This design comes from an exercise in tuning for small area, a short achievable clock period and few clock cycles per item on the open sky130 flow, not from production work.
RTL that was checked went through simulation tests only; none was proved equivalent to the original.
Not every run is shown, and edits may drop behaviour that the tests do not exercise.
Function not checked in runs 2 to 7: the RTL went through the layout flow alone.

**flow/config.mk**
```make
export PLATFORM = sky130hd
export DESIGN_NAME = mod_exponent
export DESIGN_NICKNAME = mod_exponent
export VERILOG_FILES = /design/flow/design.v
export SDC_FILE = /design/flow/constraint.sdc
export NUM_CORES = 4
export LEC_CHECK = 0
export CAP_MARGIN = 20
export CORE_MARGIN = 2
export CORE_UTILIZATION = 30
export PLACE_DENSITY = 0.4
export SLEW_MARGIN = 20
```
**flow/constraint.sdc**
```tcl
create_clock -name core_clock -period 10.0 [get_ports {clk_in}]
set_input_delay 2.0000 -clock core_clock [delete_from_list [all_inputs] [get_ports {clk_in}]]
set_output_delay 2.0000 -clock core_clock [all_outputs]
set_load 0.01 [all_outputs]
```
**flow/design.v**
```verilog
`timescale 1ns/1ps
`default_nettype none
module multiplier #(parameter WIDTH = 64) (
    input  wire [WIDTH+1:0] s_in,
    input  wire [WIDTH+1:0] c_in,
    input  wire             e_in,
    input  wire [1:0]       a_in,
    input  wire [WIDTH-1:0] b_in,
    input  wire [WIDTH-1:0] n_in,
    input  wire             n1_in,    
    input  wire             iter,     
    input  wire             sub,      
    output logic [WIDTH+1:0] s_out,
    output logic [WIDTH+1:0] c_out,
    output logic            e_out
    );
    localparam TW = WIDTH + 4;
    logic [TW-1:0] s, c, r1, r2, r3, r4;
    logic [TW-1:0] s1, c1, s2, c2, s3, c3, s4, c4;
    logic [1:0] t, q;
    assign s  = {2'b00, s_in};
    assign c  = {2'b00, c_in};
    assign r1 = a_in[0] ? {4'b0000, b_in} : {TW{1'b0}};
    assign r2 = a_in[1] ? {3'b000, b_in, 1'b0} : {TW{1'b0}};
    assign t = s_in[1:0] + c_in[1:0] + {1'b0, e_in} + r1[1:0] + r2[1:0];
    assign q = {iter & (t[1] ^ (t[0] & ~n1_in)), iter & t[0]};
    assign r3 = sub  ? {4'b1111, ~n_in} : (q[0] ? {4'b0000, n_in} : {TW{1'b0}});
    assign r4 = q[1] ? {3'b000, n_in, 1'b0} : {TW{1'b0}};
    assign s1 = s ^ c ^ r1;
    assign c1 = {(s[TW-2:0] & c[TW-2:0]) | (s[TW-2:0] & r1[TW-2:0]) | (c[TW-2:0] & r1[TW-2:0]), e_in};
    assign s2 = s1 ^ c1 ^ r2;
    assign c2 = {(s1[TW-2:0] & c1[TW-2:0]) | (s1[TW-2:0] & r2[TW-2:0]) | (c1[TW-2:0] & r2[TW-2:0]), sub};
    assign s3 = s2 ^ c2 ^ r3;
    assign c3 = {(s2[TW-2:0] & c2[TW-2:0]) | (s2[TW-2:0] & r3[TW-2:0]) | (c2[TW-2:0] & r3[TW-2:0]), 1'b0};
    assign s4 = s3 ^ c3 ^ r4;
    assign c4 = {(s3[TW-2:0] & c3[TW-2:0]) | (s3[TW-2:0] & r4[TW-2:0]) | (c3[TW-2:0] & r4[TW-2:0]), 1'b0};
    always_comb begin
        if (iter) begin
            s_out = s4[TW-1:2];
            c_out = c4[TW-1:2];
            e_out = s4[1] & c4[1];
        end else begin
            s_out = s4[WIDTH+1:0];
            c_out = c4[WIDTH+1:0];
            e_out = 1'b0;
        end
    end
endmodule
`default_nettype wire
`timescale 1ns/1ps
`default_nettype none
module mont_reduction (
    input  wire [7:0]  x,
    output logic [2:0] pos
    );
    always_comb begin
        pos = 3'd0;
        for (int i = 0; i < 8; i++)
            if (x[i]) pos = i[2:0];
    end
endmodule
`default_nettype wire
`timescale 1ns/1ps
`default_nettype none
module mod_exponent #(parameter WIDTH = 64) (
    input wire clk_in,
    input wire rst_in,
    input wire [WIDTH-1:0] base,
    input wire [WIDTH-1:0] exponent,
    input wire [WIDTH-1:0] modulo,
    input wire [WIDTH-1:0] inv_modulo,
    input wire [WIDTH:0] R,
    input wire [WIDTH-1:0] start_product,
    input wire valid_in,
    input wire ready_in,
    output logic [WIDTH-1:0] c_out,
    output logic valid_out,
    output logic busy_out
    );
    localparam ST_IDLE = 3'd0, ST_SCAN = 3'd1, ST_ITER = 3'd2, ST_SETTLE = 3'd3,
               ST_FIX = 3'd4, ST_DONE = 3'd5;
    localparam OP_SQ = 2'd0, OP_MUL = 2'd1, OP_CONV = 2'd2;
    logic [2:0] state;
    logic [1:0] op;
    logic [WIDTH-1:0] acc, n_r, b_r;
    logic [WIDTH+1:0] s_r, c_r;
    logic e_r;
    logic [1:0] a_r;
    logic [4:0] cnt;
    logic [6:0] idx, idx_n;      
    logic [7:0] grp;             
    logic [WIDTH+1:0] s_nx, c_nx;
    logic e_nx;
    logic iter, sub;
    multiplier #(.WIDTH(WIDTH)) step (
        .s_in(s_r), .c_in(c_r), .e_in(e_r), .a_in(a_r), .b_in(acc), .n_in(n_r),
        .n1_in(n_r[1]), .iter(iter), .sub(sub),
        .s_out(s_nx), .c_out(c_nx), .e_out(e_nx));
    logic [2:0] top_pos;
    mont_reduction lead (.x(grp), .pos(top_pos));
    assign c_out = acc;
    wire settled = (c_r == '0) && !e_r;
    wire ebit = grp[idx[2:0]];
    wire [WIDTH-1:0] res = s_r[WIDTH-1:0];
    logic fin_sq, fin_mul, fin_conv, need_sub;
    always_comb begin
        need_sub = s_r[WIDTH];
        fin_sq   = state == ST_SETTLE && settled && !need_sub && op == OP_SQ;
        fin_mul  = state == ST_SETTLE && settled && !need_sub && op == OP_MUL;
        fin_conv = state == ST_SETTLE && settled && !need_sub && op == OP_CONV;
    end
    always_comb begin
        iter = state == ST_ITER;
        sub  = (state == ST_SETTLE && settled && (need_sub || op == OP_CONV));
    end
    always_comb begin
        idx_n = idx;
        case (state)
            ST_IDLE: idx_n = 7'd63;
            ST_SCAN: begin
                if (grp != 8'd0) idx_n = {1'b0, idx[5:3], top_pos} - 7'd1;
                else idx_n = idx - 7'd8;
            end
            ST_SETTLE: if ((fin_sq && !ebit) || fin_mul) idx_n = idx - 7'd1;
            default: ;
        endcase
    end
    always_ff @(posedge clk_in) begin
        n_r <= modulo;
        b_r <= base;
        grp <= exponent[{idx_n[5:3], 3'b000} +: 8];
        idx <= idx_n;
        if (rst_in) begin
            state <= ST_IDLE;
            busy_out <= 1'b0;
            valid_out <= 1'b0;
        end else begin
            case (state)
                ST_IDLE: begin
                    if (valid_in) begin
                        busy_out <= 1'b1;
                        state <= ST_SCAN;
                    end
                end
                ST_SCAN: begin
                    acc <= b_r;
                    s_r <= '0;
                    c_r <= '0;
                    e_r <= 1'b0;
                    cnt <= 5'd0;
                    if (grp != 8'd0) begin
                        state <= ST_ITER;
                        if (idx[5:3] == 3'd0 && top_pos == 3'd0) begin
                            op <= OP_CONV;
                            a_r <= 2'b01;
                        end else begin
                            op <= OP_SQ;
                            a_r <= b_r[1:0];
                        end
                    end else if (idx[5:3] == 3'd0) begin
                        op <= OP_CONV;
                        s_r <= {{(WIDTH+1){1'b0}}, 1'b1};
                        state <= ST_SETTLE;
                    end
                end
                ST_ITER: begin
                    s_r <= s_nx;
                    c_r <= c_nx;
                    e_r <= e_nx;
                    cnt <= cnt + 5'd1;
                    if (cnt == 5'd31) begin
                        a_r <= 2'b00;
                        state <= ST_SETTLE;
                    end else begin
                        case (op)
                            OP_SQ:   a_r <= acc[{cnt + 5'd1, 1'b0} +: 2];
                            OP_MUL:  a_r <= b_r[{cnt + 5'd1, 1'b0} +: 2];
                            default: a_r <= 2'b00;
                        endcase
                    end
                end
                ST_SETTLE: begin
                    if (!settled || need_sub) begin
                        s_r <= s_nx;
                        c_r <= c_nx;
                        e_r <= e_nx;
                    end else begin
                        acc <= res;
                        cnt <= 5'd0;
                        if (op == OP_CONV) begin
                            s_r <= s_nx;
                            c_r <= c_nx;
                            e_r <= e_nx;
                            state <= ST_FIX;
                        end else begin
                            s_r <= '0;
                            c_r <= '0;
                            e_r <= 1'b0;
                            state <= ST_ITER;
                            if (op == OP_SQ && ebit) begin
                                op <= OP_MUL;
                                a_r <= b_r[1:0];
                            end else if (idx[5:0] == 6'd0) begin
                                op <= OP_CONV;
                                a_r <= 2'b01;
                            end else begin
                                op <= OP_SQ;
                                a_r <= res[1:0];
                            end
                        end
                    end
                end
                ST_FIX: begin
                    if (!settled) begin
                        s_r <= s_nx;
                        c_r <= c_nx;
                        e_r <= e_nx;
                    end else begin
                        if (!s_r[WIDTH+1]) acc <= res;
                        valid_out <= 1'b1;
                        busy_out <= 1'b0;
                        state <= ST_DONE;
                    end
                end
                ST_DONE: begin
                    if (ready_in) begin
                        valid_out <= 1'b0;
                        state <= ST_IDLE;
                    end
                end
                default: state <= ST_IDLE;
            endcase
        end
    end
endmodule
`default_nettype wire
```
**flow/run.sh**
```bash
#!/bin/bash
# synth_recipe.tcl (not shown) runs the flow's synth.tcl, then flattens the netlist and writes it again
# the make line also repeats each setting of config.mk as NAME=value (left out here)
make -C /OpenROAD-flow-scripts/flow DESIGN_CONFIG=/design/flow/config.mk WORK_HOME=/design/flow/orfs CLKGATE_MAP_FILE= SYNTH_SCRIPT=/design/flow/synth_recipe.tcl finish
```
### Cell classes on the final placement, run 1

Bar = 100 microns. Fill, decap, tap and diode cells in grey.
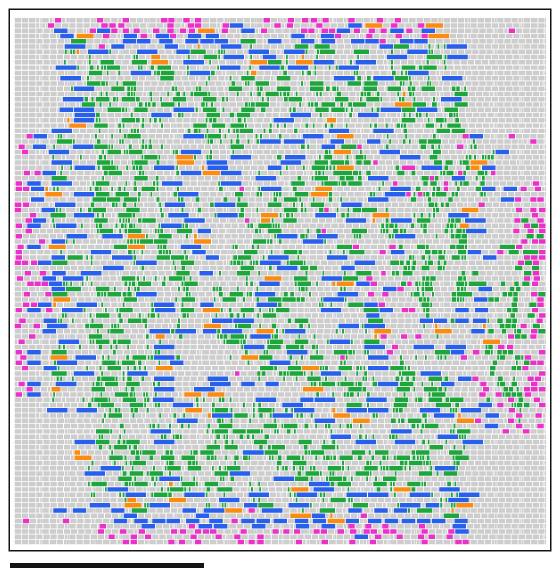
class	colour	cells
combinational and other logic	green	1708
clock drivers and dummy loads	orange	86
sequential cells	blue	352
remaining buffers and delay cells	magenta	280

### Cell area per tile, run 1

Bar = 100 microns. The die is cut into 28 by 28 equal tiles; black is low, pale yellow is high, 0 to 100% covered.
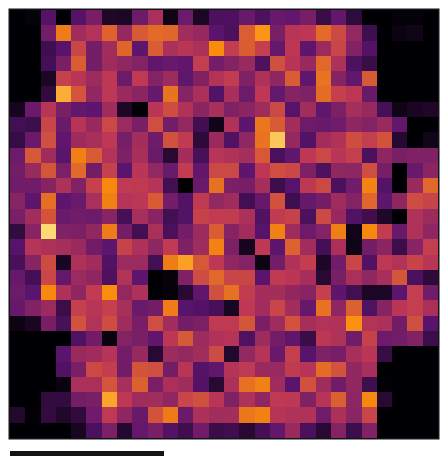
mean over tiles	34%
nearly empty tiles	12%
tiles over 75% full	1.0%
fullest tile	92%

### Routing congestion map, run 1

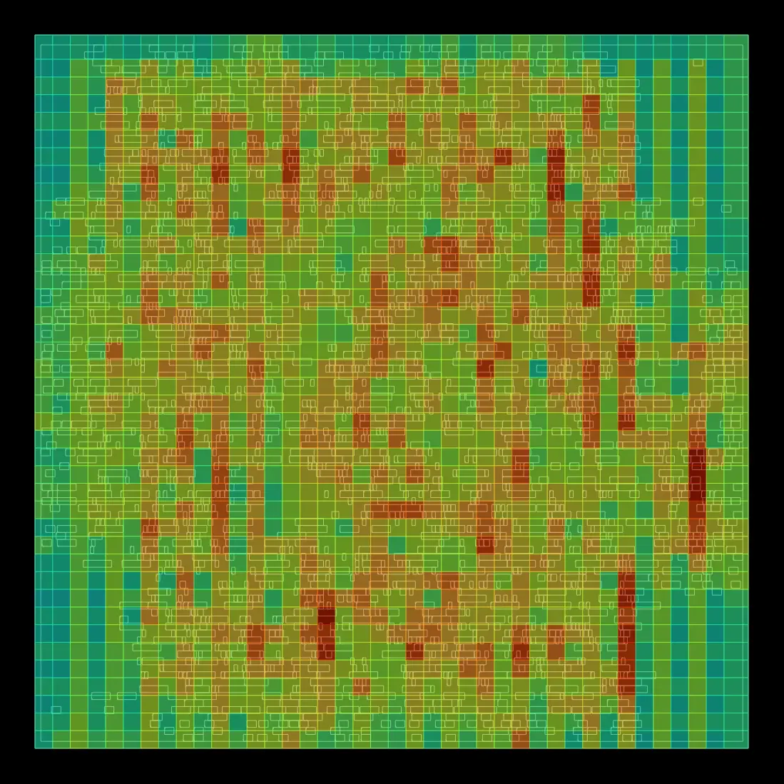
Core Util, Final: 0.3738
routing usage on met3: 0.02862
wire length per cell after detailed routing: 22.19 microns
met1 Resource Use GR: 0.2873
met2 track demand over resource: 0.3093

==> results.json, run 1 <==
{
  "initial_drt_pass_iterations": 6,
  "fmax_mhz": 185.0,
  "drt-initial-drc-count": 823,
  "worst_path_clk_slew_ps": 60,
  "cp-start-kind": "register",
  "mappedNetlistArea_sq_um": 22620,
  "area_of_the_die_sq_um": 77620,
  "worst_ep_arrival_time_ps": 5700,
  "route.vias.total": 16560,
  "timing.critical_path.fanout_max": 68,
  "setup_crit_end": "s_r[0]",
  "grt_pass1_vias": 17630,
  "design.final.nets": 3051,
  "setup_total_negative_slack_ps": 0,
  "yosysSeqAreaShare": 0.4035,
  "worst_pin_slew_ps": 1079,
  "layout.sequential_cells": 352,
  "floorplan.initialDensity": 0.3034,
  "final_layout_size_suffix_gt1_frac": 0.07543,
  "r2r.worst_path.cells": 13,
  "synth.ff_latch_count": 352,
  "multi_input_area_share": 0.4381,
  "placement.io_buffers": 261,
  "gpl_congestion": 0.8245,
  "yosys.area.top_type_share": 0.2761,
  "timing.final.ws_setup_ps": 4596,
  "multi_input_area_sq_um": 12210,
  "worst-path-stages": 13,
  "criticalPathCategory": "reg2reg",
  "status": "no timing/DRC/antenna violations",
  "synth_edf_count": 208,
  "routed_via_density": 4.877,
  "final-nonclk-buf-share": 0.09929,
  "final.setup_skew_ps": 21.75,
  "ant_nets": 0,
  "nNonClkInverters": 244,
  "worst_path_largest_cell_delay_ps": 690,
  "floorplan.rows": 100,
  "clock_tree.htree_level_count": 2,
  "slew_headroom": 0.2742,
  "cts_made_buffers": 46,
  "grtUsageTotal": 0.1960,
  "min_path_type": "reg2reg",
  "cts_num_sinks": 352,
  "die-width_microns": 278.6,
  "post_synth_inst_count": 2181,
  "design.core.area_sq_um": 74570,
  "final-setup-viol-count": 0,
  "grt_max_degree": 189,
  "dpl_worst_slack_ps": 4576,
  "grt_antenna_before_repair": 4,
  "synth_top_area_cell": "sky130_fd_sc_hd__edfxtp_1",
  "critical_path_buf_inv_count": 1,
  "worst_path_max_delay_cell": "sky130_fd_sc_hd__nor4_1",
  "layout.filler_cells": 7452,
  "synth_area_per_cell_sq_um": 10.37,
  "crit_path_max_delay_family": "simple AND/OR/NAND/NOR gates",
  "nWellTaps": 969,
  "dominantRegCellSynth": "sky130_fd_sc_hd__edfxtp_1",
  "die_height_microns": 278.6,
  "clockRootBuffer": "sky130_fd_sc_hd__clkbuf_16",
  "synth-async-reset-ratio": 0,
  "top_level_ports": 455,
  "tritoncts": "done",
  "grt_overflow_total": 0,
  "timing.critical_path.cells": "nor4_1 -> nand4_1 -> nor4_2 -> nand2_1 -> or3_2 -> buf_4 -> nor2_1 -> a21oi_1 -> fa_1 -> fa_1 -> nor2_1 -> a41oi_1 -> o31ai_1",
  "rsz_0062_raised_after_global_routing": "false",
  "critPathLaunch": "c_r[51]"
}
Testbench counts for the RTL of run 1, summed over its fixed seeds: cycles 62,945, items 32.
## run 1: cells by family (layout without fill, tap and decap cells)
group	after synthesis	count (layout)	share of synthesized area
fa+ha+maj	274	274	0.2368
xor+xnor	10	10	0.003872
compound gates	292	292	0.07666
mux	64	64	0.05492
flops	352	352	0.4035
simple gates	824	824	0.1624
buf+inv	365	610	0.06178
## run 1: cell usage after synthesis, types with 3 or more instances
library cell                  n
sky130_fd_sc_hd__and2_1      80
sky130_fd_sc_hd__a22oi_1     19
sky130_fd_sc_hd__a31oi_1      5
sky130_fd_sc_hd__o211ai_1    15
sky130_fd_sc_hd__buf_2        7
sky130_fd_sc_hd__xor2_1       3
sky130_fd_sc_hd__nor3_1      10
sky130_fd_sc_hd__dfxtp_1    144
sky130_fd_sc_hd__clkbuf_1   102
sky130_fd_sc_hd__or2_1        4
sky130_fd_sc_hd__a211oi_1    17
sky130_fd_sc_hd__nand3_1      5
sky130_fd_sc_hd__nand2_1    528
sky130_fd_sc_hd__and3_1      63
sky130_fd_sc_hd__a31o_1       8
sky130_fd_sc_hd__buf_1        9
sky130_fd_sc_hd__ha_1        17
sky130_fd_sc_hd__nor2b_1      6
sky130_fd_sc_hd__mux4_2      45
sky130_fd_sc_hd__o21ai_0     63
sky130_fd_sc_hd__o311ai_1     7
sky130_fd_sc_hd__a2111oi_0    8
sky130_fd_sc_hd__xnor2_1      7
sky130_fd_sc_hd__mux2i_1      3
sky130_fd_sc_hd__mux2_2      14
sky130_fd_sc_hd__inv_1      242
sky130_fd_sc_hd__nor4_1      19
sky130_fd_sc_hd__nor2_1      76
sky130_fd_sc_hd__fa_1       257
sky130_fd_sc_hd__nand4_1      6
sky130_fd_sc_hd__or3_1        6
sky130_fd_sc_hd__nor4_2       3
sky130_fd_sc_hd__a21oi_1    127
sky130_fd_sc_hd__nor3b_1      7
sky130_fd_sc_hd__edfxtp_1   208
sky130_fd_sc_hd__o21ai_1      8
## run 1: worst min-delay path, stage by stage, from the launching register on
cell	delay, ps
sky130_fd_sc_hd__dfxtp_1	320
sky130_fd_sc_hd__nand2_1	50
sky130_fd_sc_hd__nand2_1	50
## run 1: worst min path at each step
stage | end | cells after the start | slack [ps] | start
after global routing | acc[43] | 2 | 530 | b_r[43]
after global placement | acc[39] | 2 | 500 | b_r[39]
after CTS | acc[53] | 2 | 520 | b_r[53]
final | acc[53] | 2 | 510 | b_r[53]
after floorplan | acc[19] | 2 | 490 | b_r[19]
after detailed placement | acc[43] | 2 | 500 | b_r[43]
## run 1: cells in the final DEF (no fill, tap or decap), drive strengths merged, types with 5 or more instances in the layout
cell type	netlist	routed
nor4	22	22
nor3	10	10
a2111oi	8	8
xnor2	7	7
nand4	6	6
nor3b	7	7
o211ai	15	15
edfxtp	208	208
o311ai	7	7
nor2b	6	6
nand3	5	5
a31o	9	9
or2	6	6
a21oi	127	127
mux4	46	46
inv	244	246
nand2	528	528
and3	63	63
a31oi	5	5
fa	257	257
a22oi	19	19
clkinv	0	16
buf	19	19
clkdlybuf4s50	0	261
or3	6	6
ha	17	17
o21ai	71	71
mux2	15	15
clkbuf	102	65
dfxtp	144	144
a211oi	17	17
nor2	76	76
and2	80	80
## run 1: flip-flops by register name, indices dropped and copies added, names as in the netlist
register   count
c_r           66
acc           64
a_r            2
idx            6
valid_out      1
op             2
s_r           66
cnt            5
state          3
busy_out       1
n_r           64
grp            8
b_r           64
## run 1: through the flow
step / instance area, sq um / std cells / hold slack [ps] / utilization
final: 27870 / 3395 / 511.8 / 0.3738
after global routing: 27870 / 3395 / 530.3 / 0.3738
after CTS: 27860 / 3395 / 515.9 / 0.3736
after detailed placement: 26220 / 3309 / 501.4 / 0.3517
after global placement: 26220 / 3309 / 501.4 / 0.3517
after floorplan: 22620 / 2181 / 485.6 / -
## run 1: metal layers
layer,GRT usage,wire length [microns],part of all wire
met4,0.03805,1217,0.016
met3,0.02862,3679,0.049
met1,0.2873,36270,0.48
met5,0,0,0
met2,0.3093,34180,0.45
## Run 2: what changed since run 1
--- a/flow/design.v
+++ b/flow/design.v
@@ -78,7 +78,7 @@
     output logic busy_out
     );
     localparam ST_IDLE = 3'd0, ST_SCAN = 3'd1, ST_ITER = 3'd2, ST_SETTLE = 3'd3,
-               ST_FIX = 3'd4, ST_DONE = 3'd5;
+               ST_FIX = 3'd4, ST_DONE = 3'd5, ST_SUB = 3'd6;
     localparam OP_SQ = 2'd0, OP_MUL = 2'd1, OP_CONV = 2'd2;
     logic [2:0] state;
     logic [1:0] op;
@@ -111,7 +111,7 @@
     end
     always_comb begin
         iter = state == ST_ITER;
-        sub  = (state == ST_SETTLE && settled && (need_sub || op == OP_CONV));
+        sub  = state == ST_SUB;
     end
     always_comb begin
         idx_n = idx;
@@ -130,6 +130,9 @@
         b_r <= base;
         grp <= exponent[{idx_n[5:3], 3'b000} +: 8];
         idx <= idx_n;
+        s_r <= s_nx;
+        c_r <= c_nx;
+        e_r <= e_nx;
         if (rst_in) begin
             state <= ST_IDLE;
             busy_out <= 1'b0;
@@ -164,9 +167,6 @@
                     end
                 end
                 ST_ITER: begin
-                    s_r <= s_nx;
-                    c_r <= c_nx;
-                    e_r <= e_nx;
                     cnt <= cnt + 5'd1;
                     if (cnt == 5'd31) begin
                         a_r <= 2'b00;
@@ -179,19 +179,17 @@
                         endcase
                     end
                 end
+                ST_SUB: begin
+                    state <= (op == OP_CONV) ? ST_FIX : ST_SETTLE;
+                end
                 ST_SETTLE: begin
-                    if (!settled || need_sub) begin
-                        s_r <= s_nx;
-                        c_r <= c_nx;
-                        e_r <= e_nx;
-                    end else begin
+                    if (settled && need_sub) begin
+                        state <= ST_SUB;
+                    end else if (settled) begin
                         acc <= res;
                         cnt <= 5'd0;
                         if (op == OP_CONV) begin
-                            s_r <= s_nx;
-                            c_r <= c_nx;
-                            e_r <= e_nx;
-                            state <= ST_FIX;
+                            state <= ST_SUB;
                         end else begin
                             s_r <= '0;
                             c_r <= '0;
@@ -211,11 +209,7 @@
                     end
                 end
                 ST_FIX: begin
-                    if (!settled) begin
-                        s_r <= s_nx;
-                        c_r <= c_nx;
-                        e_r <= e_nx;
-                    end else begin
+                    if (settled) begin
                         if (!s_r[WIDTH+1]) acc <= res;
                         valid_out <= 1'b1;
                         busy_out <= 1'b0;
--- a/flow/config.mk
+++ b/flow/config.mk
@@ -5,6 +5,7 @@
 export SDC_FILE = /design/flow/constraint.sdc
 export NUM_CORES = 4
 export LEC_CHECK = 0
+export ABC_CLOCK_PERIOD_IN_PS = 3000
 export CAP_MARGIN = 20
 export CORE_MARGIN = 2
 export CORE_UTILIZATION = 30
### Cell classes on the final placement, run 2

Bar = 100 microns. Fill, decap, tap and diode cells in grey.
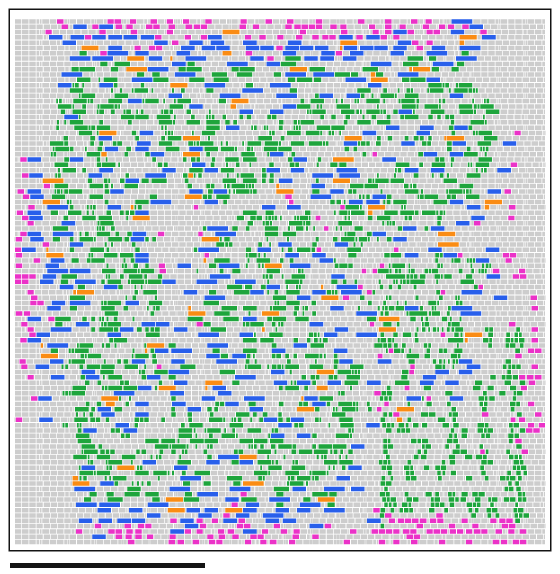
class	colour	cells
sequential cells	blue	352
clock drivers and dummy loads	orange	82
combinational and other logic	green	1560
remaining buffers and delay cells	magenta	292

### Cell area per tile, run 2

Bar = 100 microns. The die is cut into 28 by 28 equal tiles; black is low, pale yellow is high, 0 to 100% covered.
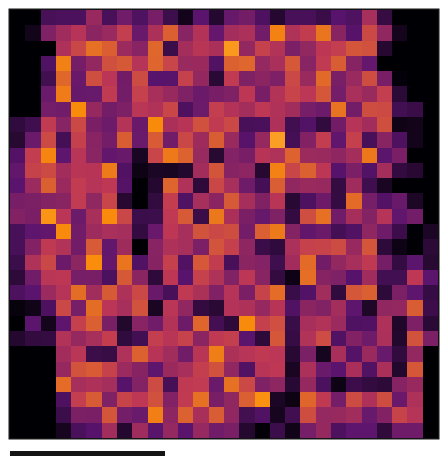
effective utilization at floorplan: 0.3043
Core Util, Final: 0.3735
total core area: 73210 sq um

### Where the registers sit, run 2

Bar = 100 microns.
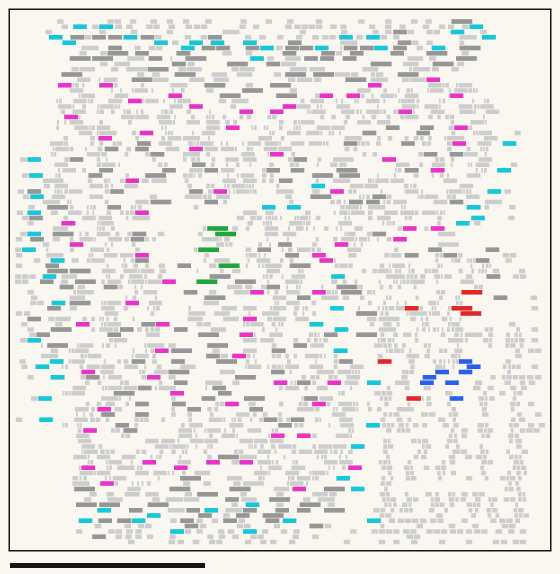
netlist name	colour	sequential cells
cnt	green	5
n_r	cyan	64
s_r	magenta	66
grp	blue	8
idx	red	6

==> run 2 against run 1 <==
  * Routed wire length rose by 2.0%
  * Final cell count fell by 4.4%
  * Worst setup slack improved by 290 ps
  * Final area fell by 1.9%
  * Maximum frequency rose by 5.6%
  * Hold slack improved by 19 ps
  * Register-to-register slack improved by 290 ps
  * Critical path depth fell by 3
  * Critical endpoint is now s_r[22]
  * Sequential share of layout area fell by 4.2 points
  * Synthesized cell count fell by 4.9%
==> results.json, run 2 <==
{
  "reg2reg_slack_ps": 4880,
  "fmax_mhz": 195.4,
  "cts_num_sinks": 352,
  "largest_registers": "c_r: 66 flops, s_r: 66 flops",
  "timing.critical_path.fanout_max": 61,
  "worst_pin_slew_ps": 1134,
  "min_period_over_period": 0.5118,
  "cts.hold.buffers_added": 0,
  "worst_ep_arrival_time_ps": 5540,
  "period_needed_ps": 5118,
  "worst_path_clk_slew_ps": 60,
  "drt-initial-drc-count": 1150,
  "cp-start-kind": "register",
  "ant_nets": 0,
  "dominant_cell_by_count_in_the_synthesized_netlist": "sky130_fd_sc_hd__dfxtp_1",
  "clock_tree.htree_level_count": 2,
  "area_growth_pct": 22.75,
  "area_of_the_die_sq_um": 76440,
  "status": "no timing/DRC/antenna violations",
  "top_level_ports": 455,
  "timing_max_transition_violations_final": 0,
  "gpl_congestion": 0.8025,
  "yosys_warnings": 3,
  "mappedNetlistArea_sq_um": 22270,
  "final_cell_mix": "275 x sky130_fd_sc_hd__dfxtp_1, 261 x sky130_fd_sc_hd__clkdlybuf4s50_1, 257 x sky130_fd_sc_hd__fa_1",
  "grt_overflow_total": 0,
  "final_layout_size_suffix_gt1_frac": 0.1050,
  "slew_headroom": 0.2422,
  "synth.top_cells.by_count": "276 x sky130_fd_sc_hd__dfxtp_1, 257 x sky130_fd_sc_hd__fa_1, 181 x sky130_fd_sc_hd__and2_1",
  "rsz_0062_raised_after_global_routing": "false",
  "design.final.nets": 2913,
  "yosysSeqAreaShare": 0.3505,
  "floorplan.rows": 99,
  "seqCellArea_sq_um": 7809,
  "dpl_worst_slack_ps": 4750,
  "critPathLaunch": "c_r[22]",
  "multi_input_area_sq_um": 13370,
  "routed_via_density": 5.103,
  "grt_pass1_vias": 17810,
  "end_kind": "register",
  "post-cts-setup-buffers": 0,
  "synth_edf_count": 76,
  "synth_area_per_cell_sq_um": 10.74,
  "clockRootBuffer": "sky130_fd_sc_hd__clkbuf_16",
  "grtUsageTotal": 0.2004,
  "cts_made_buffers": 45,
  "hold_viol_final": 0,
  "synth_fp_nets": 2736,
  "r2r.worst_path.cells": 10,
  "worstPathRequired_ps": 10420,
  "crit-reg2reg-capture": "s_r[22]",
  "post_synth_inst_count": 2074,
  "yosys.area.top_type_share": 0.2481,
  "timing.final.ws_setup_ps": 4882,
  "synthDistinctLibCells": 61,
  "synth.ff_latch_count": 352,
  "synth_top_area_cell": "sky130_fd_sc_hd__dfxtp_1",
  "setup_crit_end": "s_r[22]",
  "final.setup_skew_ps": 19.29,
  "dominantRegCellSynth": "sky130_fd_sc_hd__dfxtp_1",
  "die_height_microns": 276.5,
  "synth-async-reset-ratio": 0,
  "setup_total_negative_slack_ps": 0,
  "grt_max_degree": 95,
  "mostFrequentLayoutCell": "sky130_fd_sc_hd__dfxtp_1",
  "crit-reg2reg-launch": "c_r[22]",
  "detail_route.drc_violations": 0,
  "drt-total-wl_microns": 76820,
  "final-setup-viol-count": 0,
  "route.vias.total": 16570,
  "cts_repair_resize_count": 0,
  "layout.filler_cells": 7135,
  "grt_antenna_before_repair": 5,
  "first_pass_grt_wire_length_microns": 117000,
  "clk_path_buf_depth": 3,
  "max_cap_viol_count": 0,
  "dp_hpwl_microns": 53610,
  "criticalPathCategory": "reg2reg",
  "synth_area_leaders": "sky130_fd_sc_hd__dfxtp_1 25%, sky130_fd_sc_hd__fa_1 23%, sky130_fd_sc_hd__edfxtp_1 10%",
  "tritoncts": "done",
  "die-width_microns": 276.5,
  "route.detailed.wl_per_inst_microns": 23.66,
  "min_path_type": "reg2reg",
  "initial_drt_pass_iterations": 7,
  "placement.io_buffers": 261,
  "clk_latency_ps": 580
}
## run 2: changes by cell type in the layout (fill, tap and decap cells not counted), sizes merged, moves of 32 or more
cell    previous run  this run
nand2            528       154
nor4              22        54
dfxtp            144       276
and3              63         8
inv              246       152
a21oi            127        82
edfxtp           208        76
and2              80       181
nor3              10        42
a211oi            17       129
mux2              15        70
o21ai             71        16
o32ai              0        32
## run 2: worst min path at each step
stage                         start   endpoint  cells past startpoint
final                      busy_out   busy_out                      2
after global routing       busy_out   busy_out                      2
after CTS                  busy_out   busy_out                      2
after detailed placement   busy_out   busy_out                      2
after global placement    valid_out  valid_out                      2
after floorplan             b_r[62]    acc[62]                      2
## run 2: critical path, stage by stage, from the launching register on
cell	delay [ps]
sky130_fd_sc_hd__dfxtp_1	340
sky130_fd_sc_hd__nor4_1	760
sky130_fd_sc_hd__nand4_1	390
sky130_fd_sc_hd__or4_1	570
sky130_fd_sc_hd__buf_4	300
sky130_fd_sc_hd__nor3_1	250
sky130_fd_sc_hd__nand2_1	130
sky130_fd_sc_hd__a21boi_4	660
sky130_fd_sc_hd__buf_4	640
sky130_fd_sc_hd__buf_4	730
sky130_fd_sc_hd__a211oi_1	110
## run 2: area by class of cell
cell class / instances / share of cell area
clock inverter: 27 / 0.01172
multi-input combinational: 1409 / 0.4890
tap: 959 / 0.04389
clock buffer: 55 / 0.04485
sequential: 352 / 0.2856
timing repair buffer: 292 / 0.1041
inverter: 151 / 0.02073
antenna: 2 / 0.0001830
## run 2: cells by family (layout without fill, tap and decap cells)
kind of cell	Yosys count	in the layout	share of synthesized area
flops	352	352	0.3505
other cells	0	2	0
buf+inv	313	525	0.05477
simple gates	652	652	0.1559
compound gates	345	345	0.1088
fa+ha+maj	273	273	0.2400
xor+xnor	8	8	0.003146
mux	131	131	0.08696
## run 2: stage by stage
step	util	instance area, sq um	hold WS [ps]	instances
after global routing	0.3735	27340	547.1	3247
after detailed placement	0.3521	25780	521.2	3163
after global placement	0.3521	25780	531.2	3163
final	0.3735	27340	530.3	3247
after floorplan	-	22270	498.9	2074
after CTS	0.3732	27320	534.3	3245
## run 2: per-layer routing
metal,global-route usage,vias up,wire (microns)
met4,0.04217,0,1314
met2,0.3328,391,36880
met1,0.2796,8440,35560
met3,0.02560,87,3069
li1,-,7651,-
met5,0,-,0
## Run 3: what changed since run 2
--- a/flow/config.mk
+++ b/flow/config.mk
@@ -5,7 +5,6 @@
 export SDC_FILE = /design/flow/constraint.sdc
 export NUM_CORES = 4
 export LEC_CHECK = 0
-export ABC_CLOCK_PERIOD_IN_PS = 3000
 export CAP_MARGIN = 20
 export CORE_MARGIN = 2
 export CORE_UTILIZATION = 30
### Clock network drawn from the DEF, run 3

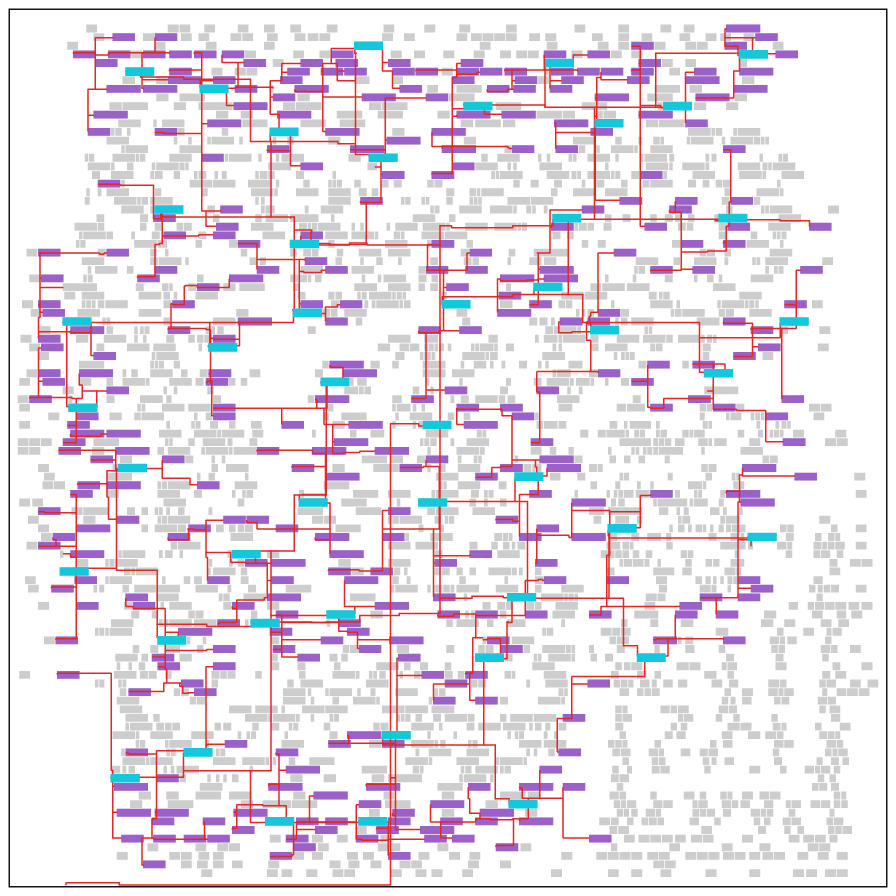
[clock wires] red | length: 6020 microns
[flip-flops] purple | count: 352
[clock drivers] cyan | count: 45
routed clock nets	46

### Routing congestion map, run 3

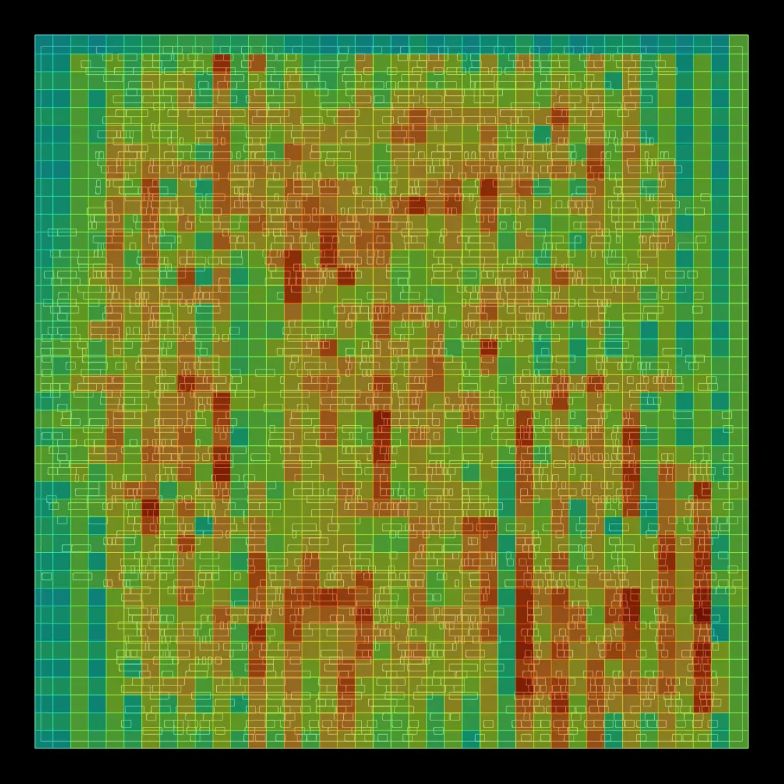
wire length per cell after detailed routing: 23.66 microns
all-layer global routing usage: 0.2004

==> run 3 against run 2 <==
  * Flip-flop and latch count unchanged
  * Critical path depth unchanged
  * Worst setup slack did not move
==> results.json, run 3 <==
{
  "synthDistinctLibCells": 61,
  "post-cts-setup-buffers": 0,
  "synth_area_leaders": "sky130_fd_sc_hd__dfxtp_1 25%, sky130_fd_sc_hd__fa_1 23%, sky130_fd_sc_hd__edfxtp_1 10%",
  "worst_path_clk_slew_ps": 60,
  "grt_max_degree": 95,
  "core_util_final": 0.3735,
  "floorplan.initialDensity": 0.3043,
  "die-width_microns": 276.5,
  "area_growth_pct": 22.75,
  "criticalPathCategory": "reg2reg",
  "layout.cell_area.non_filler_sq_um": 27340,
  "final-setup-viol-count": 0,
  "top_level_ports": 455,
  "min_path_type": "reg2reg",
  "cp-start-kind": "register",
  "seqCellArea_sq_um": 7809,
  "design.final.nets": 2913,
  "cts.hold.buffers_added": 0,
  "clk_path_buf_depth": 3,
  "mostFrequentLayoutCell": "sky130_fd_sc_hd__dfxtp_1",
  "fmax_mhz": 195.4,
  "synth.ff_latch_count": 352,
  "period_needed_ps": 5118,
  "synth.top_cells.by_count": "276 x sky130_fd_sc_hd__dfxtp_1, 257 x sky130_fd_sc_hd__fa_1, 181 x sky130_fd_sc_hd__and2_1",
  "route.vias.total": 16570,
  "final_layout_size_suffix_gt1_frac": 0.1050,
  "rsz_0062_raised_after_global_routing": "false",
  "hold_viol_final": 0,
  "synth_fp_nets": 2736,
  "cts_made_buffers": 45,
  "multi_input_area_sq_um": 13370,
  "drt-initial-drc-count": 1150,
  "timing.critical_path.cells": "nor4_1 -> nand4_1 -> or4_1 -> buf_4 -> nor3_1 -> nand2_1 -> a21boi_4 -> buf_4 -> buf_4 -> a211oi_1",
  "final_cell_mix": "275 x sky130_fd_sc_hd__dfxtp_1, 261 x sky130_fd_sc_hd__clkdlybuf4s50_1, 257 x sky130_fd_sc_hd__fa_1",
  "setup_total_negative_slack_ps": 0,
  "gpl_congestion": 0.8025,
  "worst_pin_slew_ps": 1134,
  "largest_registers": "c_r: 66 flops, s_r: 66 flops",
  "cts_repair_resize_count": 0,
  "worst_path_largest_cell_delay_ps": 760,
  "status": "no timing/DRC/antenna violations",
  "min_period_over_period": 0.5118,
  "worst_path_max_delay_cell": "sky130_fd_sc_hd__nor4_1",
  "yosys_warnings": 3,
  "post_synth_inst_count": 2074,
  "clk_latency_ps": 580,
  "dominant_cell_by_count_in_the_synthesized_netlist": "sky130_fd_sc_hd__dfxtp_1",
  "max_cap_viol_count": 0,
  "yosysSeqAreaShare": 0.3505,
  "synth_top_area_cell": "sky130_fd_sc_hd__dfxtp_1",
  "end_kind": "register",
  "tritoncts": "done",
  "clockRootBuffer": "sky130_fd_sc_hd__clkbuf_16",
  "placement.io_buffers": 261,
  "first_pass_grt_wire_length_microns": 117000,
  "crit_path_max_delay_family": "simple AND/OR/NAND/NOR gates",
  "grt_pass1_vias": 17810,
  "placed_cells": 3163,
  "grt_antenna_before_repair": 5,
  "synth-async-reset-ratio": 0,
  "dp_hpwl_microns": 53610,
  "routed_via_density": 5.103,
  "final.setup_skew_ps": 19.29,
  "cts_num_sinks": 352,
  "mappedNetlistArea_sq_um": 22270,
  "critPathMostFrequentCell": "sky130_fd_sc_hd__buf_4",
  "yosys.area.top_type_share": 0.2481,
  "drt-total-wl_microns": 76820,
  "grt_overflow_total": 0,
  "timing.critical_path.fanout_max": 61,
  "ant_nets": 0,
  "worstPathRequired_ps": 10420,
  "dominantRegCellSynth": "sky130_fd_sc_hd__dfxtp_1",
  "synth_edf_count": 76,
  "slew_headroom": 0.2422,
  "design.core.area_sq_um": 73210,
  "detail_route.drc_violations": 0,
  "initial_drt_pass_iterations": 7,
  "critical_path_buf_inv_count": 3,
  "floorplan.rows": 99,
  "area_of_the_die_sq_um": 76440,
  "placedInstanceArea_sq_um": 25780,
  "worst_ep_arrival_time_ps": 5540,
  "clock_tree.htree_level_count": 2,
  "layout.filler_cells": 7135,
  "timing_max_transition_violations_final": 0,
  "synth_area_per_cell_sq_um": 10.74
}
### Final layout, run 3

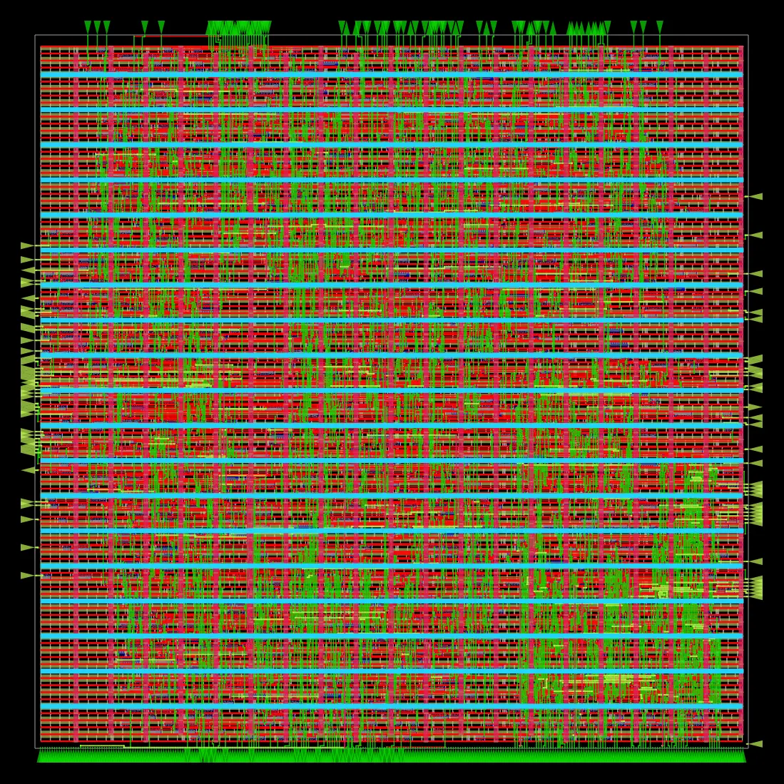
die extent in y: 276.5 microns
count of non-filler cells in the finished layout: 3247

[run 3: cell families (layout without fill, tap and decap cells)]
kind of cell / Yosys count / in the layout / share of synthesized area
buf+inv: 313 / 525 / 0.05477
flops: 352 / 352 / 0.3505
compound gates: 345 / 345 / 0.1088
other cells: 0 / 2 / 0
xor+xnor: 8 / 8 / 0.003146
fa+ha+maj: 273 / 273 / 0.2400
simple gates: 652 / 652 / 0.1559
mux: 131 / 131 / 0.08696
[run 3: area by class of cell]
cell class | instances | area share
tap | 959 | 0.04389
multi-input combinational | 1409 | 0.4890
clock buffer | 55 | 0.04485
clock inverter | 27 | 0.01172
inverter | 151 | 0.02073
antenna | 2 | 0.0001830
sequential | 352 | 0.2856
timing repair buffer | 292 | 0.1041
[run 3: layer usage]
layer	vias to the layer above	GRT usage	wire length [microns]
met4	0	0.04217	1314
met2	391	0.3328	36880
met1	8440	0.2796	35560
li1	7651	-	-
met3	87	0.02560	3069
met5	-	0	0
[run 3: worst paths after layout]
kind	startpoint	endpoint	slack [ps]	cells past startpoint
worst max-delay path	c_r[22]	s_r[22]	4880	10
worst min-delay path	busy_out	busy_out	530	2
worst max register to register	c_r[22]	s_r[22]	4880	10
worst min register to register	busy_out	busy_out	530	2
[run 3: tightest hold or removal path: stages (launching register included)]
cell                      delay [ps]
sky130_fd_sc_hd__dfxtp_1         360
sky130_fd_sc_hd__a21oi_1          70
sky130_fd_sc_hd__nor2_1           70
[run 3: metrics by stage]
stage	setup WS (ps)	hold WS, ps
after global placement	4704	531.2
after CTS	4798	534.3
after detailed placement	4750	521.2
after floorplan	4200	498.9
after global routing	4576	547.1
final	4882	530.3
--- run 4 (changed files replaced; the others as in run 3) ---
==> flow/design.v <==
`timescale 1ns/1ps
`default_nettype none
module multiplier #(parameter WIDTH = 64) (
    input  wire [WIDTH+1:0] s_in,
    input  wire [WIDTH+1:0] c_in,
    input  wire             e_in,
    input  wire [1:0]       a_in,
    input  wire [WIDTH-1:0] b_in,
    input  wire [WIDTH-1:0] n_in,
    input  wire             n1_in,    
    input  wire             iter,     
    input  wire             sub,      
    output logic [WIDTH+1:0] s_out,
    output logic [WIDTH+1:0] c_out,
    output logic            e_out
    );
    localparam TW = WIDTH + 4;
    logic [TW-1:0] s, c, r1, r2, r3, r4;
    logic [TW-1:0] s1, c1, s2, c2, s3, c3, s4, c4;
    logic [1:0] t, q;
    assign s  = {2'b00, s_in};
    assign c  = {2'b00, c_in};
    assign r1 = a_in[0] ? {4'b0000, b_in} : {TW{1'b0}};
    assign r2 = a_in[1] ? {3'b000, b_in, 1'b0} : {TW{1'b0}};
    assign t = s_in[1:0] + c_in[1:0] + {1'b0, e_in} + r1[1:0] + r2[1:0];
    assign q = {iter & (t[1] ^ (t[0] & ~n1_in)), iter & t[0]};
    assign r3 = sub  ? {4'b1111, ~n_in} : (q[0] ? {4'b0000, n_in} : {TW{1'b0}});
    assign r4 = q[1] ? {3'b000, n_in, 1'b0} : {TW{1'b0}};
    assign s1 = s ^ c ^ r1;
    assign c1 = {(s[TW-2:0] & c[TW-2:0]) | (s[TW-2:0] & r1[TW-2:0]) | (c[TW-2:0] & r1[TW-2:0]), e_in};
    assign s2 = s1 ^ c1 ^ r2;
    assign c2 = {(s1[TW-2:0] & c1[TW-2:0]) | (s1[TW-2:0] & r2[TW-2:0]) | (c1[TW-2:0] & r2[TW-2:0]), sub};
    assign s3 = s2 ^ c2 ^ r3;
    assign c3 = {(s2[TW-2:0] & c2[TW-2:0]) | (s2[TW-2:0] & r3[TW-2:0]) | (c2[TW-2:0] & r3[TW-2:0]), 1'b0};
    assign s4 = s3 ^ c3 ^ r4;
    assign c4 = {(s3[TW-2:0] & c3[TW-2:0]) | (s3[TW-2:0] & r4[TW-2:0]) | (c3[TW-2:0] & r4[TW-2:0]), 1'b0};
    always_comb begin
        if (iter) begin
            s_out = s4[TW-1:2];
            c_out = c4[TW-1:2];
            e_out = s4[1] & c4[1];
        end else begin
            s_out = s4[WIDTH+1:0];
            c_out = c4[WIDTH+1:0];
            e_out = 1'b0;
        end
    end
endmodule
`default_nettype wire
`timescale 1ns/1ps
`default_nettype none
module mont_reduction (
    input  wire [7:0]  x,
    output logic [2:0] pos
    );
    always_comb begin
        pos = 3'd0;
        for (int i = 0; i < 8; i++)
            if (x[i]) pos = i[2:0];
    end
endmodule
`default_nettype wire
`timescale 1ns/1ps
`default_nettype none
module mod_exponent #(parameter WIDTH = 64) (
    input wire clk_in,
    input wire rst_in,
    input wire [WIDTH-1:0] base,
    input wire [WIDTH-1:0] exponent,
    input wire [WIDTH-1:0] modulo,
    input wire [WIDTH-1:0] inv_modulo,
    input wire [WIDTH:0] R,
    input wire [WIDTH-1:0] start_product,
    input wire valid_in,
    input wire ready_in,
    output logic [WIDTH-1:0] c_out,
    output logic valid_out,
    output logic busy_out
    );
    localparam ST_IDLE = 3'd0, ST_SCAN = 3'd1, ST_ITER = 3'd2, ST_SETTLE = 3'd3,
               ST_FIX = 3'd4, ST_DONE = 3'd5, ST_SUB = 3'd6;
    localparam OP_SQ = 2'd0, OP_MUL = 2'd1, OP_CONV = 2'd2;
    logic [2:0] state, state_n;
    logic [1:0] op, op_n;
    logic [WIDTH-1:0] acc, n_r;
    logic [7:0] bgrp;            
    logic [WIDTH+1:0] s_r, c_r;
    logic e_r;
    logic [1:0] a_r;
    logic [4:0] cnt;
    logic [6:0] idx, idx_n;      
    logic [7:0] grp;             
    logic iter_r, sub_r;         
    logic [WIDTH+1:0] s_nx, c_nx;
    logic e_nx;
    multiplier #(.WIDTH(WIDTH)) step (
        .s_in(s_r), .c_in(c_r), .e_in(e_r), .a_in(a_r), .b_in(acc), .n_in(n_r),
        .n1_in(n_r[1]), .iter(iter_r), .sub(sub_r),
        .s_out(s_nx), .c_out(c_nx), .e_out(e_nx));
    logic [2:0] top_pos;
    mont_reduction lead (.x(grp), .pos(top_pos));
    assign c_out = acc;
    logic zq, sv;
    wire settled = zq && sv;
    wire ebit = grp[idx[2:0]];
    wire need_sub = s_r[WIDTH];
    wire [4:0] cnt1 = cnt + 5'd1;
    wire [4:0] cnt2 = cnt + 5'd2;
    logic ld_acc, ld_base, clr, set_one;
    logic [1:0] a_n;
    always_comb begin
        state_n = state;
        op_n = op;
        idx_n = idx;
        ld_acc = 1'b0;       
        ld_base = 1'b0;      
        clr = 1'b0;          
        set_one = 1'b0;      
        a_n = 2'b00;
        case (op)
            OP_SQ:   a_n = acc[{cnt1, 1'b0} +: 2];
            OP_MUL:  a_n = bgrp[{cnt1[1:0], 1'b0} +: 2];
            default: a_n = 2'b00;
        endcase
        if (state != ST_ITER || cnt == 5'd31) a_n = 2'b00;
        case (state)
            ST_IDLE: begin
                idx_n = 7'd63;
                if (valid_in) state_n = ST_SCAN;
            end
            ST_SCAN: begin
                ld_base = 1'b1;
                clr = 1'b1;
                if (grp != 8'd0) begin
                    idx_n = {1'b0, idx[5:3], top_pos} - 7'd1;
                    state_n = ST_ITER;
                    if (idx[5:3] == 3'd0 && top_pos == 3'd0) begin
                        op_n = OP_CONV;
                        a_n = 2'b01;
                    end else begin
                        op_n = OP_SQ;
                        a_n = base[1:0];
                    end
                end else if (idx[5:3] == 3'd0) begin
                    op_n = OP_CONV;
                    set_one = 1'b1;
                    state_n = ST_SETTLE;
                end else begin
                    idx_n = idx - 7'd8;
                end
            end
            ST_ITER: begin
                if (cnt == 5'd31) state_n = ST_SETTLE;
            end
            ST_SETTLE: begin
                if (settled && need_sub) begin
                    state_n = ST_SUB;
                end else if (settled) begin
                    ld_acc = 1'b1;
                    if (op == OP_CONV) begin
                        state_n = ST_SUB;
                    end else begin
                        clr = 1'b1;
                        state_n = ST_ITER;
                        if (op == OP_SQ && ebit) begin
                            op_n = OP_MUL;
                            a_n = bgrp[1:0];
                        end else if (idx[5:0] == 6'd0) begin
                            op_n = OP_CONV;
                            a_n = 2'b01;
                        end else begin
                            idx_n = idx - 7'd1;
                            op_n = OP_SQ;
                            a_n = s_r[1:0];
                        end
                    end
                end
            end
            ST_SUB: state_n = (op == OP_CONV) ? ST_FIX : ST_SETTLE;
            ST_FIX: begin
                if (settled) begin
                    ld_acc = !s_r[WIDTH+1];
                    state_n = ST_DONE;
                end
            end
            ST_DONE: if (ready_in) state_n = ST_IDLE;
            default: state_n = ST_IDLE;
        endcase
        if (rst_in) begin
            state_n = ST_IDLE;
            idx_n = 7'd63;
        end
    end
    always_ff @(posedge clk_in) begin
        n_r <= modulo;
        bgrp <= base[{(state == ST_ITER) ? cnt2[4:2] : 3'd0, 3'b000} +: 8];
        grp <= exponent[{idx_n[5:3], 3'b000} +: 8];
        idx <= idx_n;
        state <= state_n;
        op <= op_n;
        iter_r <= state_n == ST_ITER;
        sub_r <= state_n == ST_SUB;
        a_r <= a_n;
        cnt <= (state == ST_ITER) ? cnt1 : 5'd0;
        if (clr || set_one) begin
            s_r <= {{(WIDTH+1){1'b0}}, set_one};
            c_r <= '0;
            e_r <= 1'b0;
        end else begin
            s_r <= s_nx;
            c_r <= c_nx;
            e_r <= e_nx;
        end
        zq <= (c_r == '0) && !e_r;
        sv <= (state == ST_SETTLE || state == ST_FIX) && !settled;
        if (ld_base) acc <= base;
        else if (ld_acc) acc <= s_r[WIDTH-1:0];
        if (rst_in) begin
            busy_out <= 1'b0;
            valid_out <= 1'b0;
        end else begin
            if (state == ST_IDLE && valid_in) busy_out <= 1'b1;
            if (state == ST_FIX && settled) begin
                busy_out <= 1'b0;
                valid_out <= 1'b1;
            end
            if (state == ST_DONE && ready_in) valid_out <= 1'b0;
        end
    end
endmodule
`default_nettype wire
==> run 4 against run 3 <==
  * Flip-flop and latch count fell by 52
  * Clock-buffer cell count fell by 3
  * Global-route usage fell by 0.28 points
  * Routed wire length fell by 9.8%
  * Final area fell by 6.4%
  * Non-clock buffer count fell by 15
  * First-iteration DRC count fell by 20%
  * Critical endpoint is now grp[6]
  * Maximum frequency rose by 14%
  * Sequential share of layout area fell by 2.5 points
  * Via count fell by 10%
  * Register-to-register slack improved by 980 ps
==> results.json, run 4 <==
{
  "status": "no timing/DRC/antenna violations",
  "cts.hold.buffers_added": 0,
  "worst_pin_slew_ps": 1085,
  "dominant_cell_by_count_in_the_synthesized_netlist": "sky130_fd_sc_hd__inv_1",
  "synth_area_per_cell_sq_um": 10.44,
  "crit_path_max_delay_family": "compound AO/OA/AOI/OAI gates",
  "post-cts-setup-buffers": 0,
  "die-width_microns": 266.4,
  "initial_drt_pass_iterations": 5,
  "worstPathRequired_ps": 10390,
  "largest_registers": "c_r: 66 flops, s_r: 66 flops",
  "grt_antenna_before_repair": 4,
  "routed_via_density": 4.790,
  "setup_total_negative_slack_ps": 0,
  "rsz_0062_raised_after_global_routing": "false",
  "detail_route.drc_violations": 0,
  "critical_path_buf_inv_count": 2,
  "cp-start-kind": "input port",
  "timing_max_transition_violations_final": 0,
  "worst_ep_arrival_time_ps": 4880,
  "mostFrequentLayoutCell": "sky130_fd_sc_hd__inv_1",
  "layout.cell_area.non_filler_sq_um": 25590,
  "route.detailed.wl_per_inst_microns": 22.33,
  "grtUsageTotal": 0.1976,
  "area_growth_pct": 23.90,
  "dp_hpwl_microns": 52350,
  "post_synth_inst_count": 1978,
  "final_cell_mix": "272 x sky130_fd_sc_hd__inv_1, 261 x sky130_fd_sc_hd__clkdlybuf4s50_1, 258 x sky130_fd_sc_hd__fa_1",
  "timing.hold.ws_ps": 529.5,
  "drt-total-wl_microns": 69280,
  "area_of_the_die_sq_um": 70970,
  "mappedNetlistArea_sq_um": 20660,
  "cts_num_sinks": 300,
  "critPathLaunch": "rst_in",
  "yosys_warnings": 3,
  "cts_repair_resize_count": 0,
  "route.vias.total": 14860,
  "synth_edf_count": 66,
  "grt_max_degree": 75,
  "timing.critical_path.cells": "clkdlybuf4s50_1 -> a31oi_1 -> o31a_1 -> clkinv_1 -> nor2_1 -> a2111oi_1",
  "gpl_congestion": 0.8061,
  "worst_path_clk_slew_ps": 50,
  "clock_tree.htree_level_count": 2,
  "hold_viol_final": 0,
  "clockRootBuffer": "sky130_fd_sc_hd__clkbuf_16",
  "clk_latency_ps": 570,
  "synth_area_leaders": "sky130_fd_sc_hd__fa_1 25%, sky130_fd_sc_hd__dfxtp_1 23%, sky130_fd_sc_hd__mux2i_1 9.8%",
  "period_needed_ps": 4496,
  "worst_path_max_delay_cell": "sky130_fd_sc_hd__nor2_1",
  "timing.final.ws_setup_ps": 5504,
  "min_period_over_period": 0.4496,
  "design.final.nets": 2848,
  "tritoncts": "done",
  "crit-reg2reg-launch": "idx[0]",
  "grt_overflow_total": 0,
  "cts_made_buffers": 43,
  "placedInstanceArea_sq_um": 24120,
  "synth.top_cells.by_count": "272 x sky130_fd_sc_hd__inv_1, 258 x sky130_fd_sc_hd__fa_1, 234 x sky130_fd_sc_hd__dfxtp_1",
  "synth.ff_latch_count": 300,
  "final-setup-viol-count": 0,
  "max_cap_viol_count": 0,
  "drt-initial-drc-count": 921,
  "top_level_ports": 455,
  "r2r.worst_path.cells": 10,
  "worst_path_largest_cell_delay_ps": 680,
  "grt_pass1_vias": 16260,
  "final.setup_skew_ps": 16.74
}
==> run 4: cell count changes after synthesis, sizes merged, moves of 33 or more <==
cell,previous run,this run
mux2i,18,203
nor2,107,196
and2,181,72
and3,8,94
dfxtp,276,234
a211oi,129,17
nor4,54,21
inv,151,272
a21oi,82,32
==> run 4: routing by layer <==
| metal | vias to the layer above | part of all wire | GRT usage | wire length, microns |
|---|---|---|---|---|
| li1 | 6909 | - | - | - |
| met1 | 7604 | 0.45 | 0.2598 | 30990 |
| met2 | 269 | 0.50 | 0.3421 | 34410 |
| met3 | 74 | 0.036 | 0.02814 | 2502 |
| met4 | 4 | 0.020 | 0.04813 | 1355 |
| met5 | - | 0.00029 | 0 | 20 |
==> run 4: worst min path at each step <==
stage                    end  cells past startpoint  slack [ps]      from
floorplan             idx[1]                      2         480    idx[1]
global placement      idx[1]                      2         520    idx[1]
detailed placement  busy_out                      2         520  busy_out
CTS                 busy_out                      2         540  busy_out
global route        busy_out                      2         560  busy_out
finish              busy_out                      2         530  busy_out
==> run 4: worst min-delay path, cell delays in order (launching register included) <==
cell,delay [ps]
sky130_fd_sc_hd__dfxtp_1,350
sky130_fd_sc_hd__a21oi_1,70
sky130_fd_sc_hd__nor2_1,70
==> run 4: cell type report <==
class / count / share of cell area
multi-input combinational: 1288 / 0.4901
sequential: 300 / 0.2608
timing repair buffer: 277 / 0.1078
clock buffer: 52 / 0.04698
tap: 882 / 0.04312
inverter: 274 / 0.04067
clock inverter: 28 / 0.01041
antenna: 1 / 0.00009778
==> run 4: cells by family (layout without fill, tap and decap cells) <==
family / count (synthesis) / after routing / synth area share
multiplexers: 289 / 289 / 0.1578
adder cells (fa/ha/maj): 275 / 275 / 0.2603
AND/OR/NAND/NOR: 571 / 571 / 0.1340
other: 0 / 1 / 0
XOR/XNOR: 11 / 11 / 0.004664
buffers and inverters: 390 / 631 / 0.07293
AO/OA/AOI/OAI: 142 / 142 / 0.04749
flip-flops: 300 / 300 / 0.3227
==> run 4: through the flow <==
step | std cells | util
6_report | 3102 | 0.3745
4_1_cts | 3101 | 0.3744
5_1_grt | 3101 | 0.3744
3_3_place_gp | 3019 | 0.3522
3_5_place_dp | 3021 | 0.3529
2_1_floorplan | 1978 | -
### Where the registers sit, run 4

Bar = 100 microns.
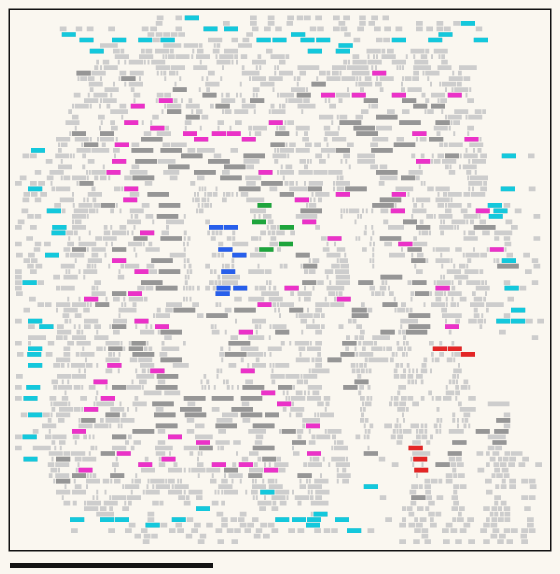
footprint of the flip-flops and latches: 6674 sq um

### Cell area per tile, run 4

Bar = 100 microns. The die is cut into 27 by 27 equal tiles; black is low, pale yellow is high, 0 to 100% covered.
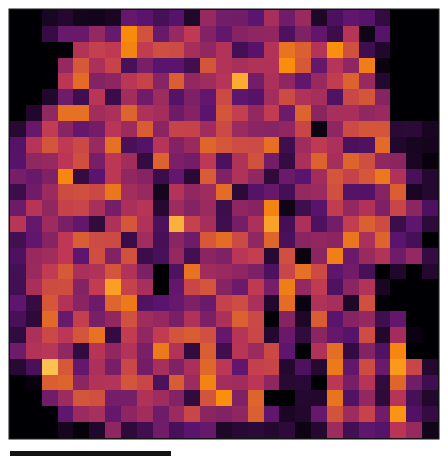
fullest tile	87%
mean over tiles	35%
nearly empty tiles	9.6%
tiles over 75% full	1.4%
total core area: 68350 sq um
Core Util, Final: 0.3745
effective utilization at floorplan: 0.3022

### Clock network drawn from the DEF, run 4

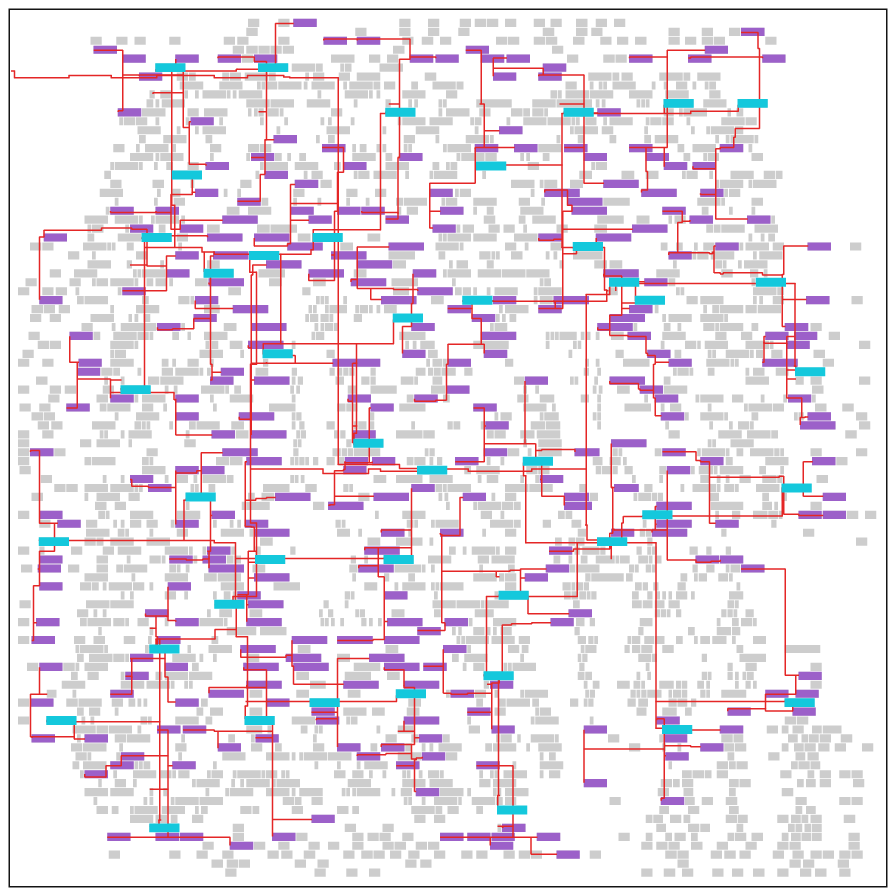
[clock wires] red | length: 5590 microns
[flip-flops] purple | count: 300
[clock drivers] cyan | count: 43
flops lie	spread over the die
routed clock nets	44

## Run 5: what changed since run 4
--- a/flow/config.mk
+++ b/flow/config.mk
@@ -9,4 +9,5 @@
 export CORE_MARGIN = 2
 export CORE_UTILIZATION = 30
 export PLACE_DENSITY = 0.4
+export SETUP_SLACK_MARGIN = 5
 export SLEW_MARGIN = 20
### Routing congestion map, run 5

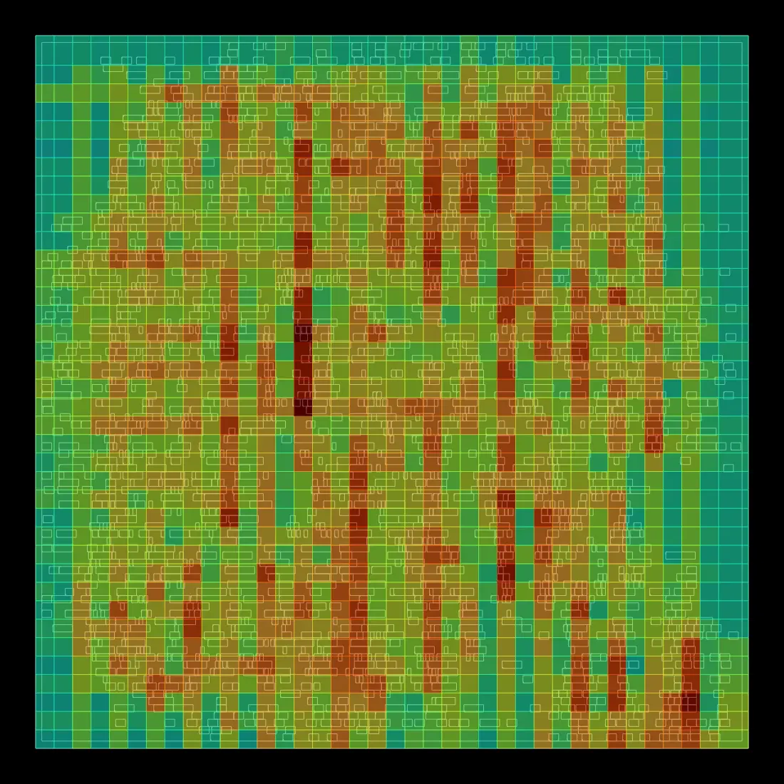
all-layer global routing usage: 0.1976
wire length per cell after detailed routing: 22.33 microns
global route hottest layer: met2
routing usage on met3: 0.02814
met1 Resource Use GR: 0.2598

### Final layout, run 5

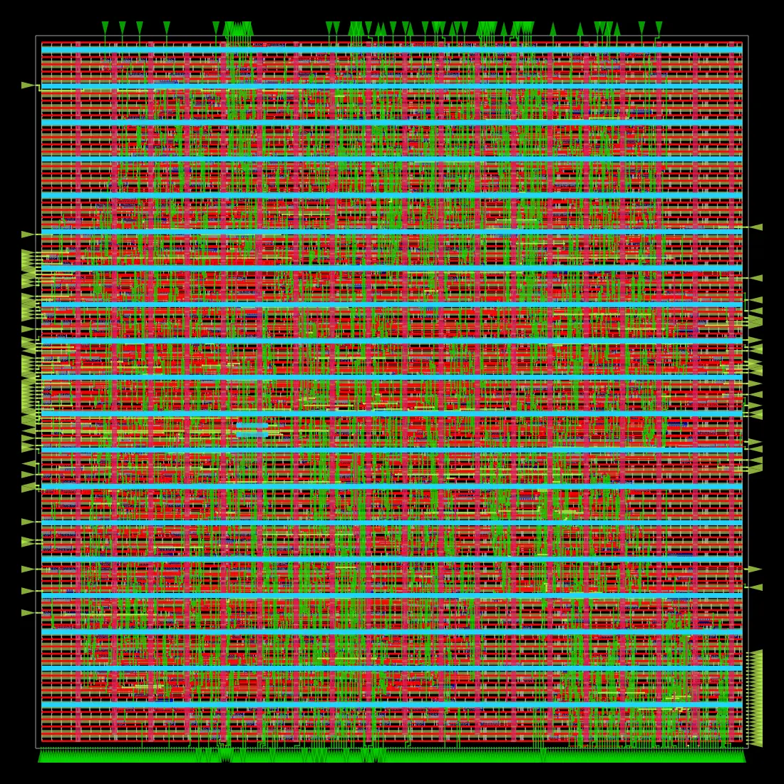
number of I/O pins: 455
wirelength, routed: 69280 microns

### Cell classes on the final placement, run 5

Bar = 100 microns. Fill, decap, tap and diode cells in grey.
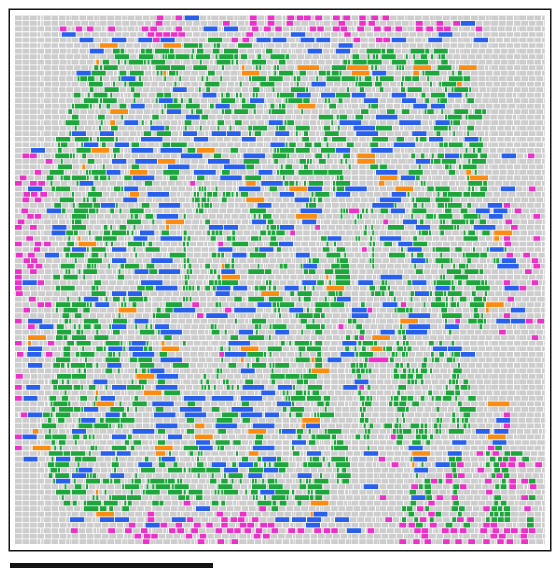
class	colour	cells
combinational and other logic	green	1562
clock drivers and dummy loads	orange	80
remaining buffers and delay cells	magenta	277
sequential cells	blue	300

==> run 5 against run 4 <==
  * Via count unchanged
  * First-iteration DRC count unchanged
  * Routed wire length unchanged
  * Synthesized cell count unchanged
  * Clock skew unchanged
  * Critical path depth unchanged
  * Critical path type unchanged
  * Critical endpoint unchanged
  * Highest routed layer unchanged
==> results.json, run 5 <==
{
  "status": "no timing/DRC/antenna violations",
  "critPathLaunch": "rst_in",
  "period_needed_ps": 4496,
  "worst_path_max_delay_cell": "sky130_fd_sc_hd__nor2_1",
  "routed_via_density": 4.790,
  "floorplan.initialDensity": 0.3022,
  "post-cts-setup-buffers": 0,
  "clockRootBuffer": "sky130_fd_sc_hd__clkbuf_16",
  "mappedNetlistArea_sq_um": 20660,
  "final_layout_size_suffix_gt1_frac": 0.08607,
  "grt_max_degree": 75,
  "area_growth_pct": 23.90,
  "final.setup_skew_ps": 16.74,
  "dominantRegCellSynth": "sky130_fd_sc_hd__dfxtp_1",
  "slew_headroom": 0.2768,
  "cts.hold.buffers_added": 0,
  "dpl_worst_slack_ps": 4927,
  "final_cell_mix": "272 x sky130_fd_sc_hd__inv_1, 261 x sky130_fd_sc_hd__clkdlybuf4s50_1, 258 x sky130_fd_sc_hd__fa_1",
  "critical_path_buf_inv_count": 2,
  "route.vias.total": 14860,
  "worst_path_clk_slew_ps": 50,
  "reg2reg_slack_ps": 5860,
  "clk_latency_ps": 570,
  "floorplan.rows": 96,
  "setup_crit_end": "grp[6]",
  "clock_tree.htree_level_count": 2,
  "crit-reg2reg-capture": "grp[6]",
  "detail_route.drc_violations": 0,
  "dp_hpwl_microns": 52350,
  "max_cap_viol_count": 0,
  "yosysSeqAreaShare": 0.3227,
  "criticalPathCategory": "in2reg",
  "final-setup-viol-count": 0,
  "timing.critical_path.cells": "clkdlybuf4s50_1 -> a31oi_1 -> o31a_1 -> clkinv_1 -> nor2_1 -> a2111oi_1",
  "cp-start-kind": "input port",
  "die_height_microns": 266.4,
  "design.core.area_sq_um": 68350,
  "crit_path_max_delay_family": "compound AO/OA/AOI/OAI gates",
  "die-width_microns": 266.4,
  "placement.io_buffers": 261,
  "multi_input_area_sq_um": 12540,
  "clk_path_buf_depth": 3,
  "synth.ff_latch_count": 300,
  "grt_pass1_vias": 16260,
  "synth-async-reset-ratio": 0,
  "ant_nets": 0,
  "worstPathRequired_ps": 10390,
  "yosys.area.top_type_share": 0.2500,
  "worst_path_largest_cell_delay_ps": 680,
  "grt_overflow_total": 0,
  "hold_viol_final": 0,
  "largest_registers": "c_r: 66 flops, s_r: 66 flops",
  "synthDistinctLibCells": 65,
  "mostFrequentLayoutCell": "sky130_fd_sc_hd__inv_1",
  "synth_area_leaders": "sky130_fd_sc_hd__fa_1 25%, sky130_fd_sc_hd__dfxtp_1 23%, sky130_fd_sc_hd__mux2i_1 9.8%",
  "post_synth_inst_count": 1978,
  "fmax_mhz": 222.4,
  "worst_pin_slew_ps": 1085,
  "cts_made_buffers": 43,
  "worst_ep_arrival_time_ps": 4880,
  "synth_area_per_cell_sq_um": 10.44,
  "synth_fp_nets": 2642,
  "design.final.nets": 2848,
  "min_period_over_period": 0.4496,
  "seqCellArea_sq_um": 6674,
  "cts_repair_resize_count": 0,
  "grt_antenna_before_repair": 4,
  "drt-initial-drc-count": 921,
  "layout.filler_cells": 6843,
  "tritoncts": "done",
  "dominant_cell_by_count_in_the_synthesized_netlist": "sky130_fd_sc_hd__inv_1",
  "synth.top_cells.by_count": "272 x sky130_fd_sc_hd__inv_1, 258 x sky130_fd_sc_hd__fa_1, 234 x sky130_fd_sc_hd__dfxtp_1",
  "area_of_the_die_sq_um": 70970,
  "initial_drt_pass_iterations": 5,
  "worst-path-stages": 6,
  "timing.final.ws_setup_ps": 5504,
  "r2r.worst_path.cells": 10,
  "synth_top_area_cell": "sky130_fd_sc_hd__fa_1",
  "yosys_warnings": 3,
  "synth_edf_count": 66,
  "timing_max_transition_violations_final": 0,
  "rsz_0062_raised_after_global_routing": "false",
  "setup_total_negative_slack_ps": 0,
  "timing.critical_path.fanout_max": 17,
  "end_kind": "register",
  "cts_num_sinks": 300,
  "crit-reg2reg-launch": "idx[0]",
  "min_path_type": "reg2reg",
  "first_pass_grt_wire_length_microns": 104600,
  "gpl_congestion": 0.8061
}
==> run 5: layout make-up <==
type                            instances  share of cell area
Multi-Input combinational cell       1288              0.4901
Sequential cell                       300              0.2608
Timing Repair Buffer                  277              0.1078
Clock buffer                           52             0.04698
Tap cell                              882             0.04312
Inverter                              274             0.04067
Clock inverter                         28             0.01041
Antenna cell                            1          0.00009778
==> run 5: cells by family (layout without fill, tap and decap cells) <==
| family | count (synthesis) | in the layout | share of synthesized area |
|---|---|---|---|
| buf+inv | 390 | 631 | 0.07293 |
| xor+xnor | 11 | 11 | 0.004664 |
| flops | 300 | 300 | 0.3227 |
| compound gates | 142 | 142 | 0.04749 |
| other cells | 0 | 1 | 0 |
| fa+ha+maj | 275 | 275 | 0.2603 |
| mux | 289 | 289 | 0.1578 |
| simple gates | 571 | 571 | 0.1340 |
==> run 5: per-layer routing <==
layer | track usage | vias up | wire length (microns)
met4 | 0.04813 | 4 | 1355
met1 | 0.2598 | 7604 | 30990
met2 | 0.3421 | 269 | 34410
met5 | 0 | - | 20
met3 | 0.02814 | 74 | 2502
li1 | - | 6909 | -
==> run 5: worst min path at each step <==
stage / start / end / slack, ps / cells after the start
final: busy_out / busy_out / 530 / 2
after global routing: busy_out / busy_out / 560 / 2
after CTS: busy_out / busy_out / 540 / 2
after detailed placement: busy_out / busy_out / 520 / 2
after global placement: idx[1] / idx[1] / 520 / 2
after floorplan: idx[1] / idx[1] / 480 / 2
==> run 5: metrics by stage <==
step	instance area [sq um]	util	instances	hold slack, ps
2_1_floorplan	20660	-	1978	484.7
3_5_place_dp	24120	0.3529	3021	521.9
4_1_cts	25590	0.3744	3101	535.6
5_1_grt	25590	0.3744	3101	564.5
6_report	25590	0.3745	3102	529.5
3_3_place_gp	24070	0.3522	3019	522.7
==> run 5: worst min-delay path, delay by kind of cell (launching register included) <==
| kind | cells | cell delay [ps] |
|---|---|---|
| flip-flops | 1 | 350 |
| AO/OA/AOI/OAI | 1 | 70 |
| AND/OR/NAND/NOR | 1 | 70 |
## Run 6: what changed since run 5
--- a/flow/design.v
+++ b/flow/design.v
@@ -24,7 +24,7 @@
     assign r2 = a_in[1] ? {3'b000, b_in, 1'b0} : {TW{1'b0}};
     assign t = s_in[1:0] + c_in[1:0] + {1'b0, e_in} + r1[1:0] + r2[1:0];
     assign q = {iter & (t[1] ^ (t[0] & ~n1_in)), iter & t[0]};
-    assign r3 = sub  ? {4'b1111, ~n_in} : (q[0] ? {4'b0000, n_in} : {TW{1'b0}});
+    assign r3 = {{4{sub}}, (n_in & {WIDTH{q[0]}}) | (~n_in & {WIDTH{sub}})};
     assign r4 = q[1] ? {3'b000, n_in, 1'b0} : {TW{1'b0}};
     assign s1 = s ^ c ^ r1;
     assign c1 = {(s[TW-2:0] & c[TW-2:0]) | (s[TW-2:0] & r1[TW-2:0]) | (c[TW-2:0] & r1[TW-2:0]), e_in};
@@ -186,10 +186,7 @@
             ST_DONE: if (ready_in) state_n = ST_IDLE;
             default: state_n = ST_IDLE;
         endcase
-        if (rst_in) begin
-            state_n = ST_IDLE;
-            idx_n = 7'd63;
-        end
+        if (rst_in) state_n = ST_IDLE;
     end
     always_ff @(posedge clk_in) begin
         n_r <= modulo;
--- a/flow/config.mk
+++ b/flow/config.mk
@@ -9,5 +9,4 @@
 export CORE_MARGIN = 2
 export CORE_UTILIZATION = 30
 export PLACE_DENSITY = 0.4
-export SETUP_SLACK_MARGIN = 5
 export SLEW_MARGIN = 20
==> run 6 against run 5 <==
  * Still clean on timing, DRC and antenna
  * Maximum frequency is 6.5% lower
  * Hold slack worse by 1.9 ps
  * Final cell count is 0.48% lower
  * Routed wire length is 3.1% higher
  * Worst setup slack worse by 310 ps
  * Critical path type is now reg2reg
  * Largest cell class unchanged
==> results.json, run 6 <==
{
  "placed_cells": 3009,
  "mappedNetlistArea_sq_um": 20610,
  "synth.ff_latch_count": 300,
  "synth_top_area_cell": "sky130_fd_sc_hd__fa_1",
  "holdPathStages": 3,
  "gpl_congestion": 0.8134,
  "timing.critical_path.fanout_max": 64,
  "drt-total-wl_microns": 71430,
  "timing_max_transition_violations_final": 0,
  "area_of_the_die_sq_um": 70810,
  "post_synth_inst_count": 1965,
  "top_level_ports": 455,
  "grt_pass1_vias": 15960,
  "min-delay-start": "c_r[64]",
  "grt_overflow_total": 0,
  "route.detailed.wl_per_inst_microns": 23.14,
  "slew_headroom": 0.3072,
  "end_kind": "register",
  "synth_area_leaders": "sky130_fd_sc_hd__fa_1 25%, sky130_fd_sc_hd__dfxtp_1 22%, sky130_fd_sc_hd__edfxtp_1 10%",
  "yosys_warnings": 3,
  "floorplan.initialDensity": 0.3016,
  "post-cts-setup-buffers": 0,
  "timing.hold.ws_ps": 527.6,
  "multi_input_area_sq_um": 12500,
  "core_util_final": 0.3719,
  "dp_hpwl_microns": 53600,
  "setup_total_negative_slack_ps": 0,
  "worst_path_max_delay_cell": "sky130_fd_sc_hd__dfxtp_4",
  "min_path_type": "reg2reg",
  "cts_num_sinks": 300,
  "synth-adder-area-share": 0.2613,
  "synth_area_per_cell_sq_um": 10.49,
  "final-setup-viol-count": 0,
  "area_growth_pct": 23.33,
  "critPathMostFrequentCell": "sky130_fd_sc_hd__fa_1",
  "cts_made_buffers": 42,
  "synth_top_family_by_area": "adder cells",
  "grt_max_degree": 73,
  "finalNonFillerCells": 3087,
  "clk_path_buf_depth": 3,
  "critical_path_buf_inv_count": 2,
  "worst_path_clk_slew_ps": 60,
  "yosysSeqAreaShare": 0.3249,
  "drt-initial-drc-count": 824,
  "die_height_microns": 266.1,
  "fmax_mhz": 207.9,
  "first_pass_grt_wire_length_microns": 106200,
  "cts_repair_resize_count": 0,
  "r2r.worst_path.cells": 10,
  "synth_mux_area_frac": 0.1571,
  "synth_edf_count": 69,
  "reg2reg_slack_ps": 5190,
  "tritoncts": "done",
  "detail_route.drc_violations": 0,
  "min_delay_worst_endpoint": "zq",
  "placement.io_buffers": 261,
  "final_cell_mix": "273 x sky130_fd_sc_hd__inv_1, 261 x sky130_fd_sc_hd__clkdlybuf4s50_1, 259 x sky130_fd_sc_hd__fa_1",
  "post_synth_xor_area_fraction": 0.004675,
  "clock_tree.htree_level_count": 2,
  "timing.critical_path.cells": "nand2_1 -> fa_1 -> nor2b_4 -> buf_4 -> mux2i_1 -> fa_1 -> inv_1 -> fa_1 -> mux2i_1 -> nor2_1",
  "final.setup_skew_ps": 20.94,
  "mostFrequentLayoutCell": "sky130_fd_sc_hd__inv_1",
  "crit_path_max_delay_family": "adder cells",
  "final_layout_size_suffix_gt1_frac": 0.08530,
  "die-width_microns": 266.1,
  "routed_via_density": 4.852,
  "yosys.area.top_type_share": 0.2516,
  "synth_fp_nets": 2629,
  "route.vias.total": 14980,
  "design.final.nets": 2835,
  "worst_pin_slew_ps": 1039,
  "clockRootBuffer": "sky130_fd_sc_hd__clkbuf_16",
  "cts.hold.buffers_added": 0,
  "max_cap_viol_count": 0,
  "hold_viol_final": 0,
  "synth-async-reset-ratio": 0,
  "dominant_cell_by_count_in_the_synthesized_netlist": "sky130_fd_sc_hd__inv_1",
  "grtUsageTotal": 0.2032,
  "min_period_over_period": 0.4810,
  "dominantRegCellSynth": "sky130_fd_sc_hd__dfxtp_1",
  "ant_nets": 0,
  "synth.top_cells.by_count": "273 x sky130_fd_sc_hd__inv_1, 259 x sky130_fd_sc_hd__fa_1, 231 x sky130_fd_sc_hd__dfxtp_1",
  "design.core.area_sq_um": 68350,
  "period_needed_ps": 4810,
  "status": "no timing/DRC/antenna violations",
  "grt_antenna_before_repair": 0,
  "synthesized_area_fraction_occupied_by_and_or_nand_nor_cells": 0.1343,
  "synthDistinctLibCells": 58,
  "crit-reg2reg-capture": "s_r[40]",
  "crit-reg2reg-launch": "a_r[0]",
  "largest_registers": "c_r: 66 flops, s_r: 66 flops",
  "cp-start-kind": "register",
  "seqCellArea_sq_um": 6709,
  "criticalPathCategory": "reg2reg",
  "worst_path_largest_cell_delay_ps": 940,
  "worstPathRequired_ps": 10430,
  "layout.filler_cells": 6788,
  "clk_latency_ps": 580,
  "worst_ep_arrival_time_ps": 5240,
  "synth-compound-area-share": 0.04620,
  "rsz_0062_raised_after_global_routing": "false",
  "initial_drt_pass_iterations": 4
}
run 6: tightest hold or removal path: stages, from the launching register on:
cell and delay (ps):
sky130_fd_sc_hd__dfxtp_1 330, sky130_fd_sc_hd__nor4_1 50, sky130_fd_sc_hd__nand3_1 70, sky130_fd_sc_hd__nor4_1 40
run 6: stage by stage:
stage	setup WS, ps	area, sq um
2_1_floorplan	1984	20610
3_3_place_gp	5087	24070
3_5_place_dp	5115	24070
4_1_cts	5109	25420
5_1_grt	4874	25420
6_report	5190	25420
run 6: area by class of cell:
cell class              count  share of cell area
diodes                      1          0.00009845
clock buffers              60             0.04760
clock inverters            17            0.005316
inverters                 274             0.04046
multi-input cells        1276              0.4917
flip-flops and latches    300              0.2639
well taps                 882             0.04342
repair buffers            277              0.1075
run 6: per-layer routing:
layer | vias to the layer above | GRT usage | routed length (microns) | share of wire
met5 | - | 0 | 0 | 0
li1 | 6918 | - | - | -
met2 | 295 | 0.3336 | 33910 | 0.47
met4 | 0 | 0.04677 | 1473 | 0.021
met3 | 72 | 0.02791 | 2619 | 0.037
met1 | 7694 | 0.2840 | 33420 | 0.47
run 6: worst max path at each step:
stage                   from       to  slack (ps)  cells after the start
floorplan           state[2]   acc[0]        1980                      4
global placement      a_r[0]  s_r[40]        5090                     10
detailed placement    a_r[0]  s_r[40]        5120                     10
CTS                   a_r[0]  s_r[61]        5110                     10
global route          a_r[0]  s_r[56]        4870                     10
finish                a_r[0]  s_r[40]        5190                     10
run 6: cell families (layout without fill, tap and decap cells):
family                     count (synthesis)  after routing
adders and majority gates                275            275
muxes                                    283            283
buffers and inverters                    389            628
and+or+nand+nor                          569            569
AOI/OAI and AO/OA                        138            138
xor gates and xnor gates                  11             11
DFF                                      300            300
other                                      0              1
### Final layout, run 6

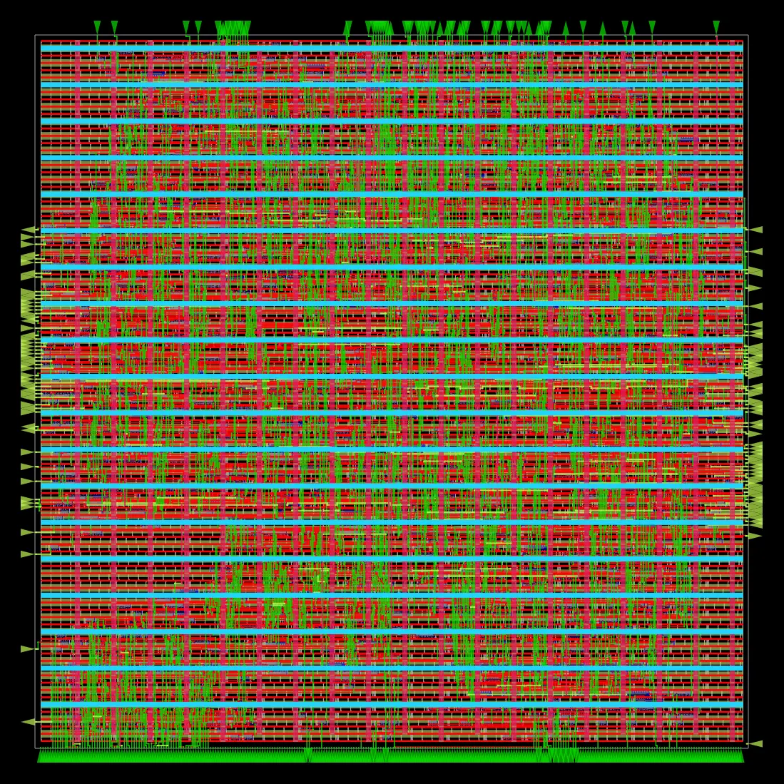
cell area after layout: 25420 sq um
row count: 96

### Clock network drawn from the DEF, run 6

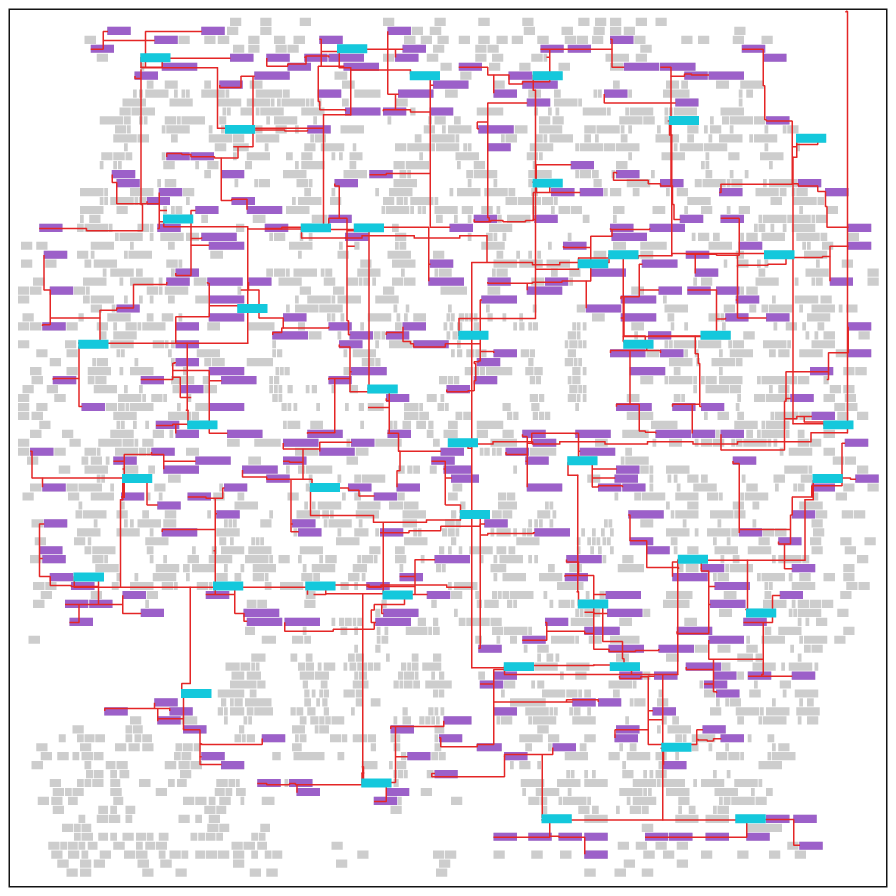
[clock wires] red | length: 5740 microns
[clock drivers] cyan | count: 42
[flip-flops] purple | count: 300
flops lie	spread over the die

### Cell area per tile, run 6

Bar = 100 microns. The die is cut into 27 by 27 equal tiles; black is low, pale yellow is high, 0 to 100% covered.
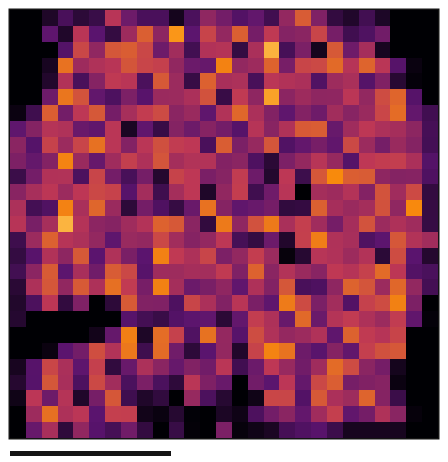
nearly empty tiles	9.5%
emptiest ninth of the die	lower left
tiles over 75% full	0.50%
fullest tile	84%
mean over tiles	34%

## Run 7: what changed since run 6
==> flow/flow/run.sh (new file) <==
#!/bin/bash
# Standard layout, with timing repair aiming well below the clock period so
# the resizer works on the paths that set the achieved period.
set -euo pipefail
export SETUP_SLACK_MARGIN=7
bash standard.sh > standard.log 2>&1
==> flow/standard.sh (new file) <==
#!/bin/bash
# synth_recipe.tcl (not shown) runs the flow's synth.tcl, then flattens the netlist and writes it again
# the make line also repeats each setting of config.mk as NAME=value (left out here)
make -C /OpenROAD-flow-scripts/flow DESIGN_CONFIG=/design/flow/config.mk WORK_HOME=/design/flow/orfs CLKGATE_MAP_FILE= SYNTH_SCRIPT=/design/flow/synth_recipe.tcl "${@:-finish}"
removed: flow/run.sh
### Cell area per tile, run 7

Bar = 100 microns. The die is cut into 27 by 27 equal tiles; black is low, pale yellow is high, 0 to 100% covered.
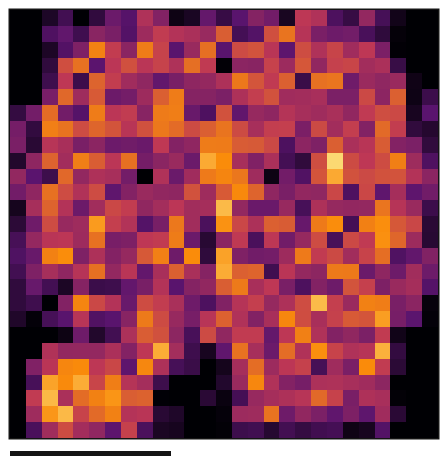
effective utilization at floorplan: 0.3016
Core Util, Final: 0.4152

### Cell classes on the final placement, run 7

Bar = 100 microns. Fill, decap, tap and diode cells in grey.
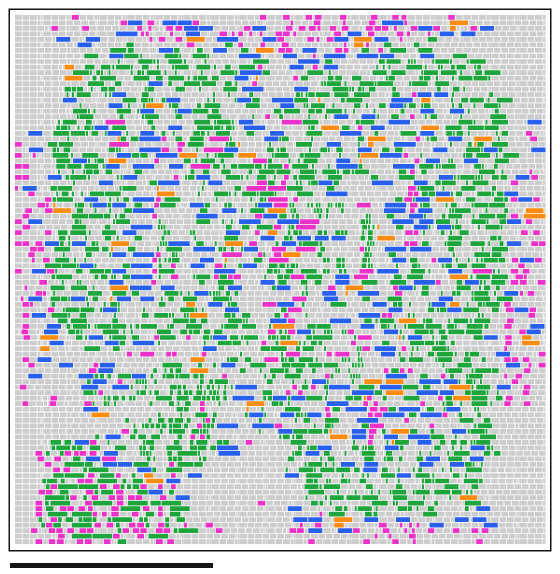
cell area after layout: 28380 sq um
sequential portion of the cell area: 0.2367

### Final layout, run 7

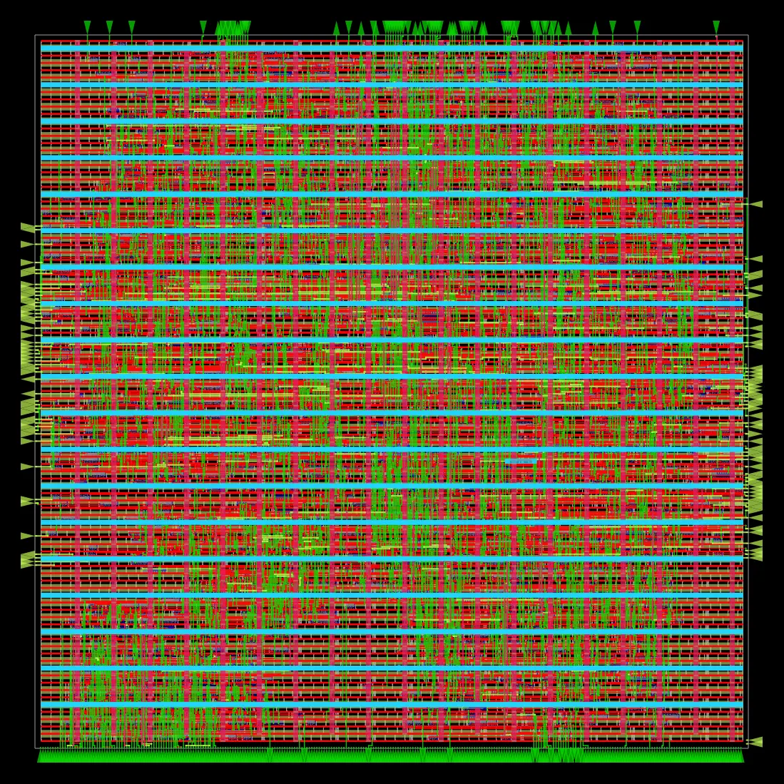
Chip Width: 266.1 microns
count of non-filler cells in the finished layout: 3241
die extent in y: 266.1 microns
wirelength, routed: 79530 microns

==> run 7 against run 6 <==
  * Routed wire length rose by 11%
  * Via count is 6.4% higher
  * Flip-flop and latch count unchanged
  * Maximum frequency rose by 44%
  * Area after synthesis stayed put
  * Worst setup slack better by 1500 ps
==> results.json, run 7 <==
{
  "status": "no timing/DRC/antenna violations",
  "cts_made_buffers": 42,
  "dominantRegCellSynth": "sky130_fd_sc_hd__dfxtp_1",
  "yosys_warnings": 3,
  "floorplan.rows": 96,
  "mostFrequentLayoutCell": "sky130_fd_sc_hd__inv_1",
  "routed_via_density": 4.920,
  "timing.final.ws_setup_ps": 6651,
  "worst_path_clk_slew_ps": 60,
  "grt_overflow_total": 0,
  "dpl_worst_slack_ps": 5671,
  "ant_nets": 0,
  "timing_max_transition_violations_final": 0,
  "design.final.nets": 2990,
  "timing.critical_path.cells": "buf_6 -> buf_12 -> buf_16 -> and2_4 -> fa_2 -> inv_2 -> fa_2 -> fa_1 -> inv_1 -> fa_2 -> mux2i_1 -> nor2_1",
  "synth_edf_count": 69,
  "top_level_ports": 455,
  "timing.critical_path.fanout_max": 8,
  "grtUsageTotal": 0.2245,
  "clk_path_buf_depth": 3,
  "route.vias.total": 15950,
  "mappedNetlistArea_sq_um": 20610,
  "dominant_cell_by_count_in_the_synthesized_netlist": "sky130_fd_sc_hd__inv_1",
  "clock_tree.htree_level_count": 2,
  "cts.hold.buffers_added": 0,
  "max_cap_viol_count": 0,
  "clockRootBuffer": "sky130_fd_sc_hd__clkbuf_16",
  "setup_total_negative_slack_ps": 0,
  "period_needed_ps": 3349,
  "min_period_over_period": 0.3349,
  "yosysSeqAreaShare": 0.3249,
  "synth_area_per_cell_sq_um": 10.49,
  "cts_num_sinks": 300,
  "synth-compound-area-share": 0.04620,
  "largest_registers": "c_r: 66 flops, s_r: 66 flops",
  "final.setup_skew_ps": 22.01,
  "end_kind": "register",
  "rsz_0062_raised_after_global_routing": "true",
  "synth.top_cells.by_count": "273 x sky130_fd_sc_hd__inv_1, 259 x sky130_fd_sc_hd__fa_1, 231 x sky130_fd_sc_hd__dfxtp_1",
  "worst_pin_slew_ps": 1012,
  "final_layout_size_suffix_gt1_frac": 0.2849,
  "synth_area_leaders": "sky130_fd_sc_hd__fa_1 25%, sky130_fd_sc_hd__dfxtp_1 22%, sky130_fd_sc_hd__edfxtp_1 10%",
  "yosys.area.top_type_share": 0.2516,
  "post_synth_xor_area_fraction": 0.004675,
  "placement.io_buffers": 261,
  "synthDistinctLibCells": 58,
  "gpl_congestion": 0.8270,
  "grt_pass1_vias": 17030,
  "synth_top_area_cell": "sky130_fd_sc_hd__fa_1",
  "route.detailed.wl_per_inst_microns": 24.54,
  "grt_max_degree": 70,
  "synth_top_family_by_area": "adder cells",
  "design.core.area_sq_um": 68350,
  "final-setup-viol-count": 0,
  "drt-initial-drc-count": 879,
  "initial_drt_pass_iterations": 5,
  "area_growth_pct": 37.69,
  "tritoncts": "done",
  "worst_ep_arrival_time_ps": 3780,
  "fmax_mhz": 298.6,
  "synth-adder-area-share": 0.2613,
  "area_of_the_die_sq_um": 70810,
  "min_path_type": "reg2reg",
  "critPathMostFrequentCell": "sky130_fd_sc_hd__fa_2",
  "cp-start-kind": "register",
  "detail_route.drc_violations": 0,
  "slew_headroom": 0.3254,
  "post_synth_inst_count": 1965,
  "worstPathRequired_ps": 10430,
  "grt_antenna_before_repair": 3,
  "synth_fp_nets": 2629,
  "synth-async-reset-ratio": 0,
  "worst_path_max_delay_cell": "sky130_fd_sc_hd__fa_2",
  "final_cell_mix": "238 x sky130_fd_sc_hd__inv_1, 222 x sky130_fd_sc_hd__dfxtp_1, 194 x sky130_fd_sc_hd__clkdlybuf4s50_1",
  "first_pass_grt_wire_length_microns": 115600,
  "synthesized_area_fraction_occupied_by_and_or_nand_nor_cells": 0.1343,
  "worst_path_largest_cell_delay_ps": 520,
  "criticalPathCategory": "reg2reg",
  "dp_hpwl_microns": 53060,
  "synth.ff_latch_count": 300,
  "synth_mux_area_frac": 0.1571,
  "clk_latency_ps": 600,
  "antenna-diode-count": 0,
  "hold_viol_final": 0
}
==> run 7: metrics by stage <==
stage / hold WS, ps / std cells / area, sq um / util
floorplan: 503.0 / 1965 / 20740 / -
CTS: 595.6 / 3210 / 27260 / 0.3988
global route: 617.5 / 3241 / 28380 / 0.4152
detailed placement: 521.2 / 3012 / 24110 / 0.3527
finish: 594.3 / 3241 / 28380 / 0.4152
global placement: 509.1 / 3012 / 24110 / 0.3527
==> run 7: area by class of cell <==
cell class              instances  area (sq um)
repair buffers                429          4302
flip-flops and latches        300          6718
well taps                     882          1104
inverters                     274          1042
multi-input cells            1279         13800
clock buffers                  71          1281
clock inverters                 6         127.6
fillers                      6615         39970
==> run 7: what timing repair did <==
action,in CTS,in global routing
gates cloned,17,1
setup buffers,104,30
setup endpoints to repair,209,208
pin swaps,31,105
gates resized for setup,519,184
==> run 7: cell families (layout without fill, tap and decap cells) <==
family,count (synthesis),after routing
xor gates and xnor gates,11,11
muxes,283,283
adders and majority gates,275,275
buffers and inverters,389,780
and+or+nand+nor,569,572
DFF,300,300
AOI/OAI and AO/OA,138,138
==> run 7: worst paths after layout <==
| path | start | end | slack (ps) | depth (start not counted) |
|---|---|---|---|---|
| min reg2reg | busy_out | busy_out | 590 | 2 |
| min | busy_out | busy_out | 590 | 2 |
| max reg2reg | a_r[0] | s_r[26] | 6650 | 12 |
| max | a_r[0] | s_r[26] | 6650 | 12 |
==> run 7: layer usage <==
layer / global-route usage / up-vias / wire, microns
met3: 0.03235 / 133 / 3734
met4: 0.08047 / 2 / 2966
met5: 0 / - / 10
li1: - / 7232 / -
met2: 0.3550 / 443 / 36260
met1: 0.3132 / 8135 / 36560
==> run 7: worst max-delay path: cells and delay by family, from the launching register on <==
kind,cells,cell delay (ps)
adders and majority gates,4,1890
buffers and inverters,5,540
DFF,1,370
muxes,1,180
and+or+nand+nor,2,220
## Run 8: what changed since run 7
--- a/flow/design.v
+++ b/flow/design.v
@@ -100,8 +100,7 @@
     logic [2:0] top_pos;
     mont_reduction lead (.x(grp), .pos(top_pos));
     assign c_out = acc;
-    logic zq, sv;
-    wire settled = zq && sv;
+    wire settled = (c_r == '0) && !e_r;
     wire ebit = grp[idx[2:0]];
     wire need_sub = s_r[WIDTH];
     wire [4:0] cnt1 = cnt + 5'd1;
@@ -208,8 +207,6 @@
             c_r <= c_nx;
             e_r <= e_nx;
         end
-        zq <= (c_r == '0) && !e_r;
-        sv <= (state == ST_SETTLE || state == ST_FIX) && !settled;
         if (ld_base) acc <= base;
         else if (ld_acc) acc <= s_r[WIDTH-1:0];
         if (rst_in) begin
==> flow/flow/run.sh (replaced) <==
#!/bin/bash
# Standard layout, with timing repair aiming well below the clock period so
# the resizer works on the paths that set the achieved period.
set -euo pipefail
export SETUP_SLACK_MARGIN=6.7
bash standard.sh > standard.log 2>&1
==> run 8 against run 7 <==
  * Routed wire length fell by 1.5%
  * Clock skew down 1.7 ps
  * Register-to-register slack improved by 70 ps
  * Final area fell by 5.4%
  * Critical path depth fell by 9
  * Die area down 0.48%
  * Synthesized cell count decreased by 4.0%
  * Flip-flop and latch count fell by 2
==> results.json, run 8 <==
{
  "rsz_0062_raised_after_global_routing": "true",
  "status": "no timing/DRC/antenna violations",
  "first_pass_grt_wire_length_microns": 110000,
  "synth_fp_nets": 2551,
  "dp_hpwl_microns": 52630,
  "final_layout_size_suffix_gt1_frac": 0.1895,
  "fmax_mhz": 297.2,
  "worst_pin_slew_ps": 1028,
  "yosys.area.top_type_share": 0.2528,
  "placement.io_buffers": 261,
  "timing.final.ws_setup_ps": 6636,
  "layout.filler_cells": 6583,
  "synth_edf_count": 69,
  "hold_viol_final": 0,
  "worstPathRequired_ps": 8000,
  "timing.critical_path.cells": "buf_4 -> buf_6 -> buf_2",
  "synth.ff_latch_count": 298,
  "grt_overflow_total": 0,
  "grt_pass1_vias": 16050,
  "mappedNetlistArea_sq_um": 20510,
  "clock_tree.htree_level_count": 2,
  "largest_registers": "c_r: 66 flops, s_r: 66 flops",
  "route.vias.total": 14980,
  "cts_made_buffers": 41,
  "min_period_over_period": 0.3364,
  "synth_top_area_cell": "sky130_fd_sc_hd__fa_1",
  "clockRootBuffer": "sky130_fd_sc_hd__clkbuf_16",
  "drt-initial-drc-count": 809,
  "dominant_cell_by_count_in_the_synthesized_netlist": "sky130_fd_sc_hd__inv_1",
  "worst_ep_arrival_time_ps": 1360,
  "area_growth_pct": 30.87,
  "worst_path_clk_slew_ps": 60,
  "grt_antenna_before_repair": 8,
  "grt_busiest_layer": "met2",
  "final_cell_mix": "262 x sky130_fd_sc_hd__inv_1, 235 x sky130_fd_sc_hd__fa_1, 231 x sky130_fd_sc_hd__mux2i_1",
  "synth_area_leaders": "sky130_fd_sc_hd__fa_1 25%, sky130_fd_sc_hd__dfxtp_1 22%, sky130_fd_sc_hd__mux2i_1 12%",
  "cp-start-kind": "register",
  "critical_path_buf_inv_count": 3,
  "mostFrequentLayoutCell": "sky130_fd_sc_hd__inv_1",
  "crit_path_max_delay_family": "buffers and inverters",
  "criticalPathCategory": "reg2out",
  "yosysSeqAreaShare": 0.3245,
  "die-width_microns": 265.5,
  "gpl_congestion": 0.8270,
  "grtUsageMet3": 0.03916,
  "routed_via_density": 4.780,
  "tritoncts": "done",
  "yosys_warnings": 3,
  "slew_headroom": 0.3144,
  "detail_route.drc_violations": 0,
  "final-setup-viol-count": 0,
  "clk_latency_ps": 580,
  "worst_path_largest_cell_delay_ps": 390,
  "grtUsageTotal": 0.2153,
  "synthDistinctLibCells": 61,
  "post_synth_inst_count": 1887,
  "grt_max_degree": 69,
  "end_kind": "output port",
  "dpl_worst_slack_ps": 5514,
  "worst_path_max_delay_cell": "sky130_fd_sc_hd__edfxtp_1",
  "setup_total_negative_slack_ps": 0,
  "synth-async-reset-ratio": 0,
  "min_path_type": "reg2reg",
  "route.detailed.wl_per_inst_microns": 25.01,
  "synth_area_per_cell_sq_um": 10.87,
  "floorplan.rows": 95,
  "timing_max_transition_violations_final": 0,
  "period_needed_ps": 3364,
  "final.setup_skew_ps": 20.30,
  "clk_path_buf_depth": 3,
  "synth.top_cells.by_count": "270 x sky130_fd_sc_hd__inv_1, 259 x sky130_fd_sc_hd__fa_1, 245 x sky130_fd_sc_hd__mux2i_1",
  "max_cap_viol_count": 0,
  "dominantRegCellSynth": "sky130_fd_sc_hd__dfxtp_1",
  "cts.hold.buffers_added": 0,
  "initial_drt_pass_iterations": 5,
  "ant_nets": 0,
  "design.final.nets": 2891,
  "timing.critical_path.fanout_max": 3,
  "cts_num_sinks": 298,
  "top_level_ports": 455,
  "area_of_the_die_sq_um": 70470
}
Testbench counts for the RTL of run 8, summed over its fixed seeds: cycles 63,204, items 32.
-- run 8: path summary, 6_finish.rpt --
check | slack, ps | end | cells past startpoint | startpoint
worst max-delay path | 6640 | c_out[0] | 3 | acc[0]
worst min-delay path | 530 | busy_out | 2 | busy_out
worst max register to register | 6720 | s_r[49] | 11 | a_r[0]
worst min register to register | 530 | busy_out | 2 | busy_out
-- run 8: area by class of cell --
class                      count  area (sq um)  area share
multi-input combinational   1219         12860      0.4791
timing repair buffer         395          3906      0.1455
antenna                        3         7.507   0.0002797
tap                          873          1092     0.04069
clock inverter                13         96.34    0.003589
sequential                   298          6675      0.2487
clock buffer                  61          1182     0.04405
inverter                     272          1021     0.03804
-- run 8: kinds of logic (layout without fill, tap and decap cells) --
family                     count (synthesis)  count (layout)  synth area share
and+or+nand+nor                          480             483            0.1119
buffers and inverters                    375             741           0.07205
muxes                                    346             346            0.1920
DFF                                      298             298            0.3245
adders and majority gates                275             275            0.2626
AOI/OAI and AO/OA                        101             102           0.03179
xor gates and xnor gates                  12              13          0.005124
other                                      0               3                 0
-- run 8: routing by layer --
layer	vias to the layer above	wire [microns]
met5	-	34
met3	113	3964
li1	6851	-
met1	7631	34440
met2	381	37430
met4	6	2497
-- run 8: stage by stage --
stage               instance area (sq um)  cells  hold slack, ps
CTS                                 26140   3105           532.1
floorplan                           20530   1887           473.5
detailed placement                  23950   2934           528.8
global route                        26840   3133           549.4
global placement                    23950   2934           516.4
finish                              26840   3134           533.4
-- run 8: worst register-to-register path, cell delays in order (launching register included) --
cell	delay, ps
sky130_fd_sc_hd__dfxtp_4	360
sky130_fd_sc_hd__buf_12	160
sky130_fd_sc_hd__clkbuf_16	200
sky130_fd_sc_hd__and2_4	160
sky130_fd_sc_hd__fa_2	530
sky130_fd_sc_hd__inv_2	40
sky130_fd_sc_hd__fa_2	530
sky130_fd_sc_hd__fa_1	430
sky130_fd_sc_hd__inv_2	70
sky130_fd_sc_hd__fa_2	460
sky130_fd_sc_hd__mux2i_1	150
sky130_fd_sc_hd__nor2_1	50
-- run 8: what timing repair did --
action | 4_1_cts | 5_1_grt
endpoints found under the setup margin | 270 | 190
setup buffers | 92 | 18
pin swaps | 7 | 16
resized for setup | 223 | 97
gates cloned | 5 | 8
endpoints found under the hold margin | 0 | 0
### Routing congestion map, run 8

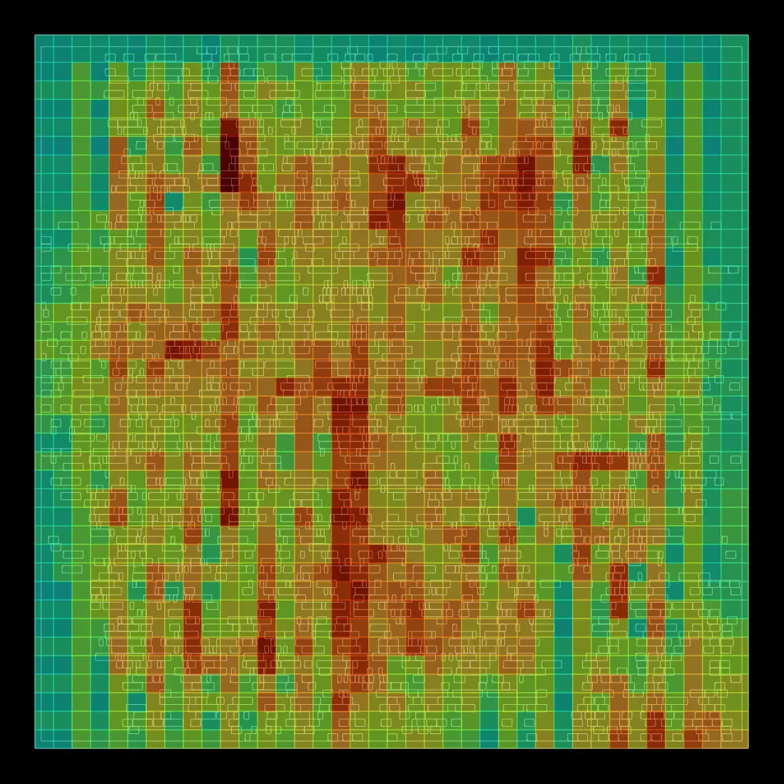
met1 Resource Use GR: 0.2851
Core Util, Final: 0.3983
met2 track demand over resource: 0.3540

### Cell area per tile, run 8

Bar = 100 microns. The die is cut into 27 by 27 equal tiles; black is low, pale yellow is high, 0 to 100% covered.
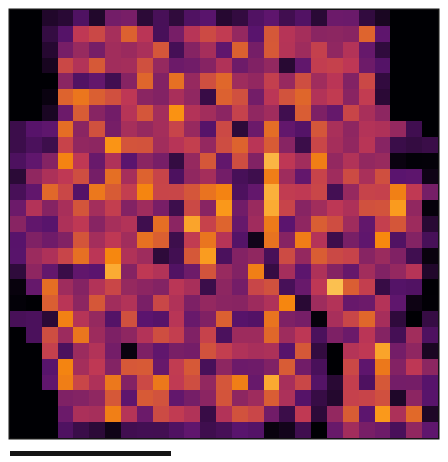
emptiest ninth of the die	upper right
tiles over 75% full	1.9%
fullest tile	86%
mean over tiles	37%
total core area: 67400 sq um
effective utilization at floorplan: 0.3043

### Final layout, run 8

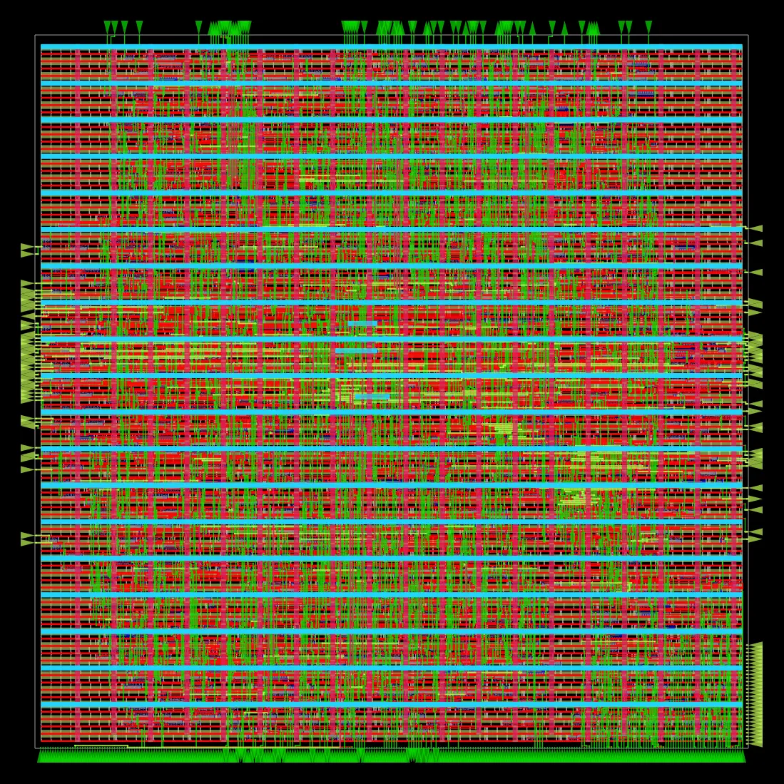
count of non-filler cells in the finished layout: 3134
die extent in y: 265.5 microns
cell area after layout: 26840 sq um
wirelength, routed: 78370 microns

## Run 9: what changed since run 8
==> flow/flow/run.sh (replaced) <==
#!/bin/bash
# Standard layout, with timing repair aiming well below the clock period so
# the resizer works on the paths that set the achieved period, and small
# port buffers (every port still gets one).
set -euo pipefail
export SETUP_SLACK_MARGIN=6.7
export BUFFER_PORTS_ARGS="-buffer_cell sky130_fd_sc_hd__buf_1"
bash standard.sh > standard.log 2>&1
### Clock network drawn from the DEF, run 9

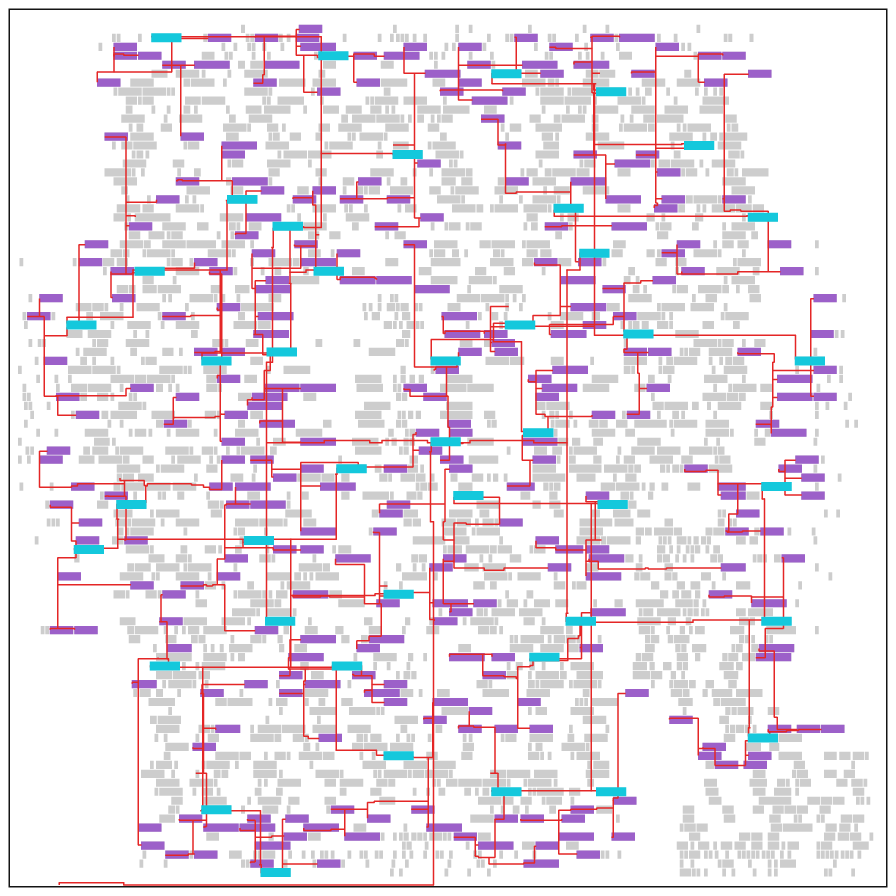
[clock wires] red | length: 5650 microns
[clock drivers] cyan | count: 42
[flip-flops] purple | count: 298
flops lie	spread over the die
routed clock nets	43
maximum clock skew at final layout: 19.86 ps
Worst-Skew Late Latency: 580 ps

### Cell classes on the final placement, run 9

Bar = 100 microns. Fill, decap, tap and diode cells in grey.
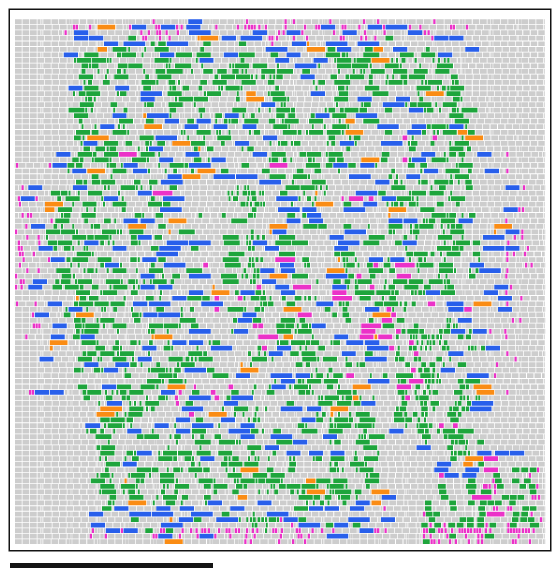
class	colour	cells
sequential cells	blue	298
combinational and other logic	green	1489
remaining buffers and delay cells	magenta	318
clock drivers and dummy loads	orange	77
sequential portion of the cell area: 0.2691
row count: 95
Core Util, Final: 0.3679

==> run 9 against run 8 <==
  * Still clean
  * Register-to-register slack got worse by 20 ps
  * Worst setup slack better by 62 ps
  * Synthesized cell count stayed put
  * Clock-buffer cell count increased by 5
  * First-iteration DRC count decreased by 0.37%
  * Non-clock buffer count shrank 77
  * Die area did not move
  * Area after synthesis unchanged
  * Final cell count is 2.4% lower
  * Routed wire length fell by 4.4%
  * Critical endpoint is now grp[6]
  * Highest routed layer unchanged
==> results.json, run 9 <==
{
  "clk_path_buf_depth": 3,
  "first_pass_grt_wire_length_microns": 106500,
  "grt_pass1_vias": 15940,
  "min_path_type": "reg2reg",
  "placedInstanceArea_sq_um": 22300,
  "tritoncts": "done",
  "mappedNetlistArea_sq_um": 20510,
  "grt_antenna_before_repair": 5,
  "slew_headroom": 0.3107,
  "grt_busiest_layer": "met2",
  "rsz_0062_raised_after_global_routing": "true",
  "dominantRegCellSynth": "sky130_fd_sc_hd__dfxtp_1",
  "route.detailed.wl_per_inst_microns": 24.50,
  "clockRootBuffer": "sky130_fd_sc_hd__clkbuf_16",
  "design.core.area_sq_um": 67400,
  "yosysSeqAreaShare": 0.3245,
  "r2r.worst_path.cells": 12,
  "grtUsageTotal": 0.2068,
  "largest_registers": "c_r: 66 flops, s_r: 66 flops",
  "worst-path-stages": 12,
  "final_layout_size_suffix_gt1_frac": 0.1389,
  "status": "no timing/DRC/antenna violations",
  "initial_drt_pass_iterations": 5,
  "yosys.area.top_type_share": 0.2528,
  "final_cell_mix": "269 x sky130_fd_sc_hd__inv_1, 258 x sky130_fd_sc_hd__buf_1, 255 x sky130_fd_sc_hd__fa_1",
  "end_kind": "register",
  "grt_max_degree": 80,
  "synth.top_cells.by_count": "270 x sky130_fd_sc_hd__inv_1, 259 x sky130_fd_sc_hd__fa_1, 245 x sky130_fd_sc_hd__mux2i_1",
  "detail_route.drc_violations": 0,
  "timing.critical_path.cells": "nor4_4 -> buf_4 -> nand4_1 -> nor4_4 -> buf_4 -> nand4_1 -> buf_4 -> nand2b_4 -> o31a_1 -> o21a_4 -> mux2i_1 -> mux2_2",
  "groute.layer.met2.usage": 0.3423,
  "timing.hold.ws_ps": 520.0,
  "mostFrequentLayoutCell": "sky130_fd_sc_hd__inv_1",
  "hold_viol_final": 0,
  "placement.io_buffers": 261,
  "route.vias.total": 14640,
  "grtUsageMet3": 0.02879,
  "die_height_microns": 265.5,
  "drt-initial-drc-count": 806,
  "criticalPathCategory": "reg2reg",
  "floorplan.initialDensity": 0.3043,
  "worst_ep_arrival_time_ps": 3750,
  "min_period_over_period": 0.3302,
  "cts.hold.buffers_added": 0,
  "cp-start-kind": "register",
  "period_needed_ps": 3302,
  "top_level_ports": 455,
  "die-width_microns": 265.5,
  "max_cap_viol_count": 0,
  "worst_pin_slew_ps": 1034,
  "synth-async-reset-ratio": 0,
  "holdPathStages": 2,
  "grt_overflow_total": 0,
  "dpl_worst_slack_ps": 5155,
  "post_synth_inst_count": 1887,
  "crit_path_max_delay_family": "simple AND/OR/NAND/NOR gates",
  "design.final.nets": 2813,
  "area_growth_pct": 20.91,
  "timing.final.ws_setup_ps": 6698,
  "cts_made_buffers": 42,
  "routed_via_density": 4.783,
  "clock_tree.htree_level_count": 2,
  "ant_nets": 0,
  "worst_path_clk_slew_ps": 50,
  "synth_top_area_cell": "sky130_fd_sc_hd__fa_1",
  "dominant_cell_by_count_in_the_synthesized_netlist": "sky130_fd_sc_hd__inv_1",
  "gpl_congestion": 0.8327,
  "dp_hpwl_microns": 51790,
  "setup_total_negative_slack_ps": 0,
  "worst_path_largest_cell_delay_ps": 390
}
### Final layout, run 9

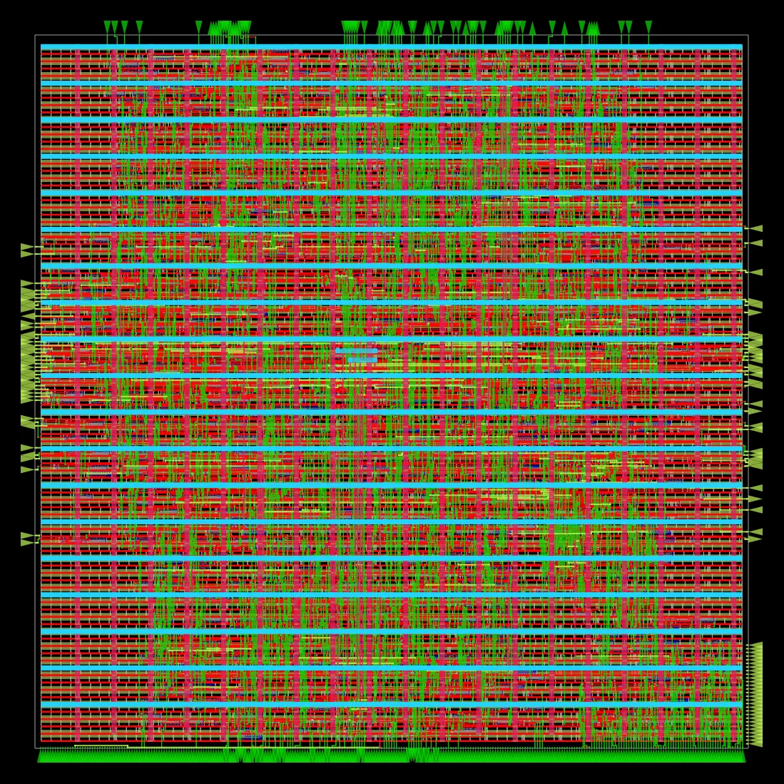
wirelength, routed: 74960 microns
cell area after layout: 24800 sq um

-- run 9: cell counts after synthesis --
No cell type changed its count.
-- run 9: final timing paths --
path	slack, ps	endpoint	startpoint
worst max-delay path	6700	grp[6]	c_r[51]
worst min register to register	520	busy_out	busy_out
worst min-delay path	520	busy_out	busy_out
worst max register to register	6700	grp[6]	c_r[51]
-- run 9: worst register-to-register path: cells and delay by family (launching register included) --
family | cells | cell delay, ps
compound gates | 2 | 660
buf+inv | 3 | 550
flops | 1 | 340
simple gates | 5 | 1190
mux | 2 | 430
-- run 9: area by class of cell --
class / count / area, sq um
Inverter: 272 / 1021
Clock inverter: 11 / 106.4
Antenna cell: 5 / 12.51
Clock buffer: 66 / 1294
Sequential cell: 298 / 6674
Timing Repair Buffer: 318 / 1778
Fill cell: 6710 / 42600
Tap cell: 873 / 1092
Multi-Input combinational cell: 1217 / 12820
-- run 9: layer usage --
metal | vias up | routed length [microns] | share of wire
li1 | 6709 | - | -
met1 | 7480 | 33430 | 0.45
met2 | 345 | 35730 | 0.48
met3 | 97 | 3338 | 0.045
met4 | 4 | 2439 | 0.033
met5 | - | 23 | 0.00031
-- run 9: cells by family (layout without fill, tap and decap cells) --
kind of cell | count (synthesis) | in the layout | synth area share
simple gates | 480 | 480 | 0.1119
buf+inv | 375 | 667 | 0.07205
mux | 346 | 346 | 0.1920
flops | 298 | 298 | 0.3245
fa+ha+maj | 275 | 275 | 0.2626
compound gates | 101 | 104 | 0.03179
xor+xnor | 12 | 12 | 0.005124
other cells | 0 | 5 | 0
-- run 9: per-stage QoR --
step	std cells	util
floorplan	1887	-
global placement	2934	0.3308
detailed placement	2934	0.3308
CTS	3038	0.3595
global route	3058	0.3679
finish	3060	0.3679
-- run 9: repair_timing --
| item | 4_1_cts | 5_1_grt |
|---|---|---|
| setup buffers | 22 | 10 |
| gates resized for setup | 38 | 67 |
| pin swaps | 6 | 32 |
| gates cloned | 5 | 7 |
| endpoints found under the setup margin | 228 | 166 |

-- what the ideal ports hide --
In the flow no input, the clock included, has a driving cell. The finished layouts below were timed again as built, in two steps.
Step 1: set_driving_cell puts a clkbuf_16 on clk_in and a buf_2 on each other input, an assumption about the parent block.
Step 2 times the ports against the registers' clock, not the clock port: input delays grow and output delays shrink by t, the midpoint of the rising clock arrivals with the driver on.
a / b / c = ideal / step 1 / step 2; a / b = the first two.
| run | shift t [ns] | setup slack, ns | worst hold slack (ns) | latest minus earliest clock arrival (ns) |
|---|---|---|---|---|
| run 1 | 0.637 | 4.596 / 4.596 / 4.596 | 0.512 / 0.512 / 0.512 | 0.022 / 0.021 |
| run 2 | 0.634 | 4.882 / 4.882 / 4.699 | 0.530 / 0.530 / 0.530 | 0.020 / 0.020 |
| run 3 | 0.634 | 4.882 / 4.882 / 4.699 | 0.530 / 0.530 / 0.530 | 0.020 / 0.020 |
| run 4 | 0.634 | 5.504 / 5.534 / 4.900 | 0.530 / 0.530 / 0.530 | 0.021 / 0.020 |
| run 5 | 0.634 | 5.504 / 5.534 / 4.900 | 0.530 / 0.530 / 0.530 | 0.021 / 0.020 |
| run 6 | 0.632 | 5.190 / 5.190 / 5.190 | 0.528 / 0.528 / 0.528 | 0.021 / 0.022 |
| run 7 | 0.645 | 6.651 / 6.607 / 6.532 | 0.594 / 0.594 / 0.594 | 0.029 / 0.029 |
| run 8 | 0.627 | 6.636 / 6.574 / 6.489 | 0.533 / 0.533 / 0.533 | 0.021 / 0.021 |
| run 9 | 0.623 | 6.698 / 6.673 / 6.698 | 0.520 / 0.520 / 0.520 | 0.021 / 0.021 |
After both steps every run listed still meets setup and hold.
